This is an optimization exercise on Yosys and OpenROAD, whose aim is small area, a short achievable clock period and few clock cycles per item, not a production implementation.
Function was checked by simulation only, so behaviour that the tests miss may differ from the original.
Some runs may be left out. An edit can pass the tests and still lose a function that they never use.

`design.v`:
```
module PID(
    input clk,rst_n,
    input adc_complete,
    input [INPUT_BIT_WIDTH-1:0] sample,
	input wire signed[PARAMETER_BIT_WIDTH-1:0] target,
    input wire signed[PARAMETER_BIT_WIDTH-1:0] kp,
    input wire signed[PARAMETER_BIT_WIDTH-1:0] ki,
    input wire signed[PARAMETER_BIT_WIDTH-1:0] maximum_out,
    input wire signed[PARAMETER_BIT_WIDTH-1:0] minimum_out,
    input wire signed[PARAMETER_BIT_WIDTH-1:0] maximum_add,
    input wire signed[PARAMETER_BIT_WIDTH-1:0] minimum_add,
    output reg signed[PARAMETER_BIT_WIDTH-1:0] pi_out,
    output reg pi_valid
);
parameter PARAMETER_BIT_WIDTH = 26;
parameter INPUT_BIT_WIDTH = 12;
parameter PERIOD_BIT_WIDTH = 21;
wire signed [PARAMETER_BIT_WIDTH-1:0] sample_signed = sample;
reg signed[PARAMETER_BIT_WIDTH-1:0]pi_add;
reg signed[PARAMETER_BIT_WIDTH-1:0] pi_out_temp;
reg signed [PARAMETER_BIT_WIDTH-1:0]e0;
reg signed [PARAMETER_BIT_WIDTH-1:0]e1;
reg signed [PARAMETER_BIT_WIDTH-1:0]e2;
reg signed [PARAMETER_BIT_WIDTH-1:0] kp_comp;
reg signed [PARAMETER_BIT_WIDTH-1:0] ki_comp;
reg signed [PARAMETER_BIT_WIDTH-1:0] kp_comp_error;
reg[4:0] pi_state;
reg adc_complete_dly1;
reg adc_complete_dly2;
wire adc_read_flag = adc_complete_dly1&(~adc_complete_dly2);
always @(posedge clk or negedge rst_n) begin
    if(!rst_n)begin
        adc_complete_dly1 <= 0;
        adc_complete_dly2 <= 0;
    end
    else begin
        adc_complete_dly1 <= adc_complete;
        adc_complete_dly2 <= adc_complete_dly1;
    end
end
always @(posedge clk or negedge rst_n) begin
    if(~rst_n)begin
        pi_state <= 0;
        e0  <= 0;
        pi_add    <=  0;
        pi_out_temp <= 0;
        kp_comp_error <= 0;
        ki_comp <= 0;
        kp_comp <= 0;
		  e1  <=  0;
        e2  <=  0; 
    end
    else
    case(pi_state)
            0: pi_state <= (adc_read_flag)?1:0;
            1: begin
                e0  <=  target - sample_signed;
                pi_state <= 2;
            end
            2:begin
                kp_comp_error <= e0-e1;
                pi_state <= 3;
            end
            3:begin
                kp_comp <= kp*kp_comp_error;
					 e2  <=  e1;
					 e1  <=  e0;
                pi_state <= 4;
            end
            4:begin
                ki_comp <= ki*e0;
                pi_state <= 5;
            end
            5: begin
                pi_add <= kp_comp + ki_comp;
                pi_state <= 6;
            end
            6:begin
                if(pi_add>maximum_add)begin
                    pi_add <= maximum_add;
                end
                else if(pi_add<minimum_add)begin
                    pi_add <= minimum_add;
                end
                pi_state <= 7;
            end
            7:begin
                pi_out_temp <= pi_out_temp+pi_add;
                pi_state <= 8;
            end
            8:begin
                if(pi_out_temp>maximum_out)begin
                    pi_out_temp <= maximum_out;
                end
                else if(pi_out_temp<minimum_out)begin
                    pi_out_temp <= minimum_out;
                end
                pi_state <= 9;
            end
				9: begin
					pi_state <= 0;
				end
            default: pi_state <= 0;
    endcase
end
always @(posedge clk or negedge rst_n) begin
    if(~rst_n)begin
        pi_out<=0;
        pi_valid<=0;
    end
    else begin
        pi_valid <= (pi_state == 9);
		if(pi_state == 9) begin
        pi_out <= pi_out_temp;
		end
    end
end
endmodule
```
`config.mk`:
```
export PLATFORM = sky130hd
export DESIGN_NAME = PID
export DESIGN_NICKNAME = PID
export VERILOG_FILES = /design/flow/design.v
export SDC_FILE = /design/flow/constraint.sdc
export NUM_CORES = 4
export LEC_CHECK = 0
export CAP_MARGIN = 20
export CORE_MARGIN = 2
export CORE_UTILIZATION = 40
export SLEW_MARGIN = 20
```
`run.sh`:
```
#!/bin/bash
# synth_recipe.tcl (not shown) runs the flow's synth.tcl, then flattens the netlist and writes it again
# the make line also repeats each setting of config.mk as NAME=value (left out here)
make -C /OpenROAD-flow-scripts/flow DESIGN_CONFIG=/design/flow/config.mk WORK_HOME=/design/flow/orfs CLKGATE_MAP_FILE= SYNTH_SCRIPT=/design/flow/synth_recipe.tcl finish
```
`constraint.sdc`:
```
create_clock -name core_clock -period 10.0 [get_ports {clk}]
set_input_delay 2.0000 -clock core_clock [delete_from_list [all_inputs] [get_ports {clk}]]
set_output_delay 2.0000 -clock core_clock [all_outputs]
set_load 0.01 [all_outputs]
```
### Sizing map, run 1

(1.5 px per um)
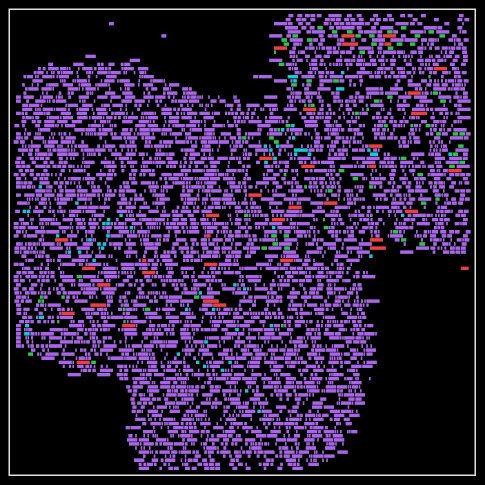
[purple] drive 1 or less | cells: 4250 | share: 96%
[cyan] drive 3 to 4 | cells: 57 | share: 1.3%
[green] drive 2 | cells: 82 | share: 1.9%
[red] drive 6 and up | cells: 37 | share: 0.84%
layout overhead on the synthesized area: 12.1%
Finished Cell Area: 0.0419 mm2
non-clock buffer count: 269
final worst-path setup slack: 1.65 ns

### The clock network, run 1

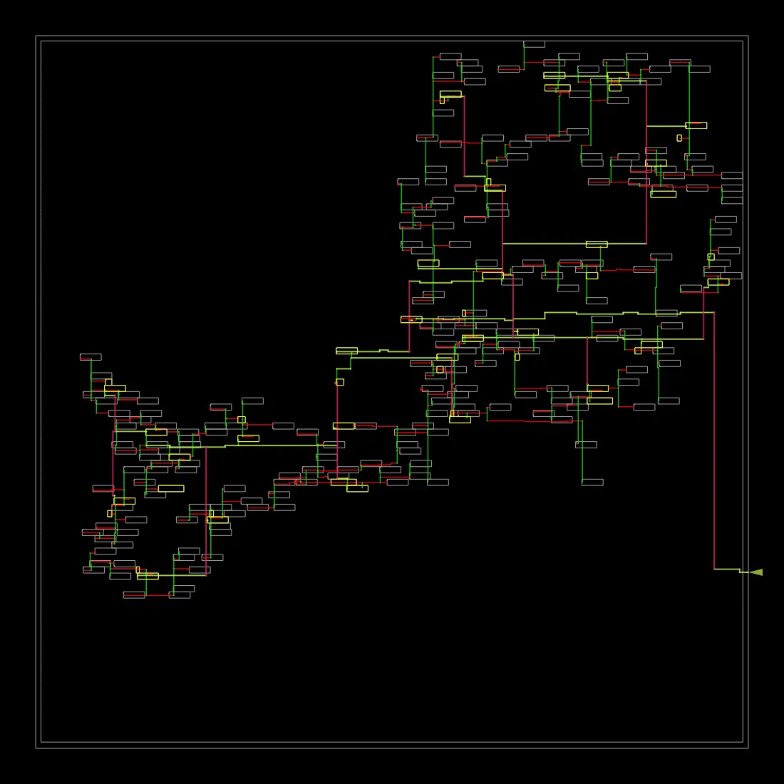
count of clock buffers in the final design: 32
Sinks on Clock Net: 215

### Pin placement, run 1

(1.5 px per um) Pins as bars across the die edge, other pins in gray.
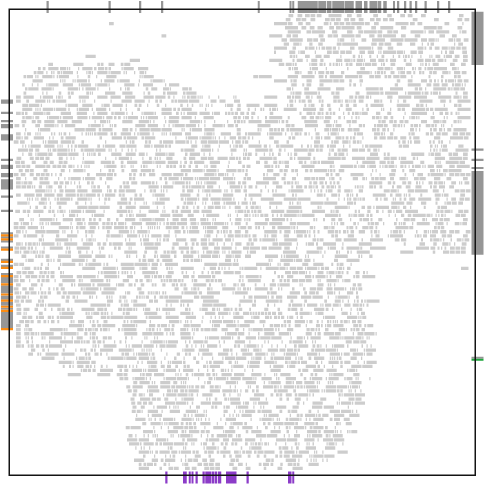
[green] clk | pins: 1 | direction: input | edge: right
[orange] sample | pins: 12 | direction: input | edge: left
[purple] kp | pins: 26 | direction: input | edge: bottom
all pins by edge: 72 right, 66 top, 60 left, 26 bottom
IO Port Bufs: 223
height of the die: 310 um
Die Span X: 310 um

==> notes.md, run 1 <==
The later-pin clock latency in the skew report came out at about 0.57 ns. The starting density of the core came out at roughly 40%. The final core utilization came out at ~45%. The number of synthesized flops with an enable pin is 0.

The run finished with no timing, DRC or antenna violations. The count of cells in the finished layout, fillers not included, comes to 5681. The final clock period utilization by the worst path came out at a little over four fifths.

The multi-input combinational cell count came out at just over 3000. The met2 wire length came out at 47500 um.

The post-CTS resize count is 0. The peak clock frequency supported by timing is approximately 120 MHz. The required time of the critical path is ~10 ns. Of the total standard cell area in the layout, the sequential portion is about 13%.

The synthesis-stage register bit count came out at around 220. Once detail routing completed, the nets flagged for antenna violations numbered 0.

The repair_antennas step left the layout with diodes totalling 1. The worst setup path startpoint is kp[5]. The final-layout worst hold slack came out at about 0.39 ns. Subtracting the final worst setup slack from the clock period gives around 8.3 ns. The routing usage on met3 came out at 1.81%. Along the worst path, the maximum fanout reaches 15. The slack of the worst reg-to-reg path came out at 3.16 ns. The worst setup path is launched from a primary input. In the post-synthesis netlist, the biggest area contributors are sky130_fd_sc_hd__fa_1, sky130_fd_sc_hd__dfrtp_1, sky130_fd_sc_hd__ha_1.

The number of ordinary inverters in the final layout is about 850. The start-to-end type of the worst setup path is primary input to flop. The standard-cell row count is approximately 110. In this run the count of I/O pins placed on the die edge is 224. TritonCTS built the clock tree. Buffers outside the clock tree occupy a little over 6% of the routed design's cell area.
Testbench counts for the RTL of run 1, summed over its fixed seeds: cycles 17,600, items 1,600.
-- run 1: worst max-delay path: stages --
cell and delay (ns):
sky130_fd_sc_hd__clkdlybuf4s50_1 1.10, sky130_fd_sc_hd__nand2_1 0.19, sky130_fd_sc_hd__fa_1 0.57, sky130_fd_sc_hd__inv_1 0.05, sky130_fd_sc_hd__fa_1 0.48, sky130_fd_sc_hd__inv_1 0.06, sky130_fd_sc_hd__fa_1 0.53, sky130_fd_sc_hd__inv_1 0.04
sky130_fd_sc_hd__ha_1 0.16, sky130_fd_sc_hd__inv_1 0.06, sky130_fd_sc_hd__fa_1 0.43, sky130_fd_sc_hd__fa_1 0.51, sky130_fd_sc_hd__fa_1 0.50, sky130_fd_sc_hd__inv_1 0.05, sky130_fd_sc_hd__ha_1 0.34, sky130_fd_sc_hd__a21o_1 0.19
sky130_fd_sc_hd__a21o_1 0.18, sky130_fd_sc_hd__a21oi_1 0.24, sky130_fd_sc_hd__a21oi_1 0.17, sky130_fd_sc_hd__o31ai_1 0.33, sky130_fd_sc_hd__o21ai_0 0.14, sky130_fd_sc_hd__a21oi_1 0.19, sky130_fd_sc_hd__xor2_1 0.15, sky130_fd_sc_hd__o21ai_0 0.08
### Zoomed window, run 1

Region (65, 220) to (90, 245) um. Cells in gray, sequential cells in the stronger gray; small squares are vias.
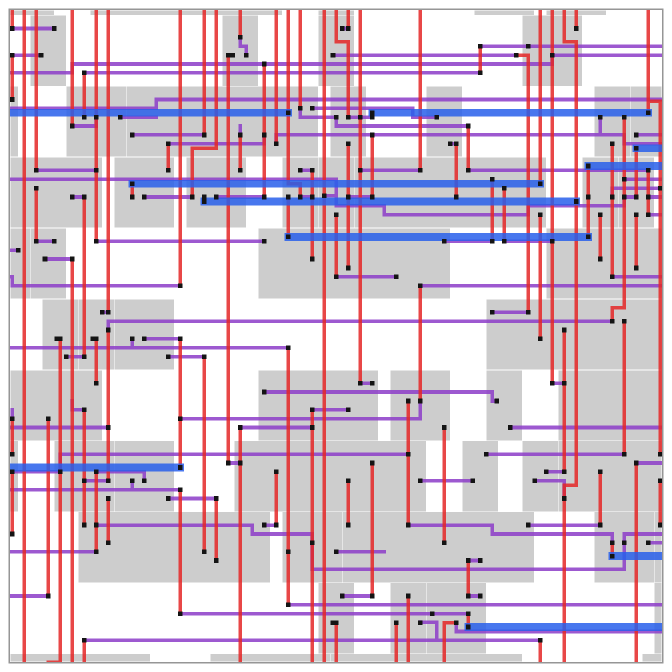

--- run 2 (changed files replaced; the others as in run 1) ---
==> design.v <==
module PID(
    input clk,rst_n,
    input adc_complete,
    input [INPUT_BIT_WIDTH-1:0] sample,
    input wire signed[PARAMETER_BIT_WIDTH-1:0] target,
    input wire signed[PARAMETER_BIT_WIDTH-1:0] kp,
    input wire signed[PARAMETER_BIT_WIDTH-1:0] ki,
    input wire signed[PARAMETER_BIT_WIDTH-1:0] maximum_out,
    input wire signed[PARAMETER_BIT_WIDTH-1:0] minimum_out,
    input wire signed[PARAMETER_BIT_WIDTH-1:0] maximum_add,
    input wire signed[PARAMETER_BIT_WIDTH-1:0] minimum_add,
    output reg signed[PARAMETER_BIT_WIDTH-1:0] pi_out,
    output reg pi_valid
);
parameter PARAMETER_BIT_WIDTH = 26;
parameter INPUT_BIT_WIDTH = 12;
reg adc_q;
reg s2, s3;                        
reg signed [25:0] e1;
reg [25:0] kpi_r;
reg [25:0] p1a_r, p1b_r;
reg signed [25:0] c_a, c_b;        
wire s1 = adc_complete & ~adc_q;   
wire [25:0] e0 = target - {14'd0, sample};
wire ns2 = ~s2;                    
wire [25:0] mx = s2 ? kpi_r : kp;
wire [25:0] p1a_g = p1a_r & {26{s2}};
wire [25:0] p1b_g = p1b_r & {26{s2}};
wire bd0one0 = e1[0] ^ 1'b0;
wire bd0two1 = (e1[1] & ~e1[0] & ~1'b0) | (~e1[1] & e1[0] & 1'b0);
wire bd0n2 = e1[1] ^ ns2;
wire bd0p3 = ((bd0one0 & mx[0])) ^ bd0n2;
wire bd0p4 = ((bd0one0 & mx[1]) | (bd0two1 & mx[0])) ^ bd0n2;
wire bd0p5 = ((bd0one0 & mx[2]) | (bd0two1 & mx[1])) ^ bd0n2;
wire bd0p6 = ((bd0one0 & mx[3]) | (bd0two1 & mx[2])) ^ bd0n2;
wire bd0p7 = ((bd0one0 & mx[4]) | (bd0two1 & mx[3])) ^ bd0n2;
wire bd0p8 = ((bd0one0 & mx[5]) | (bd0two1 & mx[4])) ^ bd0n2;
wire bd0p9 = ((bd0one0 & mx[6]) | (bd0two1 & mx[5])) ^ bd0n2;
wire bd0p10 = ((bd0one0 & mx[7]) | (bd0two1 & mx[6])) ^ bd0n2;
wire bd0p11 = ((bd0one0 & mx[8]) | (bd0two1 & mx[7])) ^ bd0n2;
wire bd0p12 = ((bd0one0 & mx[9]) | (bd0two1 & mx[8])) ^ bd0n2;
wire bd0p13 = ((bd0one0 & mx[10]) | (bd0two1 & mx[9])) ^ bd0n2;
wire bd0p14 = ((bd0one0 & mx[11]) | (bd0two1 & mx[10])) ^ bd0n2;
wire bd0p15 = ((bd0one0 & mx[12]) | (bd0two1 & mx[11])) ^ bd0n2;
wire bd0p16 = ((bd0one0 & mx[13]) | (bd0two1 & mx[12])) ^ bd0n2;
wire bd0p17 = ((bd0one0 & mx[14]) | (bd0two1 & mx[13])) ^ bd0n2;
wire bd0p18 = ((bd0one0 & mx[15]) | (bd0two1 & mx[14])) ^ bd0n2;
wire bd0p19 = ((bd0one0 & mx[16]) | (bd0two1 & mx[15])) ^ bd0n2;
wire bd0p20 = ((bd0one0 & mx[17]) | (bd0two1 & mx[16])) ^ bd0n2;
wire bd0p21 = ((bd0one0 & mx[18]) | (bd0two1 & mx[17])) ^ bd0n2;
wire bd0p22 = ((bd0one0 & mx[19]) | (bd0two1 & mx[18])) ^ bd0n2;
wire bd0p23 = ((bd0one0 & mx[20]) | (bd0two1 & mx[19])) ^ bd0n2;
wire bd0p24 = ((bd0one0 & mx[21]) | (bd0two1 & mx[20])) ^ bd0n2;
wire bd0p25 = ((bd0one0 & mx[22]) | (bd0two1 & mx[21])) ^ bd0n2;
wire bd0p26 = ((bd0one0 & mx[23]) | (bd0two1 & mx[22])) ^ bd0n2;
wire bd0p27 = ((bd0one0 & mx[24]) | (bd0two1 & mx[23])) ^ bd0n2;
wire bd0p28 = ((bd0one0 & mx[25]) | (bd0two1 & mx[24])) ^ bd0n2;
wire bd1one29 = e1[2] ^ e1[1];
wire bd1two30 = (e1[3] & ~e1[2] & ~e1[1]) | (~e1[3] & e1[2] & e1[1]);
wire bd1n31 = e1[3] ^ ns2;
wire bd1p32 = ((bd1one29 & mx[0])) ^ bd1n31;
wire bd1p33 = ((bd1one29 & mx[1]) | (bd1two30 & mx[0])) ^ bd1n31;
wire bd1p34 = ((bd1one29 & mx[2]) | (bd1two30 & mx[1])) ^ bd1n31;
wire bd1p35 = ((bd1one29 & mx[3]) | (bd1two30 & mx[2])) ^ bd1n31;
wire bd1p36 = ((bd1one29 & mx[4]) | (bd1two30 & mx[3])) ^ bd1n31;
wire bd1p37 = ((bd1one29 & mx[5]) | (bd1two30 & mx[4])) ^ bd1n31;
wire bd1p38 = ((bd1one29 & mx[6]) | (bd1two30 & mx[5])) ^ bd1n31;
wire bd1p39 = ((bd1one29 & mx[7]) | (bd1two30 & mx[6])) ^ bd1n31;
wire bd1p40 = ((bd1one29 & mx[8]) | (bd1two30 & mx[7])) ^ bd1n31;
wire bd1p41 = ((bd1one29 & mx[9]) | (bd1two30 & mx[8])) ^ bd1n31;
wire bd1p42 = ((bd1one29 & mx[10]) | (bd1two30 & mx[9])) ^ bd1n31;
wire bd1p43 = ((bd1one29 & mx[11]) | (bd1two30 & mx[10])) ^ bd1n31;
wire bd1p44 = ((bd1one29 & mx[12]) | (bd1two30 & mx[11])) ^ bd1n31;
wire bd1p45 = ((bd1one29 & mx[13]) | (bd1two30 & mx[12])) ^ bd1n31;
wire bd1p46 = ((bd1one29 & mx[14]) | (bd1two30 & mx[13])) ^ bd1n31;
wire bd1p47 = ((bd1one29 & mx[15]) | (bd1two30 & mx[14])) ^ bd1n31;
wire bd1p48 = ((bd1one29 & mx[16]) | (bd1two30 & mx[15])) ^ bd1n31;
wire bd1p49 = ((bd1one29 & mx[17]) | (bd1two30 & mx[16])) ^ bd1n31;
wire bd1p50 = ((bd1one29 & mx[18]) | (bd1two30 & mx[17])) ^ bd1n31;
wire bd1p51 = ((bd1one29 & mx[19]) | (bd1two30 & mx[18])) ^ bd1n31;
wire bd1p52 = ((bd1one29 & mx[20]) | (bd1two30 & mx[19])) ^ bd1n31;
wire bd1p53 = ((bd1one29 & mx[21]) | (bd1two30 & mx[20])) ^ bd1n31;
wire bd1p54 = ((bd1one29 & mx[22]) | (bd1two30 & mx[21])) ^ bd1n31;
wire bd1p55 = ((bd1one29 & mx[23]) | (bd1two30 & mx[22])) ^ bd1n31;
wire bd2one56 = e1[4] ^ e1[3];
wire bd2two57 = (e1[5] & ~e1[4] & ~e1[3]) | (~e1[5] & e1[4] & e1[3]);
wire bd2n58 = e1[5] ^ ns2;
wire bd2p59 = ((bd2one56 & mx[0])) ^ bd2n58;
wire bd2p60 = ((bd2one56 & mx[1]) | (bd2two57 & mx[0])) ^ bd2n58;
wire bd2p61 = ((bd2one56 & mx[2]) | (bd2two57 & mx[1])) ^ bd2n58;
wire bd2p62 = ((bd2one56 & mx[3]) | (bd2two57 & mx[2])) ^ bd2n58;
wire bd2p63 = ((bd2one56 & mx[4]) | (bd2two57 & mx[3])) ^ bd2n58;
wire bd2p64 = ((bd2one56 & mx[5]) | (bd2two57 & mx[4])) ^ bd2n58;
wire bd2p65 = ((bd2one56 & mx[6]) | (bd2two57 & mx[5])) ^ bd2n58;
wire bd2p66 = ((bd2one56 & mx[7]) | (bd2two57 & mx[6])) ^ bd2n58;
wire bd2p67 = ((bd2one56 & mx[8]) | (bd2two57 & mx[7])) ^ bd2n58;
wire bd2p68 = ((bd2one56 & mx[9]) | (bd2two57 & mx[8])) ^ bd2n58;
wire bd2p69 = ((bd2one56 & mx[10]) | (bd2two57 & mx[9])) ^ bd2n58;
wire bd2p70 = ((bd2one56 & mx[11]) | (bd2two57 & mx[10])) ^ bd2n58;
wire bd2p71 = ((bd2one56 & mx[12]) | (bd2two57 & mx[11])) ^ bd2n58;
wire bd2p72 = ((bd2one56 & mx[13]) | (bd2two57 & mx[12])) ^ bd2n58;
wire bd2p73 = ((bd2one56 & mx[14]) | (bd2two57 & mx[13])) ^ bd2n58;
wire bd2p74 = ((bd2one56 & mx[15]) | (bd2two57 & mx[14])) ^ bd2n58;
wire bd2p75 = ((bd2one56 & mx[16]) | (bd2two57 & mx[15])) ^ bd2n58;
wire bd2p76 = ((bd2one56 & mx[17]) | (bd2two57 & mx[16])) ^ bd2n58;
wire bd2p77 = ((bd2one56 & mx[18]) | (bd2two57 & mx[17])) ^ bd2n58;
wire bd2p78 = ((bd2one56 & mx[19]) | (bd2two57 & mx[18])) ^ bd2n58;
wire bd2p79 = ((bd2one56 & mx[20]) | (bd2two57 & mx[19])) ^ bd2n58;
wire bd2p80 = ((bd2one56 & mx[21]) | (bd2two57 & mx[20])) ^ bd2n58;
wire bd3one81 = e1[6] ^ e1[5];
wire bd3two82 = (e1[7] & ~e1[6] & ~e1[5]) | (~e1[7] & e1[6] & e1[5]);
wire bd3n83 = e1[7] ^ ns2;
wire bd3p84 = ((bd3one81 & mx[0])) ^ bd3n83;
wire bd3p85 = ((bd3one81 & mx[1]) | (bd3two82 & mx[0])) ^ bd3n83;
wire bd3p86 = ((bd3one81 & mx[2]) | (bd3two82 & mx[1])) ^ bd3n83;
wire bd3p87 = ((bd3one81 & mx[3]) | (bd3two82 & mx[2])) ^ bd3n83;
wire bd3p88 = ((bd3one81 & mx[4]) | (bd3two82 & mx[3])) ^ bd3n83;
wire bd3p89 = ((bd3one81 & mx[5]) | (bd3two82 & mx[4])) ^ bd3n83;
wire bd3p90 = ((bd3one81 & mx[6]) | (bd3two82 & mx[5])) ^ bd3n83;
wire bd3p91 = ((bd3one81 & mx[7]) | (bd3two82 & mx[6])) ^ bd3n83;
wire bd3p92 = ((bd3one81 & mx[8]) | (bd3two82 & mx[7])) ^ bd3n83;
wire bd3p93 = ((bd3one81 & mx[9]) | (bd3two82 & mx[8])) ^ bd3n83;
wire bd3p94 = ((bd3one81 & mx[10]) | (bd3two82 & mx[9])) ^ bd3n83;
wire bd3p95 = ((bd3one81 & mx[11]) | (bd3two82 & mx[10])) ^ bd3n83;
wire bd3p96 = ((bd3one81 & mx[12]) | (bd3two82 & mx[11])) ^ bd3n83;
wire bd3p97 = ((bd3one81 & mx[13]) | (bd3two82 & mx[12])) ^ bd3n83;
wire bd3p98 = ((bd3one81 & mx[14]) | (bd3two82 & mx[13])) ^ bd3n83;
wire bd3p99 = ((bd3one81 & mx[15]) | (bd3two82 & mx[14])) ^ bd3n83;
wire bd3p100 = ((bd3one81 & mx[16]) | (bd3two82 & mx[15])) ^ bd3n83;
wire bd3p101 = ((bd3one81 & mx[17]) | (bd3two82 & mx[16])) ^ bd3n83;
wire bd3p102 = ((bd3one81 & mx[18]) | (bd3two82 & mx[17])) ^ bd3n83;
wire bd3p103 = ((bd3one81 & mx[19]) | (bd3two82 & mx[18])) ^ bd3n83;
wire bd4one104 = e1[8] ^ e1[7];
wire bd4two105 = (e1[9] & ~e1[8] & ~e1[7]) | (~e1[9] & e1[8] & e1[7]);
wire bd4n106 = e1[9] ^ ns2;
wire bd4p107 = ((bd4one104 & mx[0])) ^ bd4n106;
wire bd4p108 = ((bd4one104 & mx[1]) | (bd4two105 & mx[0])) ^ bd4n106;
wire bd4p109 = ((bd4one104 & mx[2]) | (bd4two105 & mx[1])) ^ bd4n106;
wire bd4p110 = ((bd4one104 & mx[3]) | (bd4two105 & mx[2])) ^ bd4n106;
wire bd4p111 = ((bd4one104 & mx[4]) | (bd4two105 & mx[3])) ^ bd4n106;
wire bd4p112 = ((bd4one104 & mx[5]) | (bd4two105 & mx[4])) ^ bd4n106;
wire bd4p113 = ((bd4one104 & mx[6]) | (bd4two105 & mx[5])) ^ bd4n106;
wire bd4p114 = ((bd4one104 & mx[7]) | (bd4two105 & mx[6])) ^ bd4n106;
wire bd4p115 = ((bd4one104 & mx[8]) | (bd4two105 & mx[7])) ^ bd4n106;
wire bd4p116 = ((bd4one104 & mx[9]) | (bd4two105 & mx[8])) ^ bd4n106;
wire bd4p117 = ((bd4one104 & mx[10]) | (bd4two105 & mx[9])) ^ bd4n106;
wire bd4p118 = ((bd4one104 & mx[11]) | (bd4two105 & mx[10])) ^ bd4n106;
wire bd4p119 = ((bd4one104 & mx[12]) | (bd4two105 & mx[11])) ^ bd4n106;
wire bd4p120 = ((bd4one104 & mx[13]) | (bd4two105 & mx[12])) ^ bd4n106;
wire bd4p121 = ((bd4one104 & mx[14]) | (bd4two105 & mx[13])) ^ bd4n106;
wire bd4p122 = ((bd4one104 & mx[15]) | (bd4two105 & mx[14])) ^ bd4n106;
wire bd4p123 = ((bd4one104 & mx[16]) | (bd4two105 & mx[15])) ^ bd4n106;
wire bd4p124 = ((bd4one104 & mx[17]) | (bd4two105 & mx[16])) ^ bd4n106;
wire bd5one125 = e1[10] ^ e1[9];
wire bd5two126 = (e1[11] & ~e1[10] & ~e1[9]) | (~e1[11] & e1[10] & e1[9]);
wire bd5n127 = e1[11] ^ ns2;
wire bd5p128 = ((bd5one125 & mx[0])) ^ bd5n127;
wire bd5p129 = ((bd5one125 & mx[1]) | (bd5two126 & mx[0])) ^ bd5n127;
wire bd5p130 = ((bd5one125 & mx[2]) | (bd5two126 & mx[1])) ^ bd5n127;
wire bd5p131 = ((bd5one125 & mx[3]) | (bd5two126 & mx[2])) ^ bd5n127;
wire bd5p132 = ((bd5one125 & mx[4]) | (bd5two126 & mx[3])) ^ bd5n127;
wire bd5p133 = ((bd5one125 & mx[5]) | (bd5two126 & mx[4])) ^ bd5n127;
wire bd5p134 = ((bd5one125 & mx[6]) | (bd5two126 & mx[5])) ^ bd5n127;
wire bd5p135 = ((bd5one125 & mx[7]) | (bd5two126 & mx[6])) ^ bd5n127;
wire bd5p136 = ((bd5one125 & mx[8]) | (bd5two126 & mx[7])) ^ bd5n127;
wire bd5p137 = ((bd5one125 & mx[9]) | (bd5two126 & mx[8])) ^ bd5n127;
wire bd5p138 = ((bd5one125 & mx[10]) | (bd5two126 & mx[9])) ^ bd5n127;
wire bd5p139 = ((bd5one125 & mx[11]) | (bd5two126 & mx[10])) ^ bd5n127;
wire bd5p140 = ((bd5one125 & mx[12]) | (bd5two126 & mx[11])) ^ bd5n127;
wire bd5p141 = ((bd5one125 & mx[13]) | (bd5two126 & mx[12])) ^ bd5n127;
wire bd5p142 = ((bd5one125 & mx[14]) | (bd5two126 & mx[13])) ^ bd5n127;
wire bd5p143 = ((bd5one125 & mx[15]) | (bd5two126 & mx[14])) ^ bd5n127;
wire bd6one144 = e1[12] ^ e1[11];
wire bd6two145 = (e1[13] & ~e1[12] & ~e1[11]) | (~e1[13] & e1[12] & e1[11]);
wire bd6n146 = e1[13] ^ ns2;
wire bd6p147 = ((bd6one144 & mx[0])) ^ bd6n146;
wire bd6p148 = ((bd6one144 & mx[1]) | (bd6two145 & mx[0])) ^ bd6n146;
wire bd6p149 = ((bd6one144 & mx[2]) | (bd6two145 & mx[1])) ^ bd6n146;
wire bd6p150 = ((bd6one144 & mx[3]) | (bd6two145 & mx[2])) ^ bd6n146;
wire bd6p151 = ((bd6one144 & mx[4]) | (bd6two145 & mx[3])) ^ bd6n146;
wire bd6p152 = ((bd6one144 & mx[5]) | (bd6two145 & mx[4])) ^ bd6n146;
wire bd6p153 = ((bd6one144 & mx[6]) | (bd6two145 & mx[5])) ^ bd6n146;
wire bd6p154 = ((bd6one144 & mx[7]) | (bd6two145 & mx[6])) ^ bd6n146;
wire bd6p155 = ((bd6one144 & mx[8]) | (bd6two145 & mx[7])) ^ bd6n146;
wire bd6p156 = ((bd6one144 & mx[9]) | (bd6two145 & mx[8])) ^ bd6n146;
wire bd6p157 = ((bd6one144 & mx[10]) | (bd6two145 & mx[9])) ^ bd6n146;
wire bd6p158 = ((bd6one144 & mx[11]) | (bd6two145 & mx[10])) ^ bd6n146;
wire bd6p159 = ((bd6one144 & mx[12]) | (bd6two145 & mx[11])) ^ bd6n146;
wire bd6p160 = ((bd6one144 & mx[13]) | (bd6two145 & mx[12])) ^ bd6n146;
wire bd7one161 = e1[14] ^ e1[13];
wire bd7two162 = (e1[15] & ~e1[14] & ~e1[13]) | (~e1[15] & e1[14] & e1[13]);
wire bd7n163 = e1[15] ^ ns2;
wire bd7p164 = ((bd7one161 & mx[0])) ^ bd7n163;
wire bd7p165 = ((bd7one161 & mx[1]) | (bd7two162 & mx[0])) ^ bd7n163;
wire bd7p166 = ((bd7one161 & mx[2]) | (bd7two162 & mx[1])) ^ bd7n163;
wire bd7p167 = ((bd7one161 & mx[3]) | (bd7two162 & mx[2])) ^ bd7n163;
wire bd7p168 = ((bd7one161 & mx[4]) | (bd7two162 & mx[3])) ^ bd7n163;
wire bd7p169 = ((bd7one161 & mx[5]) | (bd7two162 & mx[4])) ^ bd7n163;
wire bd7p170 = ((bd7one161 & mx[6]) | (bd7two162 & mx[5])) ^ bd7n163;
wire bd7p171 = ((bd7one161 & mx[7]) | (bd7two162 & mx[6])) ^ bd7n163;
wire bd7p172 = ((bd7one161 & mx[8]) | (bd7two162 & mx[7])) ^ bd7n163;
wire bd7p173 = ((bd7one161 & mx[9]) | (bd7two162 & mx[8])) ^ bd7n163;
wire bd7p174 = ((bd7one161 & mx[10]) | (bd7two162 & mx[9])) ^ bd7n163;
wire bd7p175 = ((bd7one161 & mx[11]) | (bd7two162 & mx[10])) ^ bd7n163;
wire bd8one176 = e1[16] ^ e1[15];
wire bd8two177 = (e1[17] & ~e1[16] & ~e1[15]) | (~e1[17] & e1[16] & e1[15]);
wire bd8n178 = e1[17] ^ ns2;
wire bd8p179 = ((bd8one176 & mx[0])) ^ bd8n178;
wire bd8p180 = ((bd8one176 & mx[1]) | (bd8two177 & mx[0])) ^ bd8n178;
wire bd8p181 = ((bd8one176 & mx[2]) | (bd8two177 & mx[1])) ^ bd8n178;
wire bd8p182 = ((bd8one176 & mx[3]) | (bd8two177 & mx[2])) ^ bd8n178;
wire bd8p183 = ((bd8one176 & mx[4]) | (bd8two177 & mx[3])) ^ bd8n178;
wire bd8p184 = ((bd8one176 & mx[5]) | (bd8two177 & mx[4])) ^ bd8n178;
wire bd8p185 = ((bd8one176 & mx[6]) | (bd8two177 & mx[5])) ^ bd8n178;
wire bd8p186 = ((bd8one176 & mx[7]) | (bd8two177 & mx[6])) ^ bd8n178;
wire bd8p187 = ((bd8one176 & mx[8]) | (bd8two177 & mx[7])) ^ bd8n178;
wire bd8p188 = ((bd8one176 & mx[9]) | (bd8two177 & mx[8])) ^ bd8n178;
wire bd9one189 = e1[18] ^ e1[17];
wire bd9two190 = (e1[19] & ~e1[18] & ~e1[17]) | (~e1[19] & e1[18] & e1[17]);
wire bd9n191 = e1[19] ^ ns2;
wire bd9p192 = ((bd9one189 & mx[0])) ^ bd9n191;
wire bd9p193 = ((bd9one189 & mx[1]) | (bd9two190 & mx[0])) ^ bd9n191;
wire bd9p194 = ((bd9one189 & mx[2]) | (bd9two190 & mx[1])) ^ bd9n191;
wire bd9p195 = ((bd9one189 & mx[3]) | (bd9two190 & mx[2])) ^ bd9n191;
wire bd9p196 = ((bd9one189 & mx[4]) | (bd9two190 & mx[3])) ^ bd9n191;
wire bd9p197 = ((bd9one189 & mx[5]) | (bd9two190 & mx[4])) ^ bd9n191;
wire bd9p198 = ((bd9one189 & mx[6]) | (bd9two190 & mx[5])) ^ bd9n191;
wire bd9p199 = ((bd9one189 & mx[7]) | (bd9two190 & mx[6])) ^ bd9n191;
wire bd10one200 = e1[20] ^ e1[19];
wire bd10two201 = (e1[21] & ~e1[20] & ~e1[19]) | (~e1[21] & e1[20] & e1[19]);
wire bd10n202 = e1[21] ^ ns2;
wire bd10p203 = ((bd10one200 & mx[0])) ^ bd10n202;
wire bd10p204 = ((bd10one200 & mx[1]) | (bd10two201 & mx[0])) ^ bd10n202;
wire bd10p205 = ((bd10one200 & mx[2]) | (bd10two201 & mx[1])) ^ bd10n202;
wire bd10p206 = ((bd10one200 & mx[3]) | (bd10two201 & mx[2])) ^ bd10n202;
wire bd10p207 = ((bd10one200 & mx[4]) | (bd10two201 & mx[3])) ^ bd10n202;
wire bd10p208 = ((bd10one200 & mx[5]) | (bd10two201 & mx[4])) ^ bd10n202;
wire bd11one209 = e1[22] ^ e1[21];
wire bd11two210 = (e1[23] & ~e1[22] & ~e1[21]) | (~e1[23] & e1[22] & e1[21]);
wire bd11n211 = e1[23] ^ ns2;
wire bd11p212 = ((bd11one209 & mx[0])) ^ bd11n211;
wire bd11p213 = ((bd11one209 & mx[1]) | (bd11two210 & mx[0])) ^ bd11n211;
wire bd11p214 = ((bd11one209 & mx[2]) | (bd11two210 & mx[1])) ^ bd11n211;
wire bd11p215 = ((bd11one209 & mx[3]) | (bd11two210 & mx[2])) ^ bd11n211;
wire bd12one216 = e1[24] ^ e1[23];
wire bd12two217 = (e1[25] & ~e1[24] & ~e1[23]) | (~e1[25] & e1[24] & e1[23]);
wire bd12n218 = e1[25] ^ ns2;
wire bd12p219 = ((bd12one216 & mx[0])) ^ bd12n218;
wire bd12p220 = ((bd12one216 & mx[1]) | (bd12two217 & mx[0])) ^ bd12n218;
wire fs221 = p1a_g[0] ^ p1b_g[0] ^ bd0n2;
wire fc222 = (p1a_g[0] & p1b_g[0]) | (bd0n2 & (p1a_g[0] ^ p1b_g[0]));
wire fs223 = p1a_g[1] ^ p1b_g[1] ^ fc222;
wire fc224 = (p1a_g[1] & p1b_g[1]) | (fc222 & (p1a_g[1] ^ p1b_g[1]));
wire fs225 = p1a_g[2] ^ p1b_g[2] ^ bd1n31;
wire fc226 = (p1a_g[2] & p1b_g[2]) | (bd1n31 & (p1a_g[2] ^ p1b_g[2]));
wire fs227 = fs225 ^ fc224 ^ bd0p5;
wire fc228 = (fs225 & fc224) | (bd0p5 & (fs225 ^ fc224));
wire fs229 = p1a_g[3] ^ p1b_g[3] ^ fc226;
wire fc230 = (p1a_g[3] & p1b_g[3]) | (fc226 & (p1a_g[3] ^ p1b_g[3]));
wire fs231 = fs229 ^ bd0p6 ^ bd1p33;
wire fc232 = (fs229 & bd0p6) | (bd1p33 & (fs229 ^ bd0p6));
wire fs233 = p1a_g[4] ^ p1b_g[4] ^ bd2n58;
wire fc234 = (p1a_g[4] & p1b_g[4]) | (bd2n58 & (p1a_g[4] ^ p1b_g[4]));
wire fs235 = fs233 ^ fc230 ^ bd0p7;
wire fc236 = (fs233 & fc230) | (bd0p7 & (fs233 ^ fc230));
wire fs237 = bd1p34 ^ bd2p59 ^ fc232;
wire fc238 = (bd1p34 & bd2p59) | (fc232 & (bd1p34 ^ bd2p59));
wire fs239 = p1a_g[5] ^ p1b_g[5] ^ fc234;
wire fc240 = (p1a_g[5] & p1b_g[5]) | (fc234 & (p1a_g[5] ^ p1b_g[5]));
wire fs241 = fs239 ^ bd0p8 ^ bd1p35;
wire fc242 = (fs239 & bd0p8) | (bd1p35 & (fs239 ^ bd0p8));
wire fs243 = bd2p60 ^ fc236 ^ fs241;
wire fc244 = (bd2p60 & fc236) | (fs241 & (bd2p60 ^ fc236));
wire fs245 = p1a_g[6] ^ p1b_g[6] ^ bd3n83;
wire fc246 = (p1a_g[6] & p1b_g[6]) | (bd3n83 & (p1a_g[6] ^ p1b_g[6]));
wire fs247 = fs245 ^ fc240 ^ bd0p9;
wire fc248 = (fs245 & fc240) | (bd0p9 & (fs245 ^ fc240));
wire fs249 = bd1p36 ^ bd2p61 ^ bd3p84;
wire fc250 = (bd1p36 & bd2p61) | (bd3p84 & (bd1p36 ^ bd2p61));
wire fs251 = fc242 ^ fs247 ^ fs249;
wire fc252 = (fc242 & fs247) | (fs249 & (fc242 ^ fs247));
wire fs253 = p1a_g[7] ^ p1b_g[7] ^ fc246;
wire fc254 = (p1a_g[7] & p1b_g[7]) | (fc246 & (p1a_g[7] ^ p1b_g[7]));
wire fs255 = fs253 ^ bd0p10 ^ bd1p37;
wire fc256 = (fs253 & bd0p10) | (bd1p37 & (fs253 ^ bd0p10));
wire fs257 = bd2p62 ^ bd3p85 ^ fc248;
wire fc258 = (bd2p62 & bd3p85) | (fc248 & (bd2p62 ^ bd3p85));
wire fs259 = fc250 ^ fs255 ^ fc252;
wire fc260 = (fc250 & fs255) | (fc252 & (fc250 ^ fs255));
wire fs261 = p1a_g[8] ^ p1b_g[8] ^ bd4n106;
wire fc262 = (p1a_g[8] & p1b_g[8]) | (bd4n106 & (p1a_g[8] ^ p1b_g[8]));
wire fs263 = fs261 ^ fc254 ^ bd0p11;
wire fc264 = (fs261 & fc254) | (bd0p11 & (fs261 ^ fc254));
wire fs265 = bd1p38 ^ bd2p63 ^ bd3p86;
wire fc266 = (bd1p38 & bd2p63) | (bd3p86 & (bd1p38 ^ bd2p63));
wire fs267 = bd4p107 ^ fc256 ^ fs263;
wire fc268 = (bd4p107 & fc256) | (fs263 & (bd4p107 ^ fc256));
wire fs269 = fs265 ^ fc258 ^ fs267;
wire fc270 = (fs265 & fc258) | (fs267 & (fs265 ^ fc258));
wire fs271 = p1a_g[9] ^ p1b_g[9] ^ fc262;
wire fc272 = (p1a_g[9] & p1b_g[9]) | (fc262 & (p1a_g[9] ^ p1b_g[9]));
wire fs273 = fs271 ^ bd0p12 ^ bd1p39;
wire fc274 = (fs271 & bd0p12) | (bd1p39 & (fs271 ^ bd0p12));
wire fs275 = bd2p64 ^ bd3p87 ^ bd4p108;
wire fc276 = (bd2p64 & bd3p87) | (bd4p108 & (bd2p64 ^ bd3p87));
wire fs277 = fc264 ^ fc266 ^ fs273;
wire fc278 = (fc264 & fc266) | (fs273 & (fc264 ^ fc266));
wire fs279 = fs275 ^ fc268 ^ fs277;
wire fc280 = (fs275 & fc268) | (fs277 & (fs275 ^ fc268));
wire fs281 = p1a_g[10] ^ p1b_g[10] ^ bd5n127;
wire fc282 = (p1a_g[10] & p1b_g[10]) | (bd5n127 & (p1a_g[10] ^ p1b_g[10]));
wire fs283 = fs281 ^ fc272 ^ bd0p13;
wire fc284 = (fs281 & fc272) | (bd0p13 & (fs281 ^ fc272));
wire fs285 = bd1p40 ^ bd2p65 ^ bd3p88;
wire fc286 = (bd1p40 & bd2p65) | (bd3p88 & (bd1p40 ^ bd2p65));
wire fs287 = bd4p109 ^ bd5p128 ^ fc274;
wire fc288 = (bd4p109 & bd5p128) | (fc274 & (bd4p109 ^ bd5p128));
wire fs289 = fc276 ^ fs283 ^ fs285;
wire fc290 = (fc276 & fs283) | (fs285 & (fc276 ^ fs283));
wire fs291 = fc278 ^ fs287 ^ fs289;
wire fc292 = (fc278 & fs287) | (fs289 & (fc278 ^ fs287));
wire fs293 = p1a_g[11] ^ p1b_g[11] ^ fc282;
wire fc294 = (p1a_g[11] & p1b_g[11]) | (fc282 & (p1a_g[11] ^ p1b_g[11]));
wire fs295 = fs293 ^ bd0p14 ^ bd1p41;
wire fc296 = (fs293 & bd0p14) | (bd1p41 & (fs293 ^ bd0p14));
wire fs297 = bd2p66 ^ bd3p89 ^ bd4p110;
wire fc298 = (bd2p66 & bd3p89) | (bd4p110 & (bd2p66 ^ bd3p89));
wire fs299 = bd5p129 ^ fc284 ^ fc286;
wire fc300 = (bd5p129 & fc284) | (fc286 & (bd5p129 ^ fc284));
wire fs301 = fs295 ^ fs297 ^ fc288;
wire fc302 = (fs295 & fs297) | (fc288 & (fs295 ^ fs297));
wire fs303 = fc290 ^ fs299 ^ fs301;
wire fc304 = (fc290 & fs299) | (fs301 & (fc290 ^ fs299));
wire fs305 = p1a_g[12] ^ p1b_g[12] ^ bd6n146;
wire fc306 = (p1a_g[12] & p1b_g[12]) | (bd6n146 & (p1a_g[12] ^ p1b_g[12]));
wire fs307 = fs305 ^ fc294 ^ bd0p15;
wire fc308 = (fs305 & fc294) | (bd0p15 & (fs305 ^ fc294));
wire fs309 = bd1p42 ^ bd2p67 ^ bd3p90;
wire fc310 = (bd1p42 & bd2p67) | (bd3p90 & (bd1p42 ^ bd2p67));
wire fs311 = bd4p111 ^ bd5p130 ^ bd6p147;
wire fc312 = (bd4p111 & bd5p130) | (bd6p147 & (bd4p111 ^ bd5p130));
wire fs313 = fc296 ^ fc298 ^ fs307;
wire fc314 = (fc296 & fc298) | (fs307 & (fc296 ^ fc298));
wire fs315 = fs309 ^ fs311 ^ fc300;
wire fc316 = (fs309 & fs311) | (fc300 & (fs309 ^ fs311));
wire fs317 = fs313 ^ fc302 ^ fs315;
wire fc318 = (fs313 & fc302) | (fs315 & (fs313 ^ fc302));
wire fs319 = p1a_g[13] ^ p1b_g[13] ^ fc306;
wire fc320 = (p1a_g[13] & p1b_g[13]) | (fc306 & (p1a_g[13] ^ p1b_g[13]));
wire fs321 = fs319 ^ bd0p16 ^ bd1p43;
wire fc322 = (fs319 & bd0p16) | (bd1p43 & (fs319 ^ bd0p16));
wire fs323 = bd2p68 ^ bd3p91 ^ bd4p112;
wire fc324 = (bd2p68 & bd3p91) | (bd4p112 & (bd2p68 ^ bd3p91));
wire fs325 = bd5p131 ^ bd6p148 ^ fc308;
wire fc326 = (bd5p131 & bd6p148) | (fc308 & (bd5p131 ^ bd6p148));
wire fs327 = fc310 ^ fc312 ^ fs321;
wire fc328 = (fc310 & fc312) | (fs321 & (fc310 ^ fc312));
wire fs329 = fs323 ^ fc314 ^ fs325;
wire fc330 = (fs323 & fc314) | (fs325 & (fs323 ^ fc314));
wire fs331 = fs327 ^ fc316 ^ fs329;
wire fc332 = (fs327 & fc316) | (fs329 & (fs327 ^ fc316));
wire fs333 = p1a_g[14] ^ p1b_g[14] ^ bd7n163;
wire fc334 = (p1a_g[14] & p1b_g[14]) | (bd7n163 & (p1a_g[14] ^ p1b_g[14]));
wire fs335 = fs333 ^ fc320 ^ bd0p17;
wire fc336 = (fs333 & fc320) | (bd0p17 & (fs333 ^ fc320));
wire fs337 = bd1p44 ^ bd2p69 ^ bd3p92;
wire fc338 = (bd1p44 & bd2p69) | (bd3p92 & (bd1p44 ^ bd2p69));
wire fs339 = bd4p113 ^ bd5p132 ^ bd6p149;
wire fc340 = (bd4p113 & bd5p132) | (bd6p149 & (bd4p113 ^ bd5p132));
wire fs341 = bd7p164 ^ fc322 ^ fc324;
wire fc342 = (bd7p164 & fc322) | (fc324 & (bd7p164 ^ fc322));
wire fs343 = fs335 ^ fs337 ^ fs339;
wire fc344 = (fs335 & fs337) | (fs339 & (fs335 ^ fs337));
wire fs345 = fc326 ^ fc328 ^ fs341;
wire fc346 = (fc326 & fc328) | (fs341 & (fc326 ^ fc328));
wire fs347 = fs343 ^ fc330 ^ fs345;
wire fc348 = (fs343 & fc330) | (fs345 & (fs343 ^ fc330));
wire fs349 = p1a_g[15] ^ p1b_g[15] ^ fc334;
wire fc350 = (p1a_g[15] & p1b_g[15]) | (fc334 & (p1a_g[15] ^ p1b_g[15]));
wire fs351 = fs349 ^ bd0p18 ^ bd1p45;
wire fc352 = (fs349 & bd0p18) | (bd1p45 & (fs349 ^ bd0p18));
wire fs353 = bd2p70 ^ bd3p93 ^ bd4p114;
wire fc354 = (bd2p70 & bd3p93) | (bd4p114 & (bd2p70 ^ bd3p93));
wire fs355 = bd5p133 ^ bd6p150 ^ bd7p165;
wire fc356 = (bd5p133 & bd6p150) | (bd7p165 & (bd5p133 ^ bd6p150));
wire fs357 = fc336 ^ fc338 ^ fc340;
wire fc358 = (fc336 & fc338) | (fc340 & (fc336 ^ fc338));
wire fs359 = fs351 ^ fs353 ^ fs355;
wire fc360 = (fs351 & fs353) | (fs355 & (fs351 ^ fs353));
wire fs361 = fc342 ^ fc344 ^ fs357;
wire fc362 = (fc342 & fc344) | (fs357 & (fc342 ^ fc344));
wire fs363 = fs359 ^ fc346 ^ fs361;
wire fc364 = (fs359 & fc346) | (fs361 & (fs359 ^ fc346));
wire fs365 = p1a_g[16] ^ p1b_g[16] ^ bd8n178;
wire fc366 = (p1a_g[16] & p1b_g[16]) | (bd8n178 & (p1a_g[16] ^ p1b_g[16]));
wire fs367 = fs365 ^ fc350 ^ bd0p19;
wire fc368 = (fs365 & fc350) | (bd0p19 & (fs365 ^ fc350));
wire fs369 = bd1p46 ^ bd2p71 ^ bd3p94;
wire fc370 = (bd1p46 & bd2p71) | (bd3p94 & (bd1p46 ^ bd2p71));
wire fs371 = bd4p115 ^ bd5p134 ^ bd6p151;
wire fc372 = (bd4p115 & bd5p134) | (bd6p151 & (bd4p115 ^ bd5p134));
wire fs373 = bd7p166 ^ bd8p179 ^ fc352;
wire fc374 = (bd7p166 & bd8p179) | (fc352 & (bd7p166 ^ bd8p179));
wire fs375 = fc354 ^ fc356 ^ fs367;
wire fc376 = (fc354 & fc356) | (fs367 & (fc354 ^ fc356));
wire fs377 = fs369 ^ fs371 ^ fc358;
wire fc378 = (fs369 & fs371) | (fc358 & (fs369 ^ fs371));
wire fs379 = fc360 ^ fs373 ^ fs375;
wire fc380 = (fc360 & fs373) | (fs375 & (fc360 ^ fs373));
wire fs381 = fc362 ^ fs377 ^ fs379;
wire fc382 = (fc362 & fs377) | (fs379 & (fc362 ^ fs377));
wire fs383 = p1a_g[17] ^ p1b_g[17] ^ fc366;
wire fc384 = (p1a_g[17] & p1b_g[17]) | (fc366 & (p1a_g[17] ^ p1b_g[17]));
wire fs385 = fs383 ^ bd0p20 ^ bd1p47;
wire fc386 = (fs383 & bd0p20) | (bd1p47 & (fs383 ^ bd0p20));
wire fs387 = bd2p72 ^ bd3p95 ^ bd4p116;
wire fc388 = (bd2p72 & bd3p95) | (bd4p116 & (bd2p72 ^ bd3p95));
wire fs389 = bd5p135 ^ bd6p152 ^ bd7p167;
wire fc390 = (bd5p135 & bd6p152) | (bd7p167 & (bd5p135 ^ bd6p152));
wire fs391 = bd8p180 ^ fc368 ^ fc370;
wire fc392 = (bd8p180 & fc368) | (fc370 & (bd8p180 ^ fc368));
wire fs393 = fc372 ^ fs385 ^ fs387;
wire fc394 = (fc372 & fs385) | (fs387 & (fc372 ^ fs385));
wire fs395 = fs389 ^ fc374 ^ fc376;
wire fc396 = (fs389 & fc374) | (fc376 & (fs389 ^ fc374));
wire fs397 = fs391 ^ fs393 ^ fc378;
wire fc398 = (fs391 & fs393) | (fc378 & (fs391 ^ fs393));
wire fs399 = fc380 ^ fs395 ^ fs397;
wire fc400 = (fc380 & fs395) | (fs397 & (fc380 ^ fs395));
wire fs401 = p1a_g[18] ^ p1b_g[18] ^ bd9n191;
wire fc402 = (p1a_g[18] & p1b_g[18]) | (bd9n191 & (p1a_g[18] ^ p1b_g[18]));
wire fs403 = fs401 ^ fc384 ^ bd0p21;
wire fc404 = (fs401 & fc384) | (bd0p21 & (fs401 ^ fc384));
wire fs405 = bd1p48 ^ bd2p73 ^ bd3p96;
wire fc406 = (bd1p48 & bd2p73) | (bd3p96 & (bd1p48 ^ bd2p73));
wire fs407 = bd4p117 ^ bd5p136 ^ bd6p153;
wire fc408 = (bd4p117 & bd5p136) | (bd6p153 & (bd4p117 ^ bd5p136));
wire fs409 = bd7p168 ^ bd8p181 ^ bd9p192;
wire fc410 = (bd7p168 & bd8p181) | (bd9p192 & (bd7p168 ^ bd8p181));
wire fs411 = fc386 ^ fc388 ^ fc390;
wire fc412 = (fc386 & fc388) | (fc390 & (fc386 ^ fc388));
wire fs413 = fs403 ^ fs405 ^ fs407;
wire fc414 = (fs403 & fs405) | (fs407 & (fs403 ^ fs405));
wire fs415 = fs409 ^ fc392 ^ fc394;
wire fc416 = (fs409 & fc392) | (fc394 & (fs409 ^ fc392));
wire fs417 = fs411 ^ fs413 ^ fc396;
wire fc418 = (fs411 & fs413) | (fc396 & (fs411 ^ fs413));
wire fs419 = fs415 ^ fc398 ^ fs417;
wire fc420 = (fs415 & fc398) | (fs417 & (fs415 ^ fc398));
wire fs421 = p1a_g[19] ^ p1b_g[19] ^ fc402;
wire fc422 = (p1a_g[19] & p1b_g[19]) | (fc402 & (p1a_g[19] ^ p1b_g[19]));
wire fs423 = fs421 ^ bd0p22 ^ bd1p49;
wire fc424 = (fs421 & bd0p22) | (bd1p49 & (fs421 ^ bd0p22));
wire fs425 = bd2p74 ^ bd3p97 ^ bd4p118;
wire fc426 = (bd2p74 & bd3p97) | (bd4p118 & (bd2p74 ^ bd3p97));
wire fs427 = bd5p137 ^ bd6p154 ^ bd7p169;
wire fc428 = (bd5p137 & bd6p154) | (bd7p169 & (bd5p137 ^ bd6p154));
wire fs429 = bd8p182 ^ bd9p193 ^ fc404;
wire fc430 = (bd8p182 & bd9p193) | (fc404 & (bd8p182 ^ bd9p193));
wire fs431 = fc406 ^ fc408 ^ fc410;
wire fc432 = (fc406 & fc408) | (fc410 & (fc406 ^ fc408));
wire fs433 = fs423 ^ fs425 ^ fs427;
wire fc434 = (fs423 & fs425) | (fs427 & (fs423 ^ fs425));
wire fs435 = fc412 ^ fc414 ^ fs429;
wire fc436 = (fc412 & fc414) | (fs429 & (fc412 ^ fc414));
wire fs437 = fs431 ^ fs433 ^ fc416;
wire fc438 = (fs431 & fs433) | (fc416 & (fs431 ^ fs433));
wire fs439 = fs435 ^ fc418 ^ fs437;
wire fc440 = (fs435 & fc418) | (fs437 & (fs435 ^ fc418));
wire fs441 = p1a_g[20] ^ p1b_g[20] ^ bd10n202;
wire fc442 = (p1a_g[20] & p1b_g[20]) | (bd10n202 & (p1a_g[20] ^ p1b_g[20]));
wire fs443 = fs441 ^ fc422 ^ bd0p23;
wire fc444 = (fs441 & fc422) | (bd0p23 & (fs441 ^ fc422));
wire fs445 = bd10p203 ^ bd1p50 ^ bd2p75;
wire fc446 = (bd10p203 & bd1p50) | (bd2p75 & (bd10p203 ^ bd1p50));
wire fs447 = bd3p98 ^ bd4p119 ^ bd5p138;
wire fc448 = (bd3p98 & bd4p119) | (bd5p138 & (bd3p98 ^ bd4p119));
wire fs449 = bd6p155 ^ bd7p170 ^ bd8p183;
wire fc450 = (bd6p155 & bd7p170) | (bd8p183 & (bd6p155 ^ bd7p170));
wire fs451 = bd9p194 ^ fc424 ^ fc426;
wire fc452 = (bd9p194 & fc424) | (fc426 & (bd9p194 ^ fc424));
wire fs453 = fc428 ^ fs443 ^ fs445;
wire fc454 = (fc428 & fs443) | (fs445 & (fc428 ^ fs443));
wire fs455 = fs447 ^ fs449 ^ fc430;
wire fc456 = (fs447 & fs449) | (fc430 & (fs447 ^ fs449));
wire fs457 = fc432 ^ fc434 ^ fs451;
wire fc458 = (fc432 & fc434) | (fs451 & (fc432 ^ fc434));
wire fs459 = fs453 ^ fc436 ^ fs455;
wire fc460 = (fs453 & fc436) | (fs455 & (fs453 ^ fc436));
wire fs461 = fs457 ^ fc438 ^ fs459;
wire fc462 = (fs457 & fc438) | (fs459 & (fs457 ^ fc438));
wire fs463 = p1a_g[21] ^ p1b_g[21] ^ fc442;
wire fc464 = (p1a_g[21] & p1b_g[21]) | (fc442 & (p1a_g[21] ^ p1b_g[21]));
wire fs465 = fs463 ^ bd0p24 ^ bd10p204;
wire fc466 = (fs463 & bd0p24) | (bd10p204 & (fs463 ^ bd0p24));
wire fs467 = bd1p51 ^ bd2p76 ^ bd3p99;
wire fc468 = (bd1p51 & bd2p76) | (bd3p99 & (bd1p51 ^ bd2p76));
wire fs469 = bd4p120 ^ bd5p139 ^ bd6p156;
wire fc470 = (bd4p120 & bd5p139) | (bd6p156 & (bd4p120 ^ bd5p139));
wire fs471 = bd7p171 ^ bd8p184 ^ bd9p195;
wire fc472 = (bd7p171 & bd8p184) | (bd9p195 & (bd7p171 ^ bd8p184));
wire fs473 = fc444 ^ fc446 ^ fc448;
wire fc474 = (fc444 & fc446) | (fc448 & (fc444 ^ fc446));
wire fs475 = fc450 ^ fs465 ^ fs467;
wire fc476 = (fc450 & fs465) | (fs467 & (fc450 ^ fs465));
wire fs477 = fs469 ^ fs471 ^ fc452;
wire fc478 = (fs469 & fs471) | (fc452 & (fs469 ^ fs471));
wire fs479 = fc454 ^ fs473 ^ fs475;
wire fc480 = (fc454 & fs473) | (fs475 & (fc454 ^ fs473));
wire fs481 = fc456 ^ fc458 ^ fs477;
wire fc482 = (fc456 & fc458) | (fs477 & (fc456 ^ fc458));
wire fs483 = fs479 ^ fc460 ^ fs481;
wire fc484 = (fs479 & fc460) | (fs481 & (fs479 ^ fc460));
wire fs485 = p1a_g[22] ^ p1b_g[22] ^ bd11n211;
wire fc486 = (p1a_g[22] & p1b_g[22]) | (bd11n211 & (p1a_g[22] ^ p1b_g[22]));
wire fs487 = fs485 ^ fc464 ^ bd0p25;
wire fc488 = (fs485 & fc464) | (bd0p25 & (fs485 ^ fc464));
wire fs489 = bd10p205 ^ bd11p212 ^ bd1p52;
wire fc490 = (bd10p205 & bd11p212) | (bd1p52 & (bd10p205 ^ bd11p212));
wire fs491 = bd2p77 ^ bd3p100 ^ bd4p121;
wire fc492 = (bd2p77 & bd3p100) | (bd4p121 & (bd2p77 ^ bd3p100));
wire fs493 = bd5p140 ^ bd6p157 ^ bd7p172;
wire fc494 = (bd5p140 & bd6p157) | (bd7p172 & (bd5p140 ^ bd6p157));
wire fs495 = bd8p185 ^ bd9p196 ^ fc466;
wire fc496 = (bd8p185 & bd9p196) | (fc466 & (bd8p185 ^ bd9p196));
wire fs497 = fc468 ^ fc470 ^ fc472;
wire fc498 = (fc468 & fc470) | (fc472 & (fc468 ^ fc470));
wire fs499 = fs487 ^ fs489 ^ fs491;
wire fc500 = (fs487 & fs489) | (fs491 & (fs487 ^ fs489));
wire fs501 = fs493 ^ fc474 ^ fc476;
wire fc502 = (fs493 & fc474) | (fc476 & (fs493 ^ fc474));
wire fs503 = fs495 ^ fs497 ^ fs499;
wire fc504 = (fs495 & fs497) | (fs499 & (fs495 ^ fs497));
wire fs505 = fc478 ^ fc480 ^ fs501;
wire fc506 = (fc478 & fc480) | (fs501 & (fc478 ^ fc480));
wire fs507 = fs503 ^ fc482 ^ fs505;
wire fc508 = (fs503 & fc482) | (fs505 & (fs503 ^ fc482));
wire fs509 = p1a_g[23] ^ p1b_g[23] ^ fc486;
wire fc510 = (p1a_g[23] & p1b_g[23]) | (fc486 & (p1a_g[23] ^ p1b_g[23]));
wire fs511 = fs509 ^ bd0p26 ^ bd10p206;
wire fc512 = (fs509 & bd0p26) | (bd10p206 & (fs509 ^ bd0p26));
wire fs513 = bd11p213 ^ bd1p53 ^ bd2p78;
wire fc514 = (bd11p213 & bd1p53) | (bd2p78 & (bd11p213 ^ bd1p53));
wire fs515 = bd3p101 ^ bd4p122 ^ bd5p141;
wire fc516 = (bd3p101 & bd4p122) | (bd5p141 & (bd3p101 ^ bd4p122));
wire fs517 = bd6p158 ^ bd7p173 ^ bd8p186;
wire fc518 = (bd6p158 & bd7p173) | (bd8p186 & (bd6p158 ^ bd7p173));
wire fs519 = bd9p197 ^ fc488 ^ fc490;
wire fc520 = (bd9p197 & fc488) | (fc490 & (bd9p197 ^ fc488));
wire fs521 = fc492 ^ fc494 ^ fs511;
wire fc522 = (fc492 & fc494) | (fs511 & (fc492 ^ fc494));
wire fs523 = fs513 ^ fs515 ^ fs517;
wire fc524 = (fs513 & fs515) | (fs517 & (fs513 ^ fs515));
wire fs525 = fc496 ^ fc498 ^ fc500;
wire fc526 = (fc496 & fc498) | (fc500 & (fc496 ^ fc498));
wire fs527 = fs519 ^ fs521 ^ fs523;
wire fc528 = (fs519 & fs521) | (fs523 & (fs519 ^ fs521));
wire fs529 = fc502 ^ fc504 ^ fs525;
wire fc530 = (fc502 & fc504) | (fs525 & (fc502 ^ fc504));
wire fs531 = fs527 ^ fc506 ^ fs529;
wire fc532 = (fs527 & fc506) | (fs529 & (fs527 ^ fc506));
wire fs533 = p1a_g[24] ^ p1b_g[24] ^ bd12n218;
wire fc534 = (p1a_g[24] & p1b_g[24]) | (bd12n218 & (p1a_g[24] ^ p1b_g[24]));
wire fs535 = fs533 ^ fc510 ^ bd0p27;
wire fc536 = (fs533 & fc510) | (bd0p27 & (fs533 ^ fc510));
wire fs537 = bd10p207 ^ bd11p214 ^ bd12p219;
wire fc538 = (bd10p207 & bd11p214) | (bd12p219 & (bd10p207 ^ bd11p214));
wire fs539 = bd1p54 ^ bd2p79 ^ bd3p102;
wire fc540 = (bd1p54 & bd2p79) | (bd3p102 & (bd1p54 ^ bd2p79));
wire fs541 = bd4p123 ^ bd5p142 ^ bd6p159;
wire fc542 = (bd4p123 & bd5p142) | (bd6p159 & (bd4p123 ^ bd5p142));
wire fs543 = bd7p174 ^ bd8p187 ^ bd9p198;
wire fc544 = (bd7p174 & bd8p187) | (bd9p198 & (bd7p174 ^ bd8p187));
wire fs545 = fc512 ^ fc514 ^ fc516;
wire fc546 = (fc512 & fc514) | (fc516 & (fc512 ^ fc514));
wire fs547 = fc518 ^ fs535 ^ fs537;
wire fc548 = (fc518 & fs535) | (fs537 & (fc518 ^ fs535));
wire fs549 = fs539 ^ fs541 ^ fs543;
wire fc550 = (fs539 & fs541) | (fs543 & (fs539 ^ fs541));
wire fs551 = fc520 ^ fc522 ^ fc524;
wire fc552 = (fc520 & fc522) | (fc524 & (fc520 ^ fc522));
wire fs553 = fs545 ^ fs547 ^ fs549;
wire fc554 = (fs545 & fs547) | (fs549 & (fs545 ^ fs547));
wire fs555 = fc526 ^ fc528 ^ fs551;
wire fc556 = (fc526 & fc528) | (fs551 & (fc526 ^ fc528));
wire fs557 = fs553 ^ fc530 ^ fs555;
wire fc558 = (fs553 & fc530) | (fs555 & (fs553 ^ fc530));
wire fs559 = p1a_g[25] ^ p1b_g[25] ^ fc534;
wire fs560 = fs559 ^ bd0p28 ^ bd10p208;
wire fs561 = bd11p215 ^ bd12p220 ^ bd1p55;
wire fs562 = bd2p80 ^ bd3p103 ^ bd4p124;
wire fs563 = bd5p143 ^ bd6p160 ^ bd7p175;
wire fs564 = bd8p188 ^ bd9p199 ^ fc536;
wire fs565 = fc538 ^ fc540 ^ fc542;
wire fs566 = fc544 ^ fs560 ^ fs561;
wire fs567 = fs562 ^ fs563 ^ fc546;
wire fs568 = fc548 ^ fc550 ^ fs564;
wire fs569 = fs565 ^ fs566 ^ fc552;
wire fs570 = fs567 ^ fc554 ^ fs568;
wire fs571 = fc556 ^ fs569 ^ fs570;
wire us572 = pi_out[0] ^ ua[0] ^ ub[0];
wire uc573 = (pi_out[0] & ua[0]) | (ub[0] & (pi_out[0] ^ ua[0]));
wire us574 = pi_out[1] ^ ua[1] ^ ub[1];
wire uc575 = (pi_out[1] & ua[1]) | (ub[1] & (pi_out[1] ^ ua[1]));
wire us576 = pi_out[2] ^ ua[2] ^ ub[2];
wire uc577 = (pi_out[2] & ua[2]) | (ub[2] & (pi_out[2] ^ ua[2]));
wire us578 = pi_out[3] ^ ua[3] ^ ub[3];
wire uc579 = (pi_out[3] & ua[3]) | (ub[3] & (pi_out[3] ^ ua[3]));
wire us580 = pi_out[4] ^ ua[4] ^ ub[4];
wire uc581 = (pi_out[4] & ua[4]) | (ub[4] & (pi_out[4] ^ ua[4]));
wire us582 = pi_out[5] ^ ua[5] ^ ub[5];
wire uc583 = (pi_out[5] & ua[5]) | (ub[5] & (pi_out[5] ^ ua[5]));
wire us584 = pi_out[6] ^ ua[6] ^ ub[6];
wire uc585 = (pi_out[6] & ua[6]) | (ub[6] & (pi_out[6] ^ ua[6]));
wire us586 = pi_out[7] ^ ua[7] ^ ub[7];
wire uc587 = (pi_out[7] & ua[7]) | (ub[7] & (pi_out[7] ^ ua[7]));
wire us588 = pi_out[8] ^ ua[8] ^ ub[8];
wire uc589 = (pi_out[8] & ua[8]) | (ub[8] & (pi_out[8] ^ ua[8]));
wire us590 = pi_out[9] ^ ua[9] ^ ub[9];
wire uc591 = (pi_out[9] & ua[9]) | (ub[9] & (pi_out[9] ^ ua[9]));
wire us592 = pi_out[10] ^ ua[10] ^ ub[10];
wire uc593 = (pi_out[10] & ua[10]) | (ub[10] & (pi_out[10] ^ ua[10]));
wire us594 = pi_out[11] ^ ua[11] ^ ub[11];
wire uc595 = (pi_out[11] & ua[11]) | (ub[11] & (pi_out[11] ^ ua[11]));
wire us596 = pi_out[12] ^ ua[12] ^ ub[12];
wire uc597 = (pi_out[12] & ua[12]) | (ub[12] & (pi_out[12] ^ ua[12]));
wire us598 = pi_out[13] ^ ua[13] ^ ub[13];
wire uc599 = (pi_out[13] & ua[13]) | (ub[13] & (pi_out[13] ^ ua[13]));
wire us600 = pi_out[14] ^ ua[14] ^ ub[14];
wire uc601 = (pi_out[14] & ua[14]) | (ub[14] & (pi_out[14] ^ ua[14]));
wire us602 = pi_out[15] ^ ua[15] ^ ub[15];
wire uc603 = (pi_out[15] & ua[15]) | (ub[15] & (pi_out[15] ^ ua[15]));
wire us604 = pi_out[16] ^ ua[16] ^ ub[16];
wire uc605 = (pi_out[16] & ua[16]) | (ub[16] & (pi_out[16] ^ ua[16]));
wire us606 = pi_out[17] ^ ua[17] ^ ub[17];
wire uc607 = (pi_out[17] & ua[17]) | (ub[17] & (pi_out[17] ^ ua[17]));
wire us608 = pi_out[18] ^ ua[18] ^ ub[18];
wire uc609 = (pi_out[18] & ua[18]) | (ub[18] & (pi_out[18] ^ ua[18]));
wire us610 = pi_out[19] ^ ua[19] ^ ub[19];
wire uc611 = (pi_out[19] & ua[19]) | (ub[19] & (pi_out[19] ^ ua[19]));
wire us612 = pi_out[20] ^ ua[20] ^ ub[20];
wire uc613 = (pi_out[20] & ua[20]) | (ub[20] & (pi_out[20] ^ ua[20]));
wire us614 = pi_out[21] ^ ua[21] ^ ub[21];
wire uc615 = (pi_out[21] & ua[21]) | (ub[21] & (pi_out[21] ^ ua[21]));
wire us616 = pi_out[22] ^ ua[22] ^ ub[22];
wire uc617 = (pi_out[22] & ua[22]) | (ub[22] & (pi_out[22] ^ ua[22]));
wire us618 = pi_out[23] ^ ua[23] ^ ub[23];
wire uc619 = (pi_out[23] & ua[23]) | (ub[23] & (pi_out[23] ^ ua[23]));
wire us620 = pi_out[24] ^ ua[24] ^ ub[24];
wire uc621 = (pi_out[24] & ua[24]) | (ub[24] & (pi_out[24] ^ ua[24]));
wire us622 = pi_out[25] ^ ua[25] ^ ub[25];
wire uc623 = (pi_out[25] & ua[25]) | (ub[25] & (pi_out[25] ^ ua[25]));
wire [25:0] ta = {fc558, fc532, fc508, fc484, fc462, fc440, fc420, fc400, fc382, fc364, fc348, fc332, fc318, fc304, fc292, fc280, fc270, fc260, fs257, fc244, fc238, fs235, fc228, bd1p32, fs223, fs221};
wire [25:0] tb = {fs571, fs557, fs531, fs507, fs483, fs461, fs439, fs419, fs399, fs381, fs363, fs347, fs331, fs317, fs303, fs291, fs279, fs269, fs259, fs251, fs243, fs237, fs231, fs227, bd0p4, bd0p3};
wire signed [25:0] s_r = p1a_r + p1b_r;
wire [25:0] ua = s3 ? p1a_r : (s2 ? minimum_add : maximum_add);
wire [25:0] ub = p1b_r & {26{s3}};
wire signed [25:0] ut = {us622, us620, us618, us616, us614, us612, us610, us608, us606, us604, us602, us600, us598, us596, us594, us592, us590, us588, us586, us584, us582, us580, us578, us576, us574, us572} + {uc621, uc619, uc617, uc615, uc613, uc611, uc609, uc607, uc605, uc603, uc601, uc599, uc597, uc595, uc593, uc591, uc589, uc587, uc585, uc583, uc581, uc579, uc577, uc575, uc573, 1'b0};
wire signed [25:0] u = (ut > maximum_out) ? maximum_out :
                       (ut < minimum_out) ? minimum_out : ut;
wire a_hi = s_r > maximum_add;
wire a_lo = s_r < minimum_add;
wire signed [25:0] t_new = a_hi ? c_b : (a_lo ? c_a : u);
always @(posedge clk or negedge rst_n) begin
    if (!rst_n) begin
        adc_q <= 1'b0;
        s2 <= 1'b0;
        s3 <= 1'b0;
        pi_valid <= 1'b0;
        pi_out <= 26'd0;
        e1 <= 26'd0;
    end else begin
        adc_q <= adc_complete;
        s2 <= s1;
        s3 <= s2;
        pi_valid <= s3;
        if (s1)
            e1 <= e0;
        if (s3)
            pi_out <= t_new;
    end
end
always @(posedge clk) begin
    kpi_r <= kp + ki;
    p1a_r <= ta;
    p1b_r <= tb;
    c_a <= u;         
    c_b <= c_a;       
end
endmodule
### Zoomed window, run 2

Region (51, 178) to (76, 203) um. Cells in gray, sequential cells in the stronger gray; small squares are vias.
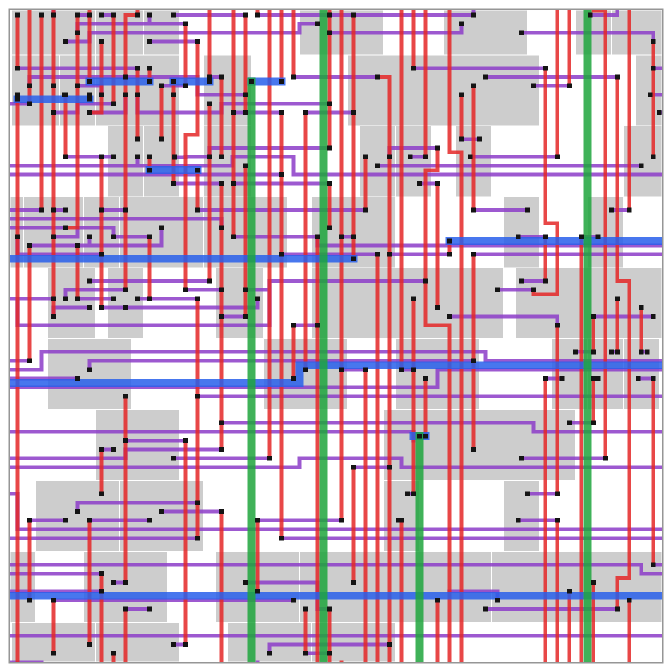
[purple] met1
[red] met2
[green] met4
[blue] met3
sequential cells in the window: 0
cells with their middle in the window: 50
most frequent: xnor2_1 (14), inv_1 (11), fa_1 (6)

### Final layout, run 2

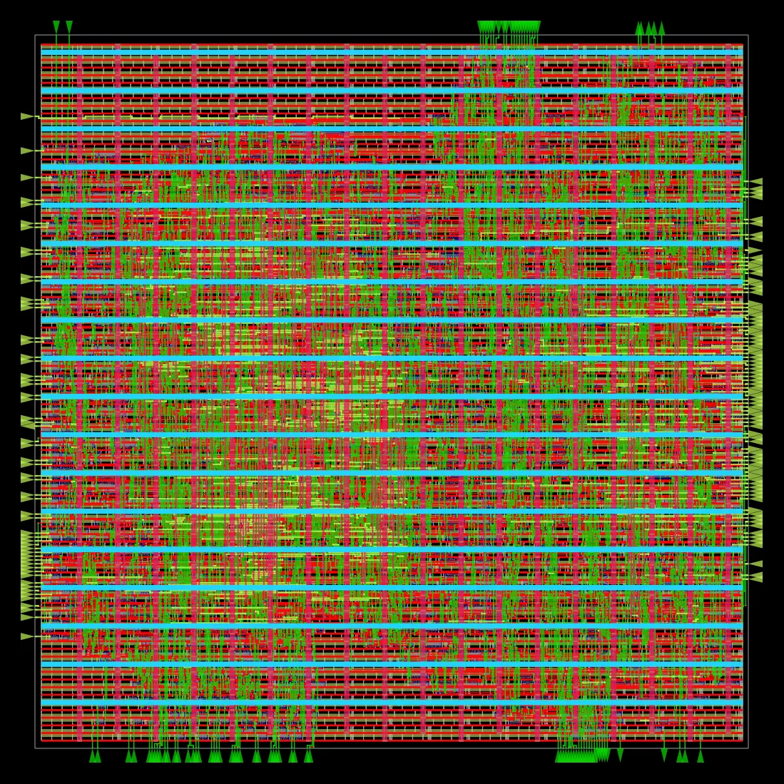
num ports: 224
height of the die: 254 um

==> run 2 against run 1 <==
  * Largest cell class unchanged
  * Routed wire length shrank 11%
  * Critical path type unchanged
  * Register-to-register slack got worse by 0.83 ns
  * First-iteration DRC count rose by 38%
  * Global-route usage increased by 6.1 points
  * Setup slack worse by 0.28 ns
  * Highest routed layer unchanged
  * Still clean on timing, DRC and antenna
==> notes.md, run 2 <==
The number of distinct library cell variants in the gate-level netlist after synthesis came out at 73. The run finished with no timing, DRC or antenna violations. The ratio of cells with drive above 1 in the final layout is under 10%. The die width came out at 254 um (-18%). The master of the slowest instance on the critical path is sky130_fd_sc_hd__mux2i_4. The later-pin clock latency in the skew report came out at 0.52 ns (-0.05 ns). By instance count, the cell type seen most on the critical path is sky130_fd_sc_hd__o21ai_0. The number of violations reported at the end of detailed-routing iteration 0 is about 2100. Tracing the worst setup path back leads to its startpoint at minimum_add[1]. The slack of the worst reg-to-reg path is 2.33 ns (-0.83 ns).

The full die area is approximately 0.064 mm2. The met2 wire length is 41100 um (-14%). The peak clock frequency supported by timing came out at 116 MHz (-3.2%). The starting density of the core is 40.4% (+0.18 points). The biggest fanout along the worst timing path came out at 33 (+18).

The headroom to the max-slew limit is approximately 33%. The post-CTS resize count is 0 (unchanged). The final clock period utilization by the worst path is 86.3% (+2.8 points). The number of synthesized flops with an enable pin is 0 (unchanged).

The remaining antenna violation count after routing is 0 (unchanged). The shortest clock period the worst path allows after layout was 8.63 ns (+0.276 ns). The first global-routing pass estimated about 130000 um of wire. TritonCTS built the clock tree. The origin of the critical flop-to-flop path is s3$_DFF_PN0_. The final non-filler cell total is 3973 (-30%).

The number of buffers and inverters on the critical path is 4 (-2). The required time of the critical path is 10.36 ns (-0.05 ns). The standard-cell row count is 91 (-19%).

The depth of the critical timing path with buffers and inverters included came out at 26 (+8.3%). STA classifies the critical path startpoint as a primary input. The critical path is of the primary input to flop type. Global routing consumed, over all layers together, a little over a quarter of the routing resources. The number of diodes added for antenna fixing is 0 (-1). The total of buffers placed on input and output ports is 223 (unchanged). Ranked by total cell area, the synthesized netlist is headed by sky130_fd_sc_hd__fa_1, sky130_fd_sc_hd__dfxtp_1, sky130_fd_sc_hd__ha_1. The synthesis-stage register bit count is 186 (-13%). The number of warnings printed during yosys synthesis is 1. The wire length reported by the detailed router is 87300 um. The delay of the slowest cell on the worst path is 0.59 ns (-0.51 ns). The number of sinks handled by clock tree synthesis was 186 (-13%).
Testbench counts for the RTL of run 2, summed over its fixed seeds: cycles 4,800, items 1,600.
### Sizing map, run 2

(2 px per um)
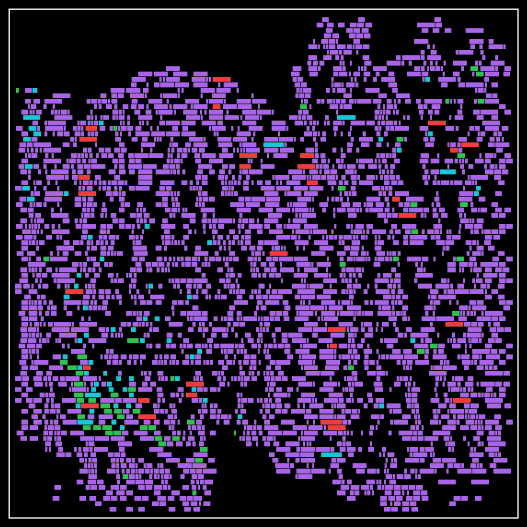
[red] drive 6 and up | cells: 30 | share: 0.96%
[purple] drive 1 or less | cells: 2984 | share: 95%
[green] drive 2 | cells: 55 | share: 1.8%
[cyan] drive 3 to 4 | cells: 67 | share: 2.1%
Finished Cell Area: 0.0285 mm2
layout overhead on the synthesized area: 14.4%
non-clock buffer count: 275

### Nets reached from selected ports, run 2

(2 px per um)
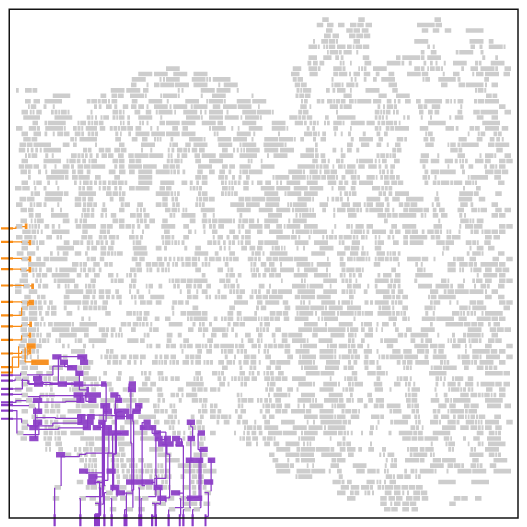
[purple] kp | direction: input | end cells: 76 | buffers: 26 | wire: 1440 um
[orange] sample | direction: input | end cells: 13 | buffers: 12 | wire: 121 um

run 2: layout make-up:
class / count / area (um2) / area share [%]
clock buffer: 18 / 429 / 1.50
inverter: 268 / 1010 / 3.53
timing repair buffer: 275 / 2630 / 9.22
clock inverter: 14 / 200 / 0.702
tap: 837 / 1050 / 3.67
sequential: 186 / 4010 / 14.1
multi-input combinational: 2375 / 19200 / 67.3
run 2: cell families after synthesis:
logic type	synth area share, %
adders and majority gates	26.3
buffers and inverters	7.29
xor gates and xnor gates	11.1
muxes	4.66
and+or+nand+nor	12.5
DFF	16.1
AOI/OAI and AO/OA	22.1
run 2: metrics by stage:
| stage | util, % | hold slack [ns] |
|---|---|---|
| 2_1_floorplan | - | 0.322 |
| 3_3_place_gp | 45.2 | 0.324 |
| 3_5_place_dp | 45.2 | 0.335 |
| 4_1_cts | 46.2 | 0.347 |
| 5_1_grt | 46.2 | 0.355 |
| 6_report | 46.2 | 0.353 |
### The clock network, run 2

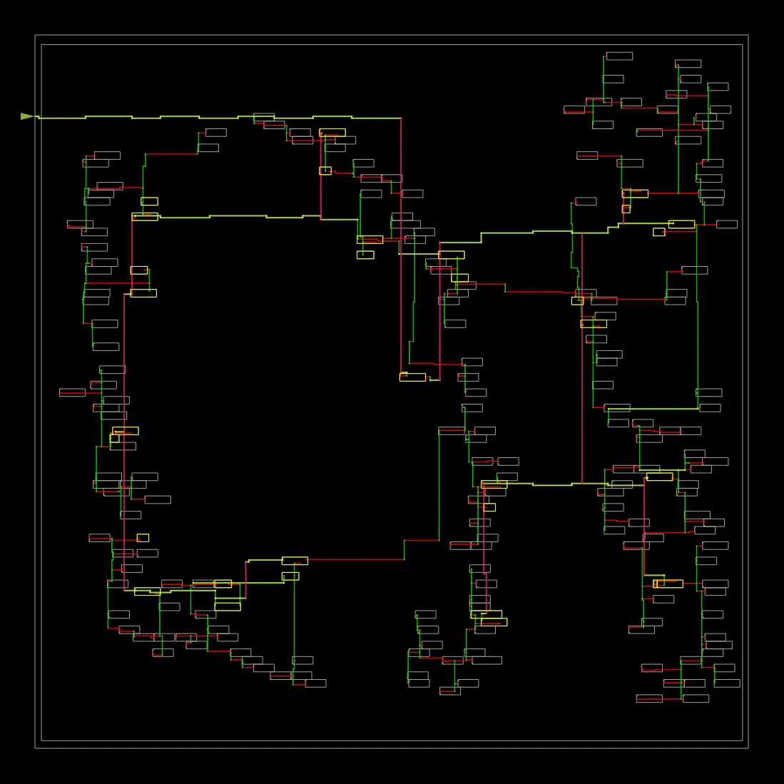

--- run 3: outline of the changes from run 2 ---
design.v: 690 -> 807 lines; modules unchanged: 0
  PID: edited, 690 -> 807 lines
--- a/config.mk
+++ b/config.mk
@@ -9,3 +9,4 @@
 export CORE_MARGIN = 2
 export CORE_UTILIZATION = 40
+export SETUP_SLACK_MARGIN = 4
 export SLEW_MARGIN = 20
### The clock network, run 3

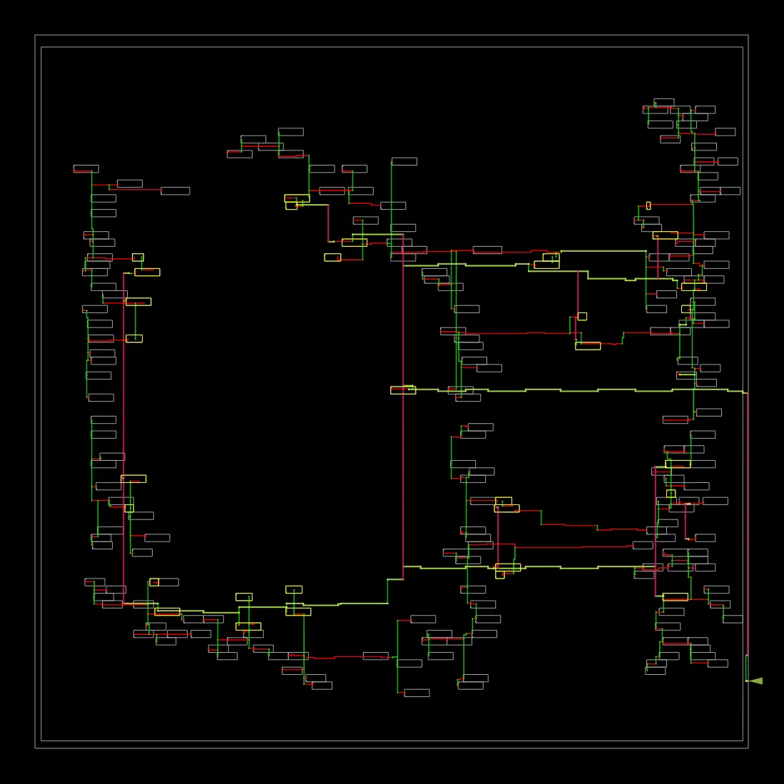
Sinks on Clock Net: 186
Fin Clk Skew: 0.0148 ns
Num CTS Buffers: 17
count of clock buffers in the final design: 18

### Nets reached from selected ports, run 3

(2 px per um)
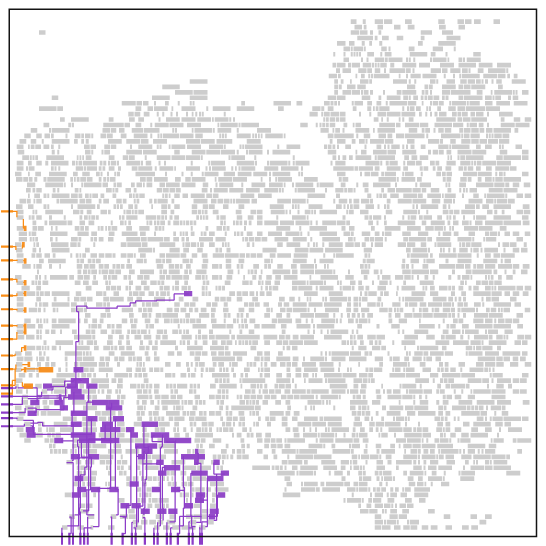
[orange] sample | direction: input | end cells: 13 | buffers: 12 | wire: 96.0 um
[purple] kp | direction: input | end cells: 75 | buffers: 26 | wire: 1480 um

==> run 3 against run 2 <==
  * Design area up 16%
  * Critical path type unchanged
  * Sequential share of layout area down 1.1 points
  * Register-to-register slack better by 1.7 ns
  * Routed wire length up 7.3%
  * Highest routed layer unchanged
==> notes.md, run 3 <==
The fraction of area in clock buffers and inverters came out at 1.82% (-0.38 points). The met2 wire length came out at 43200 um (+5.2%). The xor/xnor cell area share of the yosys netlist came out at 11.4% (+0.31 points).

The number of distinct library cell variants in the gate-level netlist after synthesis was 76 (+4.1%). The ratio of cells with drive above 1 in the final layout came out at 14.8% (+10 points). The area used by sequential logic in the layout was 0.00427 mm2 (+6.5%). The multiplexer share of the synthesized area was 3.04% (-1.6 points). The worst setup path is launched from a primary input. The headroom to the max-slew limit was 29.0% (-3.8 points). The number of warnings printed during yosys synthesis came out at 1 (unchanged). The master of the slowest instance on the critical path is sky130_fd_sc_hd__fa_2. The global-route total usage across every layer was 27.0% (-0.22 points). The final core utilization is 49.9% (+3.7 points). The run finished with no timing, DRC or antenna violations. The delay of the slowest cell on the worst path is 0.51 ns (-0.08 ns). The standard-cell row count came out at 94 (+3.3%).

The post-synthesis adder-cell area fraction is 28.5% (+2.2 points). The combinational family with the most area after synthesis is adder cells. The shortest clock period the worst path allows after layout is 6.13 ns (-2.49 ns). The global-route wire length before repair is 144000 um (+7.8%). The number of primary I/O pins is 224 (unchanged). The number of violations reported at the end of detailed-routing iteration 0 came out at 2501 (+21%).

The number of diodes added for antenna fixing is 0 (unchanged). The number of synthesized flops with an enable pin is 0 (unchanged). The sequential fraction of total cell area came out at 13.0% (-1.1 points). The biggest fanout along the worst timing path came out at 5 (-85%). The final-layout worst hold slack was 0.353 ns (+0.000451 ns).

The synthesis-stage register bit count is 186 (unchanged). The full die area is 0.0691 mm2 (+7.4%). The post-CTS resize count came out at 271 (+271). The non-clock buffer total of the final layout is 403 (+47%).
Testbench counts for the RTL of run 3, summed over its fixed seeds: cycles 4,800, items 1,600.
### Sizing map, run 3

(2 px per um)
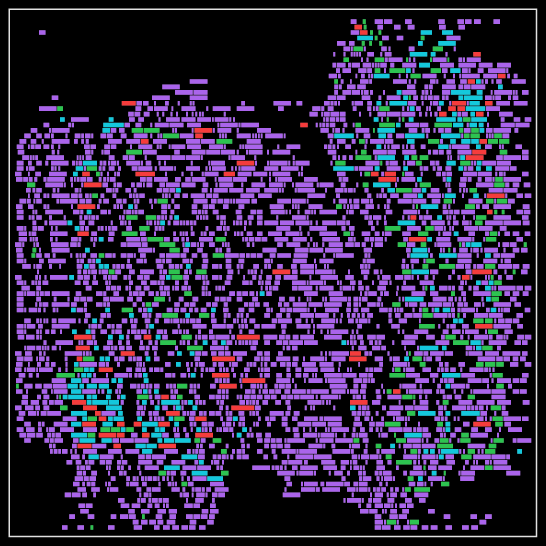
[purple] drive 1 or less | cells: 2915 | share: 85%
[red] drive 6 and up | cells: 72 | share: 2.1%
[cyan] drive 3 to 4 | cells: 231 | share: 6.7%
[green] drive 2 | cells: 205 | share: 6.0%
Finished Cell Area: 0.0330 mm2
layout overhead on the synthesized area: 23.1%
final worst-path setup slack: 3.87 ns

### Pin placement, run 3

(2 px per um) Pins as bars across the die edge, other pins in gray.
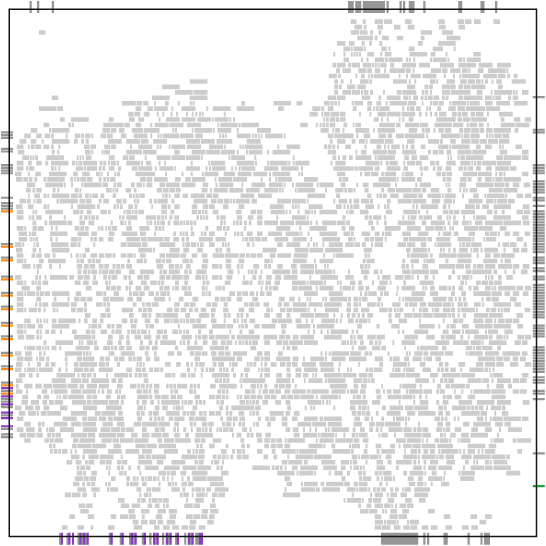
[green] clk | pins: 1 | direction: input | edge: right
[orange] sample | pins: 12 | direction: input | edge: left
[purple] kp | pins: 26 | direction: input | edge: 20 bottom, 6 left
all pins by edge: 74 right, 68 bottom, 49 left, 33 top
height of the die: 263 um
Die Span X: 263 um

[run 3: changes by cell type after synthesis, sizes merged, moves of 18 or more]
cell / previous run / this run
dfrtp: 56 / 108
fa: 198 / 249
mux2i: 80 / 54
inv: 268 / 406
nand2: 323 / 220
xnor2: 259 / 204
o22ai: 53 / 93
nor2: 98 / 157
dfxtp: 130 / 78
o221a: 1 / 19
xor2: 57 / 137
[run 3: path summary, 6_finish.rpt]
kind	startpoint	slack (ns)	cells after the start	endpoint
min in group asynchronous	rst_n	1.61	1	pi_out[0]$_DFFE_PN0P_
max in group asynchronous	rst_n	7.10	2	s2$_DFF_PN0_
worst max register to register	s3$_DFF_PN0_	4.02	18	pi_out[25]$_DFFE_PN0P_
worst max-delay path	maximum_add[13]	3.87	18	pi_out[25]$_DFFE_PN0P_
worst min-delay path	c_a[11]$_DFF_P_	0.35	0	c_b[11]$_DFF_P_
worst min register to register	c_a[11]$_DFF_P_	0.35	0	c_b[11]$_DFF_P_
### Final layout, run 3

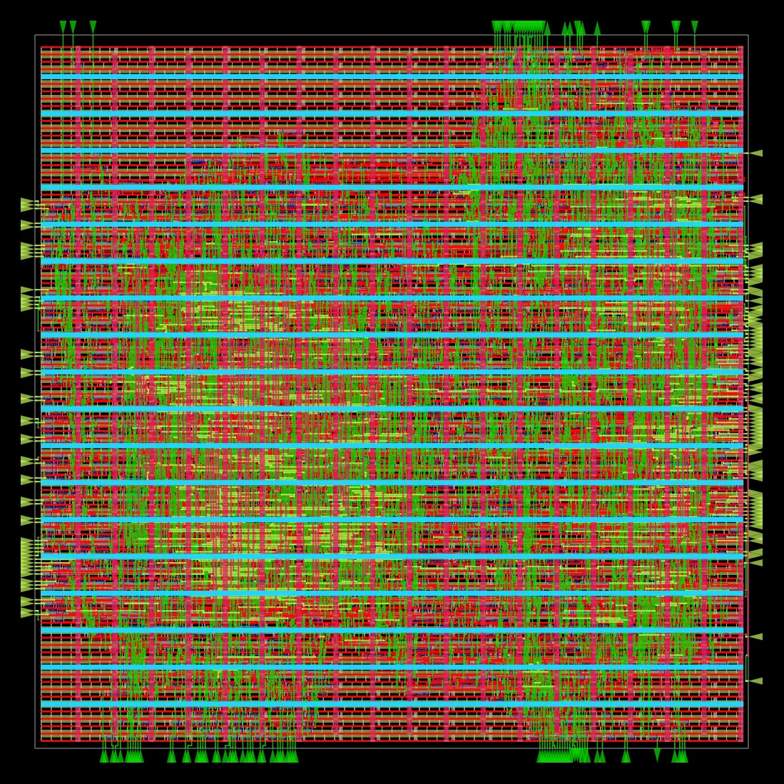

==> run 4, diff against run 3 <==
--- a/config.mk
+++ b/config.mk
@@ -8,5 +8,5 @@
 export CAP_MARGIN = 20
 export CORE_MARGIN = 2
 export CORE_UTILIZATION = 40
-export SETUP_SLACK_MARGIN = 4
+export SETUP_SLACK_MARGIN = 5
 export SLEW_MARGIN = 20
### Final layout, run 4

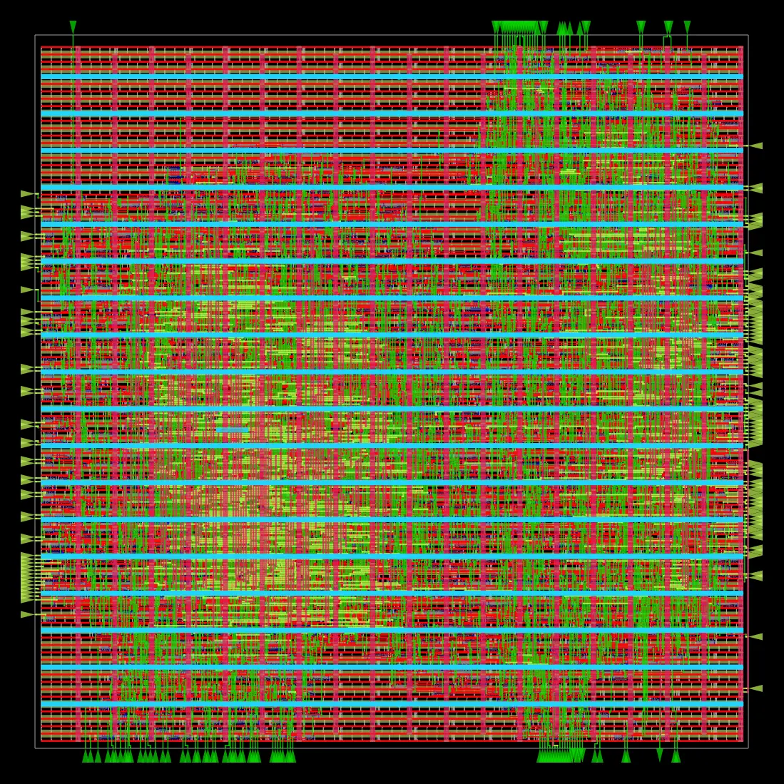
final core area utilization: 52.8%
Detailed Route WL: 99900 um
Finished Cell Area: 0.0349 mm2
number of placement rows: 94
die area: 0.0691 mm2

### Pin placement, run 4

(2 px per um) Pins as bars across the die edge, other pins in gray.
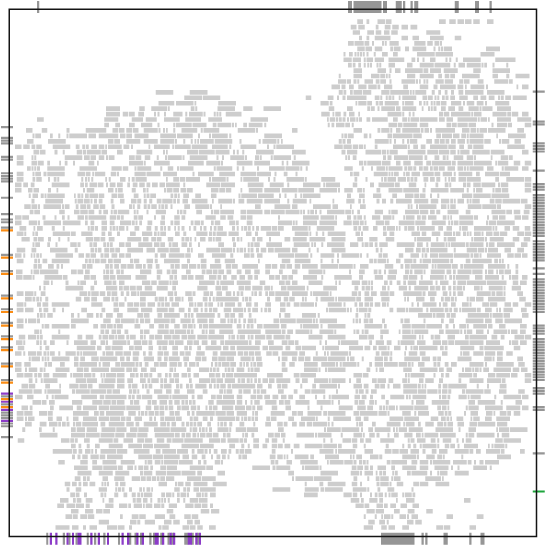
[green] clk | pins: 1 | direction: input | edge: right
[orange] sample | pins: 12 | direction: input | edge: left
[purple] kp | pins: 26 | direction: input | edge: 22 bottom, 4 left
all pins by edge: 77 right, 67 bottom, 48 left, 32 top

### Sizing map, run 4

(2 px per um)
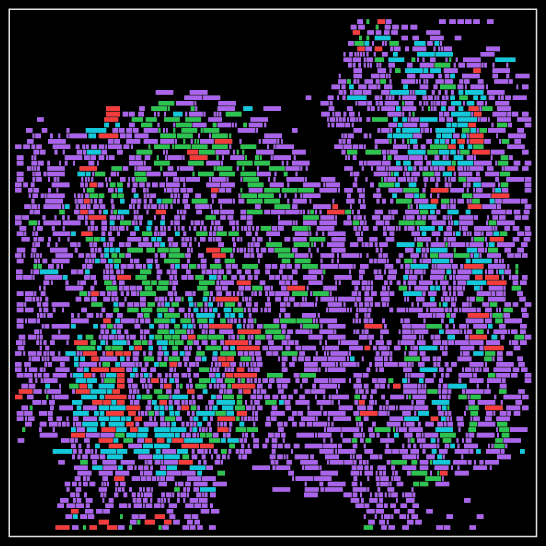
[red] drive 6 and up | cells: 128 | share: 3.6%
[purple] drive 1 or less | cells: 2719 | share: 77%
[cyan] drive 3 to 4 | cells: 304 | share: 8.7%
[green] drive 2 | cells: 360 | share: 10%
final worst-path setup slack: 3.95 ns
layout overhead on the synthesized area: 30.3%
non-clock buffer count: 486

### The clock network, run 4

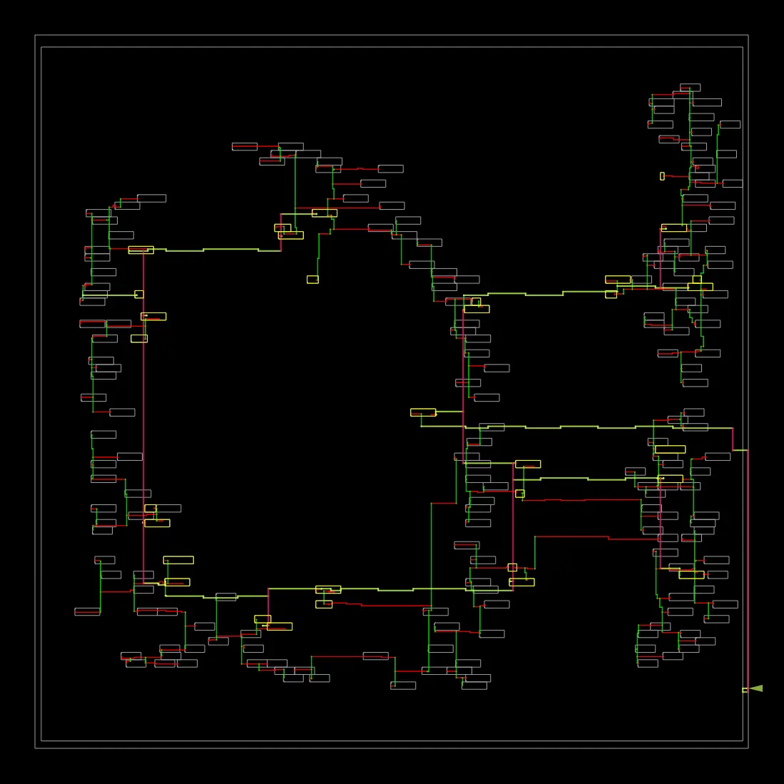
clock latency of the later-clocked register in the worst-skew pair: 0.51 ns
Fin Clk Skew: 0.0158 ns
number of sequential cells: 186

==> run 4 against run 3 <==
  * Global-route usage grew 1.6 points
  * Area after synthesis is the same
  * Core utilization grew 2.9 points
  * Flip-flop and latch count is the same
  * Largest cell class unchanged
==> notes.md, run 4 <==
The worst setup path endpoint is pi_out[12]$_DFFE_PN0P_. Walking the worst path, the cells encountered are clkdlybuf4s15_1 -> mux2i_1 -> o21ai_1 -> fa_1 -> inv_2 -> fa_1 -> inv_2 -> ha_4 -> nand2_4 -> nor2_4 -> o221ai_4 -> nor4_4 -> a21oi_2 -> xnor2_2 -> buf_4 -> buf_6 -> nor2_2 -> mux2_4 -> nand2_8 -> o221a_2. The number of synthesized flops with an enable pin came to 0 (unchanged). The delay of the slowest cell on the worst path came to 0.54 ns (+0.03 ns). The die width is 263 um (unchanged). The slack of the worst reg-to-reg path came out at 4.28 ns (+0.26 ns). In the post-synthesis netlist, the cell with the most instances is sky130_fd_sc_hd__inv_1.

For hold timing, the worst endpoint is c_b[19]$_DFF_P_. The top routing layer in use is met5. The post-CTS resize count is 645 (+140%).

The number of violations reported at the end of detailed-routing iteration 0 is 2712 (+8.4%). For this design, the slowest cell found on the critical path is sky130_fd_sc_hd__fa_1. The met2 wire length came to 45200 um (+4.8%). The count of cells along the worst hold path came out at 0 (unchanged). The worst hold path begins at c_a[19]$_DFF_P_.

The biggest fanout along the worst timing path came out at 19 (+14). In the synthesized netlist, the cells that appear most often are sky130_fd_sc_hd__inv_1, sky130_fd_sc_hd__a21oi_1, sky130_fd_sc_hd__fa_1, sky130_fd_sc_hd__nand2_1, sky130_fd_sc_hd__o21ai_0. The cell at the root of the clock tree is sky130_fd_sc_hd__clkbuf_16.

The global-route total usage across every layer came out at 28.6% (+1.6 points). The global-route wire length before repair came out at 152000 um (+5.2%). The fraction of the yosys area taken by sequential cells came out at ~16%. The run finished with no timing, DRC or antenna violations. In this run the critical register-to-register path is captured at pi_out[12]$_DFFE_PN0P_.

The total negative setup slack came out at 0 ns. The clock slew seen by the registers of the worst setup and hold paths is roughly 0.08 ns. The number of sinks handled by clock tree synthesis is 186 (unchanged). The depth of the critical timing path with buffers and inverters included came out at 20 (+2).

The number of buffers inserted during clock tree synthesis came out at 17 (unchanged). The number of primary I/O pins came out at 224 (unchanged). The synthesis-stage register bit count was 186 (unchanged). The peak clock frequency supported by timing came out at 165 MHz.

The startpoint type of the worst setup path is a primary input. The shortest clock period the worst path allows after layout came out at 6.05 ns (-0.0787 ns).

The origin of the critical flop-to-flop path is p1b_r[0]$_DFF_PN0_. The worst setup path startpoint is minimum_add[22]. The number of warnings printed during yosys synthesis came out at 1 (unchanged). The number of distinct library cell variants in the gate-level netlist after synthesis was 76 (unchanged). The headroom to the max-slew limit came out at 33.4% (+4.4 points).
[run 4: logic make-up (layout without fill, tap and decap cells)]
family / after synthesis / count (layout) / synth area share, %
xor gates and xnor gates: 342 / 344 / 11.4
DFF: 186 / 186 / 15.9
and+or+nand+nor: 584 / 590 / 9.97
buffers and inverters: 620 / 924 / 8.79
muxes: 78 / 82 / 3.04
AOI/OAI and AO/OA: 918 / 918 / 22.4
adders and majority gates: 467 / 467 / 28.5
other: 0 / 2 / 0
[run 4: layout make-up]
cell class,instances,area (um2)
inverter,406,1520
tap,864,1080
fill,6061,31200
clock inverter,14,203
multi-input combinational,2401,22600
antenna,2,5.00
sequential,186,4270
clock buffer,18,429
timing repair buffer,486,4860
[run 4: per-stage QoR]
stage	util [%]	worst slack, ns	hold slack, ns	instance area [um2]
after floorplan	-	4.11	0.331	27200
after global placement	45.3	1.97	0.332	29900
after detailed placement	45.3	1.93	0.337	29900
after CTS	51.7	4.08	0.351	34200
after global routing	52.8	3.88	0.353	34900
final	52.8	3.95	0.351	34900
### Zoomed window, run 4

Region (53, 185) to (78, 210) um. Cells in gray, sequential cells in the stronger gray; small squares are vias.
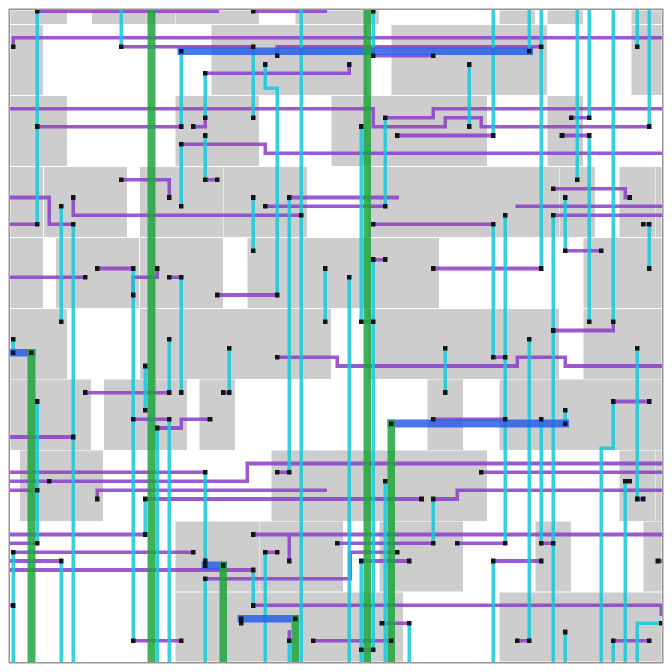

==> run 5, diff against run 4 <==
--- a/config.mk
+++ b/config.mk
@@ -5,6 +5,7 @@
 export SDC_FILE = /design/flow/constraint.sdc
 export NUM_CORES = 4
 export LEC_CHECK = 0
+export ABC_AREA = 1
 export CAP_MARGIN = 20
 export CORE_MARGIN = 2
 export CORE_UTILIZATION = 40
### Zoomed window, run 5

Region (50, 176) to (75, 201) um. Cells in gray, sequential cells in the stronger gray; small squares are vias.
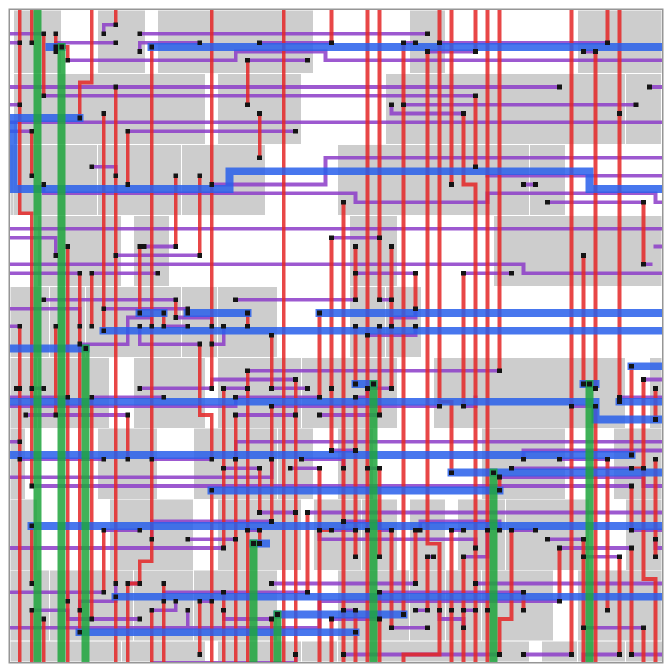
[blue] met3
[red] met2
[purple] met1
[green] met4
most frequent: xor2_1 (12), nand2_1 (8), inv_1 (5)
sequential cells in the window: 0
cells with their middle in the window: 50

### Nets reached from selected ports, run 5

(2 px per um)
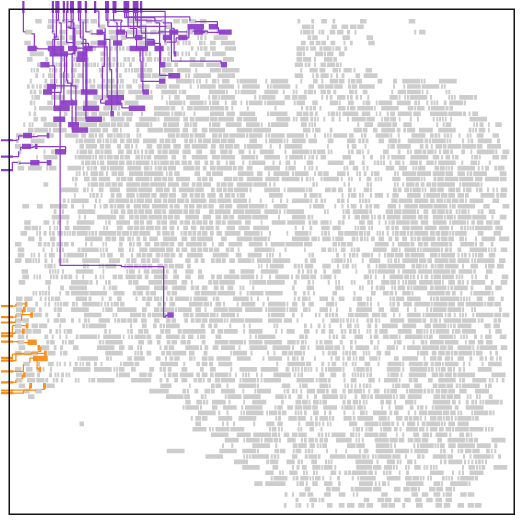
[orange] sample | direction: input | end cells: 13 | buffers: 12 | wire: 132 um
[purple] kp | direction: input | end cells: 54 | buffers: 26 | wire: 1470 um

==> run 5 against run 4 <==
  * Still clean
  * Flip-flop and latch count unchanged
  * Core utilization rose by 0.46 points
  * Clock skew rose by 0.0033 ns
  * Non-clock buffer count fell by 24
  * Routed wire length shrank 13%
==> notes.md, run 5 <==
The run finished with no timing, DRC or antenna violations. The later-pin clock latency in the skew report came out at 0.51 ns (about the same). By instance count, the leading cell after synthesis is sky130_fd_sc_hd__nand2_1. The number of primary I/O pins came out at 224 (unchanged). The fraction of area in clock buffers and inverters came out at 1.91% (+0.097 points).

The number of sinks handled by clock tree synthesis came to 186 (unchanged). The headroom to the max-slew limit is 27.6% (-5.8 points). In the synthesized netlist, the cells that appear most often are sky130_fd_sc_hd__nand2_1, sky130_fd_sc_hd__inv_1, sky130_fd_sc_hd__fa_1, sky130_fd_sc_hd__xor2_1, sky130_fd_sc_hd__nor2_1. The peak clock frequency supported by timing is 185 MHz (+12%).

The multi-input combinational cell count is 2359 (-1.7%). The master of the slowest instance on the critical path is sky130_fd_sc_hd__fa_1. The biggest slice of the area belongs to multi-input combinational cells. The total negative setup slack is 0 ns (unchanged). The layout filler cell count was 5651 (-6.8%). The number of buffers inserted during clock tree synthesis came out at 17 (unchanged). The biggest fanout along the worst timing path was 7 (-12). The count of cells along the worst hold path is 0 (unchanged).

The capture point of the worst reg-to-reg path is pi_out[14]$_DFFE_PN0P_. The number of diodes added for antenna fixing is 1 (-1). The final clock skew is 0.0191 ns (+0.00325 ns).

The critical path goes through clkdlybuf4s15_2 -> a21oi_2 -> a21oi_2 -> fa_1 -> inv_2 -> fa_1 -> inv_2 -> ha_4 -> nand2_2 -> nor2_4 -> nand4_1 -> nor2_1 -> nand2_2 -> nand4_1 -> nand3_4 -> nand2_8 -> nand2_8 -> buf_8 -> nand3b_1 -> nand3_2 -> nand3_2 -> nand2_2 -> a21oi_2. The synthesis-stage register bit count is 186 (unchanged). The area used by sequential logic in the layout came out at 0.00427 mm2 (about the same). The depth of the critical timing path with buffers and inverters included is 23 (+15%). The buffering overhead came out at 13.4% (-0.49 points). The slack of the worst reg-to-reg path is 4.91 ns (+0.63 ns). The setup slack at placement came out at 3.35 ns (+1.42 ns).

The sequential fraction of total cell area came to 13.2% (+1.0 points). The number of sequential cells in the layout is 186 (unchanged). The path with the worst hold slack has its endpoint at c_b[7]$_DFF_P_.

The die width is 252 um (-4.2%). The number of warnings printed during yosys synthesis is 1 (unchanged). The number of ordinary inverters in the final layout came to 571 (+41%).

The most critical setup path has its startpoint at minimum_add[25]. The number of violations reported at the end of detailed-routing iteration 0 is 1782 (-34%).
### Sizing map, run 5

(2 px per um)
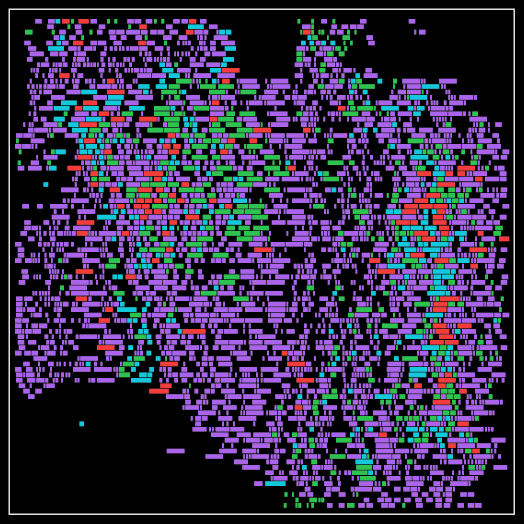
[purple] drive 1 or less | cells: 2785 | share: 77%
[cyan] drive 3 to 4 | cells: 263 | share: 7.3%
[red] drive 6 and up | cells: 128 | share: 3.5%
[green] drive 2 | cells: 434 | share: 12%
Finished Cell Area: 0.0323 mm2
non-clock buffer count: 462
final worst-path setup slack: 4.60 ns
layout overhead on the synthesized area: 31.5%

### The clock network, run 5

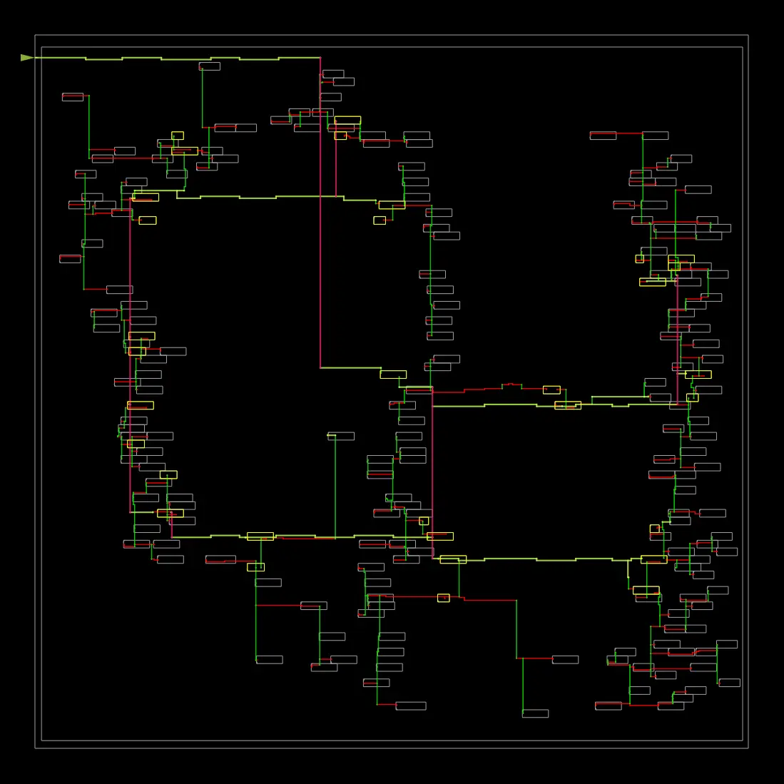
count of clock buffers in the final design: 17

## run 5: changes by cell type in the layout (fill, tap and decap cells not counted), sizes merged, moves of 93 or more
cell / before / now
xor2: 137 / 238
o21ai: 209 / 116
inv: 413 / 574
xnor2: 206 / 68
nand3: 27 / 151
nand2: 221 / 593
## run 5: cells by family (layout without fill, tap and decap cells)
kind of cell	count (synthesis)	in the layout	synth area share (%)
other	0	1	0
and+or+nand+nor	1063	1072	18.2
xor gates and xnor gates	306	306	11.2
AOI/OAI and AO/OA	531	532	12.2
DFF	186	186	17.4
buffers and inverters	686	1065	10.7
adders and majority gates	437	437	29.9
muxes	12	12	0.504
## run 5: layer usage
layer	share of wire [%]	vias to the layer above	GRT usage (%)
li1	-	11009	-
met1	41	11006	34.7
met2	47	1020	45.9
met3	6.6	284	4.33
met4	5.4	0	12.5
met5	0	-	0
## run 5: what timing repair did
item	CTS	global route
gates cloned	15	2
setup endpoints to repair	80	67
pin swaps	250	169
setup buffers	143	55
resized for setup	522	211
hold buffers	0	0
### Final layout, run 5

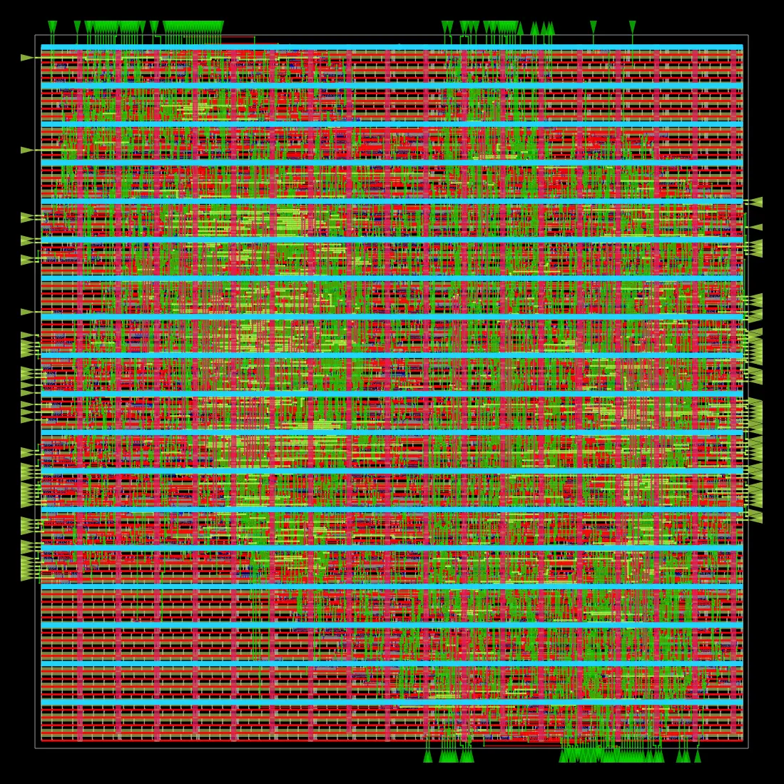

==> run 6, diff against run 5 <==
--- a/config.mk
+++ b/config.mk
@@ -9,5 +9,5 @@
 export CAP_MARGIN = 20
 export CORE_MARGIN = 2
 export CORE_UTILIZATION = 40
-export SETUP_SLACK_MARGIN = 5
+export SETUP_SLACK_MARGIN = 4
 export SLEW_MARGIN = 20
### Final layout, run 6

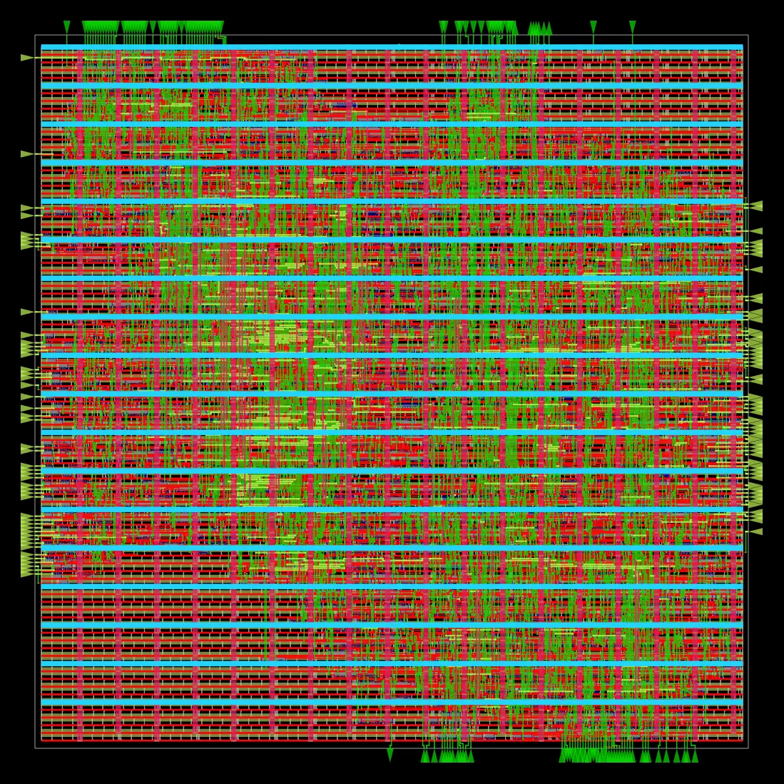
final core area utilization: 47.7%
Die Span X: 252 um
post-route insts no fill: 4219
height of the die: 252 um

### Zoomed window, run 6

Region (50, 176) to (75, 201) um. Cells in gray, sequential cells in the stronger gray; small squares are vias.
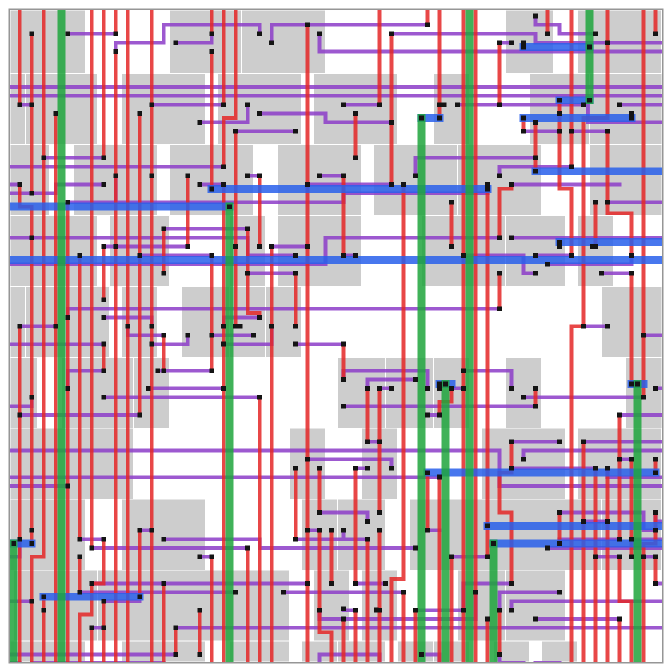
[green] met4
[blue] met3
[purple] met1
[red] met2
sequential cells in the window: 0
cells with their middle in the window: 53
most frequent: xor2_1 (17), nand2_1 (8), inv_1 (5)

### Nets reached from selected ports, run 6

(2 px per um)
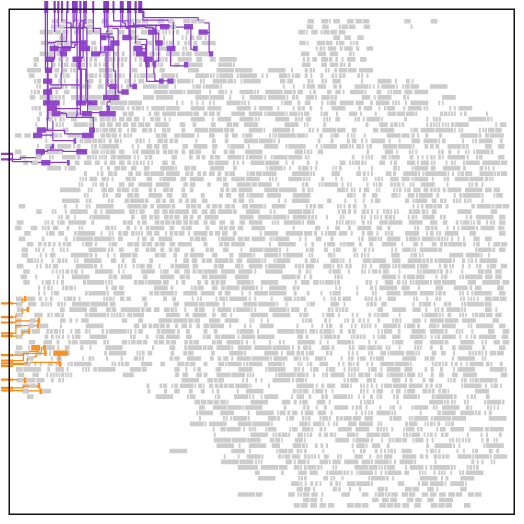
[purple] kp | direction: input | end cells: 53 | buffers: 26 | wire: 1370 um
[orange] sample | direction: input | end cells: 13 | buffers: 12 | wire: 150 um

### Pin placement, run 6

(2 px per um) Pins as bars across the die edge, other pins in gray.
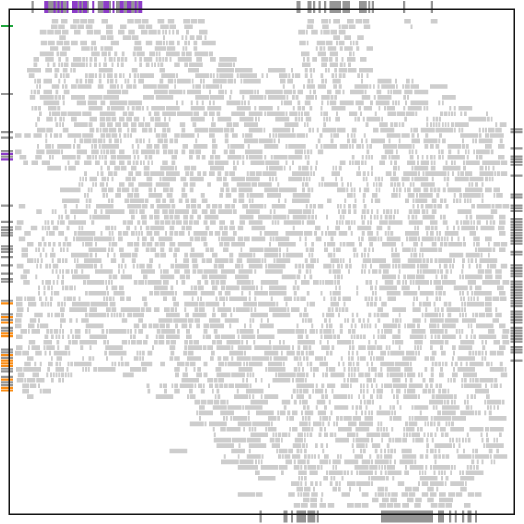
[purple] kp | pins: 26 | direction: input | edge: 24 top, 2 left
[green] clk | pins: 1 | direction: input | edge: left
[orange] sample | pins: 12 | direction: input | edge: left
all pins by edge: 71 top, 55 right, 51 bottom, 47 left

==> run 6 against run 5 <==
  * First-iteration DRC count shrank 16%
  * Sequential share of layout area grew 1.6 points
  * Still clean on timing, DRC and antenna
  * Clock skew shrank 0.0034 ns
  * Setup slack lost 0.44 ns
  * Flip-flop and latch count is the same
  * Worst hold slack gained 0.014 ns
  * Critical path depth shrank 10
  * Critical endpoint is now p1b_r[22]$_DFF_PN0_
  * Register-to-register slack lost 0.65 ns
  * Highest routed layer unchanged
==> notes.md, run 6 <==
The synthesis-stage register bit count is 186 (unchanged). The number of sinks handled by clock tree synthesis is 186 (unchanged). The area fraction in and, or, nand and nor cells after synthesis came out at 18.2% (unchanged).

The multiplexer share of the synthesized area is 0.504% (unchanged). The total negative setup slack came out at 0 ns (unchanged). The number of buffers inserted during clock tree synthesis came out at 17 (unchanged). The fraction of area in clock buffers and inverters is 2.12% (+0.21 points).

The post-CTS resize count came out at 18 (-97%). The biggest fanout along the worst timing path is 5 (-2).

The number of diodes added for antenna fixing came out at 0 (-1). The number of violations reported at the end of detailed-routing iteration 0 came out at 1504 (-16%).

The non-clock buffer total of the final layout is 297 (-36%). The number of warnings printed during yosys synthesis came to 1 (unchanged). The later-pin clock latency in the skew report was 0.51 ns (about the same). The xor/xnor cell area share of the yosys netlist is 11.2% (unchanged). The flow ran to the end and the layout has no timing, DRC or antenna violations. The count of cells along the worst hold path is 0 (unchanged). The slack of the worst reg-to-reg path is 4.26 ns (-0.65 ns).

The final clock skew is 0.0157 ns (-0.00340 ns). The sequential fraction of total cell area is 14.8% (+1.6 points). The complex-gate fraction of the synthesized area came out at 12.2% (unchanged).

The count of hold-fix buffers inserted at cts was 0 (unchanged). The post-CTS repair timing setup buffer count was 4 (-97%). The critical path starts at kp[1]. The number of sequential cells in the layout is 186 (unchanged). The library cell with the highest instance count after synthesis is sky130_fd_sc_hd__nand2_1. By area, multi-input combinational cells come first. The multi-input combinational cell count is 2350 (-0.38%). The combinational family with the most area after synthesis is adder cells. The setup slack at placement was 2.98 ns (-0.377 ns). The headroom to the max-slew limit came out at 33.0% (+5.4 points). The capture point of the worst reg-to-reg path is p1b_r[25]$_DFF_PN0_.
run 6: cell counts after synthesis:
No cell type changed its count.
run 6: per-stage QoR:
step                      hold slack (ns)  cell area (um2)
final                               0.348            28900
after global routing                0.354            28900
after CTS                           0.350            28400
after detailed placement            0.330            27600
after global placement              0.328            27600
after floorplan                     0.324            24600
run 6: per-layer routing:
| layer | track usage, % | part of all wire [%] | vias up |
|---|---|---|---|
| met5 | 0 | 0 | - |
| met4 | 9.40 | 3.5 | 0 |
| met3 | 2.80 | 4.8 | 151 |
| met2 | 42.2 | 47 | 721 |
| met1 | 33.3 | 44 | 10274 |
| li1 | - | - | 10646 |
run 6: worst min-delay path by stage:
stage / start / to
floorplan: c_a[0]$_DFF_P_ / c_b[0]$_DFF_P_
global placement: c_a[7]$_DFF_P_ / c_b[7]$_DFF_P_
detailed placement: c_a[10]$_DFF_P_ / c_b[10]$_DFF_P_
CTS: c_a[0]$_DFF_P_ / c_b[0]$_DFF_P_
global route: c_a[4]$_DFF_P_ / c_b[4]$_DFF_P_
finish: c_a[15]$_DFF_P_ / c_b[15]$_DFF_P_
### The clock network, run 6

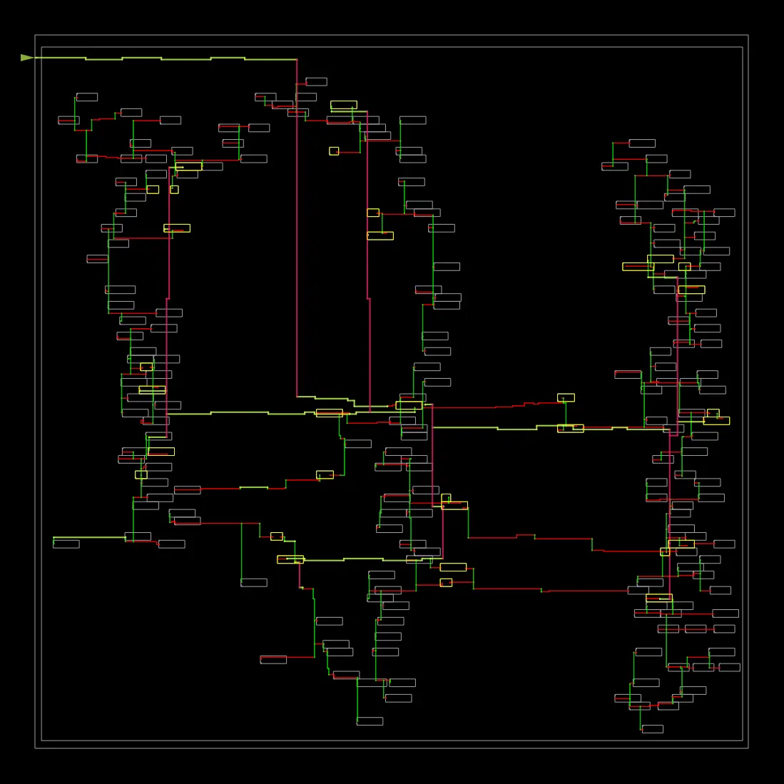

==> run 7, diff against run 6 <==
==> flow/run.sh (new file) <==
#!/bin/bash
set -euo pipefail
echo 'export BUFFER_PORTS_ARGS = -buffer_cell sky130_fd_sc_hd__buf_2' >> config.mk
bash standard.sh finish > standard_flow.log 2>&1
==> standard.sh (new file) <==
#!/bin/bash
# synth_recipe.tcl (not shown) runs the flow's synth.tcl, then flattens the netlist and writes it again
# the make line also repeats each setting of config.mk as NAME=value (left out here)
make -C /OpenROAD-flow-scripts/flow DESIGN_CONFIG=/design/flow/config.mk WORK_HOME=/design/flow/orfs CLKGATE_MAP_FILE= SYNTH_SCRIPT=/design/flow/synth_recipe.tcl "${@:-finish}"
--- a/config.mk
+++ b/config.mk
@@ -8,6 +8,7 @@
 export ABC_AREA = 1
 export CAP_MARGIN = 20
 export CORE_MARGIN = 2
-export CORE_UTILIZATION = 40
+export CORE_UTILIZATION = 60
 export SETUP_SLACK_MARGIN = 4
 export SLEW_MARGIN = 20
+export BUFFER_PORTS_ARGS = -buffer_cell sky130_fd_sc_hd__buf_2
removed: run.sh
### The clock network, run 7

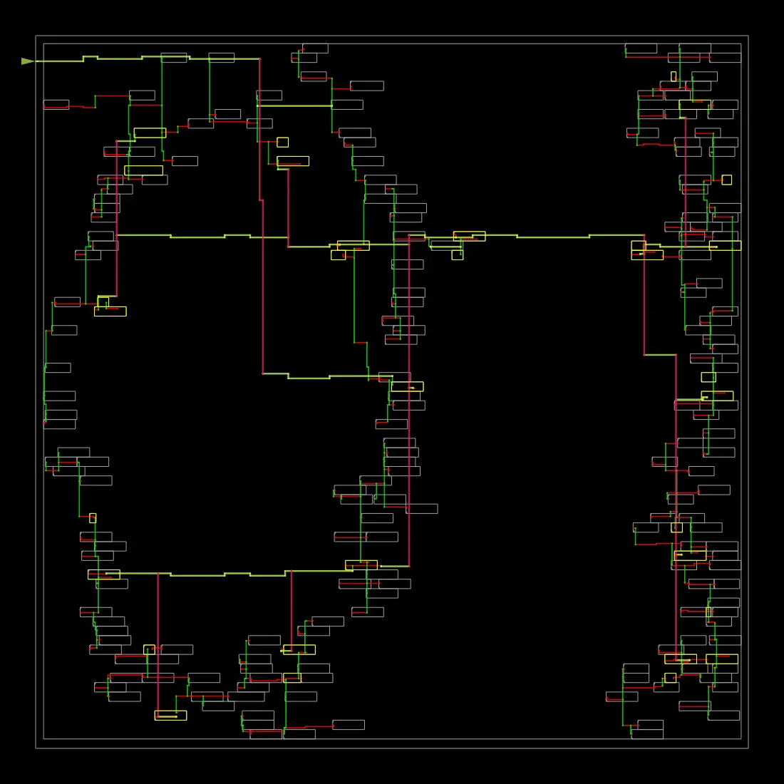
Fin Clk Skew: 0.0103 ns
clock latency of the later-clocked register in the worst-skew pair: 0.50 ns

### Nets reached from selected ports, run 7

(3 px per um)
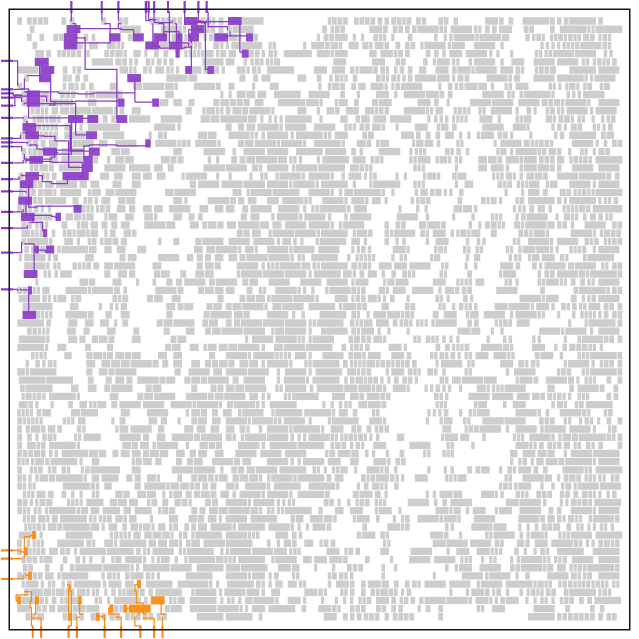
[orange] sample | direction: input | end cells: 13 | buffers: 12 | wire: 162 um
[purple] kp | direction: input | end cells: 53 | buffers: 26 | wire: 833 um

### Zoomed window, run 7

Region (39, 142) to (64, 167) um. Cells in gray, sequential cells in the stronger gray; small squares are vias.
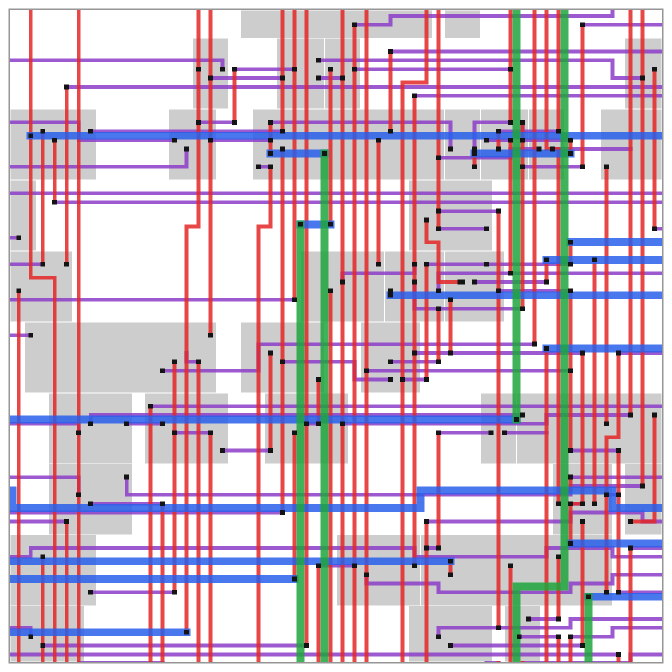
[purple] met1
[blue] met3
[green] met4
[red] met2
cells with their middle in the window: 28
most frequent: xor2_1 (9), o22ai_1 (4), fa_1 (4)
sequential cells in the window: 0

### Sizing map, run 7

(2 px per um)
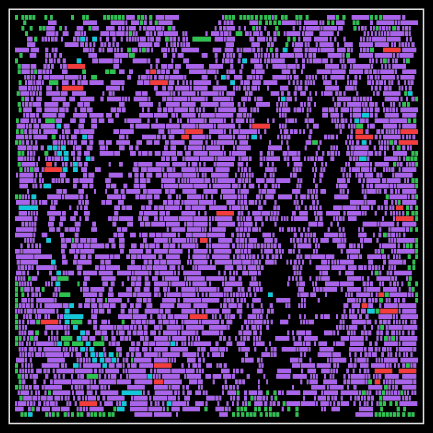
[green] drive 2 | cells: 281 | share: 8.2%
[cyan] drive 3 to 4 | cells: 61 | share: 1.8%
[purple] drive 1 or less | cells: 3039 | share: 89%
[red] drive 6 and up | cells: 29 | share: 0.85%
layout overhead on the synthesized area: 9.62%
Finished Cell Area: 0.0269 mm2
final worst-path setup slack: 4.32 ns

==> run 7 against run 6 <==
  * Die area is 33% lower
  * Routed wire length is 2.2% lower
  * Cell count is 6.6% lower
  * Design area is 6.8% lower
  * Area after synthesis stayed put
  * Critical endpoint is now p1b_r[25]$_DFF_PN0_
  * Largest cell class unchanged
  * Highest routed layer unchanged
==> notes.md, run 7 <==
The worst hold path begins at c_a[18]$_DFF_P_. The headroom to the max-slew limit came to 33.7% (+0.66 points).

In this run the critical register-to-register path is captured at p1b_r[25]$_DFF_PN0_. Signal routing reaches up to met4. The number of buffers inserted during clock tree synthesis came out at 17 (unchanged). The number of sinks handled by clock tree synthesis is 186 (unchanged). The die extent in y came to 206 um (-18%). The number of warnings printed during yosys synthesis came out at 1 (unchanged). The met2 usage in global routing came out at 64.4% (+22 points). The multi-input combinational cell count came out at 2349 (-0.043%). The biggest fanout along the worst timing path came out at 41 (+36). The worst hold path terminates at c_b[18]$_DFF_P_. The worst setup path startpoint is s2$_DFF_PN0_. The most congested layer reported by global routing is met2. The number of diodes added for antenna fixing was 0 (unchanged). The sequential fraction of total cell area came out at 15.9% (+1.1 points). The library cell with the highest instance count after synthesis is sky130_fd_sc_hd__nand2_1. The number of sequential cells in the layout is 186 (unchanged). The ratio of cells with drive above 1 in the final layout is 10.9%.

The synthesis-stage register bit count is 186 (unchanged). The setup slack at placement is 3.46 ns (+0.478 ns). The met2 wire length came to 37700 um (about the same). The slack of the worst reg-to-reg path came out at 4.32 ns (+0.06 ns). Among all cell classes, the greatest summed area belongs to multi-input combinational cells.

The final core utilization came out at 66.2% (+19 points). The number of violations reported at the end of detailed-routing iteration 0 came out at 1845 (+23%). The met1 usage in global routing is 45.2% (+12 points). The length of routed met3 wiring is 5570 um (+46%).

The final non-filler cell total is 3942 (-6.6%). The fraction of area in clock buffers and inverters is 2.14% (+0.019 points). The post-detailed-placement cell area is 0.0263 mm2 (-5.0%).

The flow ran to the end and the layout has no timing, DRC or antenna violations. The die width came out at 206 um (-18%).
[run 7: changes by cell type in the layout (fill, tap and decap cells not counted), sizes merged]
| cell | before | now |
|---|---|---|
| buf | 75 | 273 |
| clkbuf | 17 | 19 |
| clkdlybuf4s50 | 221 | 0 |
| clkinv | 4 | 6 |
| clkinvlp | 7 | 3 |
| dlymetal6s2s | 1 | 0 |
| inv | 575 | 573 |
| nand2 | 587 | 586 |
[run 7: cell families (layout without fill, tap and decap cells)]
| logic type | after synthesis | in the layout | synth area share, % |
|---|---|---|---|
| AOI/OAI and AO/OA | 531 | 531 | 12.2 |
| adders and majority gates | 437 | 437 | 29.9 |
| DFF | 186 | 186 | 17.4 |
| and+or+nand+nor | 1063 | 1063 | 18.2 |
| buffers and inverters | 686 | 875 | 10.7 |
| muxes | 12 | 12 | 0.504 |
| xor gates and xnor gates | 306 | 306 | 11.2 |
[run 7: timing repair]
item	4_1_cts	5_1_grt
cloned	0	1
hold buffers	0	0
gates resized for setup	2	13
pin swaps	0	0
setup endpoints to repair	10	38
setup buffers	0	2

==> separate check: timing with driven ports <==
The flow's constraints put no driver on any port. The routed layouts listed below were extracted and timed again, unchanged, in two steps. Step 1, drivers: a clkbuf_16 drives clk and a buf_2 each remaining input, both assumed. Step 2 adds t to the input delays and takes it off the output delays; t is the mean of the earliest and latest rising clock arrival at the registers after step 1. Input paths then give back, and output paths get back, about the clock's delay inside the block. a / b / c = no drivers / after step 1 / after step 2; a / b = the first two.
run	shift t [ns]	slack for setup (ns)	worst hold slack (ns)
run 1	0.621	1.651 / 1.693 / 1.073	0.388 / 0.388 / 0.388
run 2	0.569	1.375 / 1.408 / 0.839	0.353 / 0.353 / 0.353
run 3	0.570	3.868 / 3.906 / 3.337	0.353 / 0.353 / 0.353
run 4	0.566	3.947 / 3.983 / 3.417	0.351 / 0.351 / 0.351
run 5	0.565	4.598 / 4.635 / 4.070	0.335 / 0.335 / 0.335
run 6	0.567	4.155 / 4.194 / 3.627	0.348 / 0.348 / 0.348
run 7	0.558	4.318 / 4.318 / 3.804	0.344 / 0.344 / 0.344
After both steps every run listed still meets setup and hold. The setup slack of run 1, which loses most, moves by +0.042 ns with the drivers and by -0.578 ns with both steps.
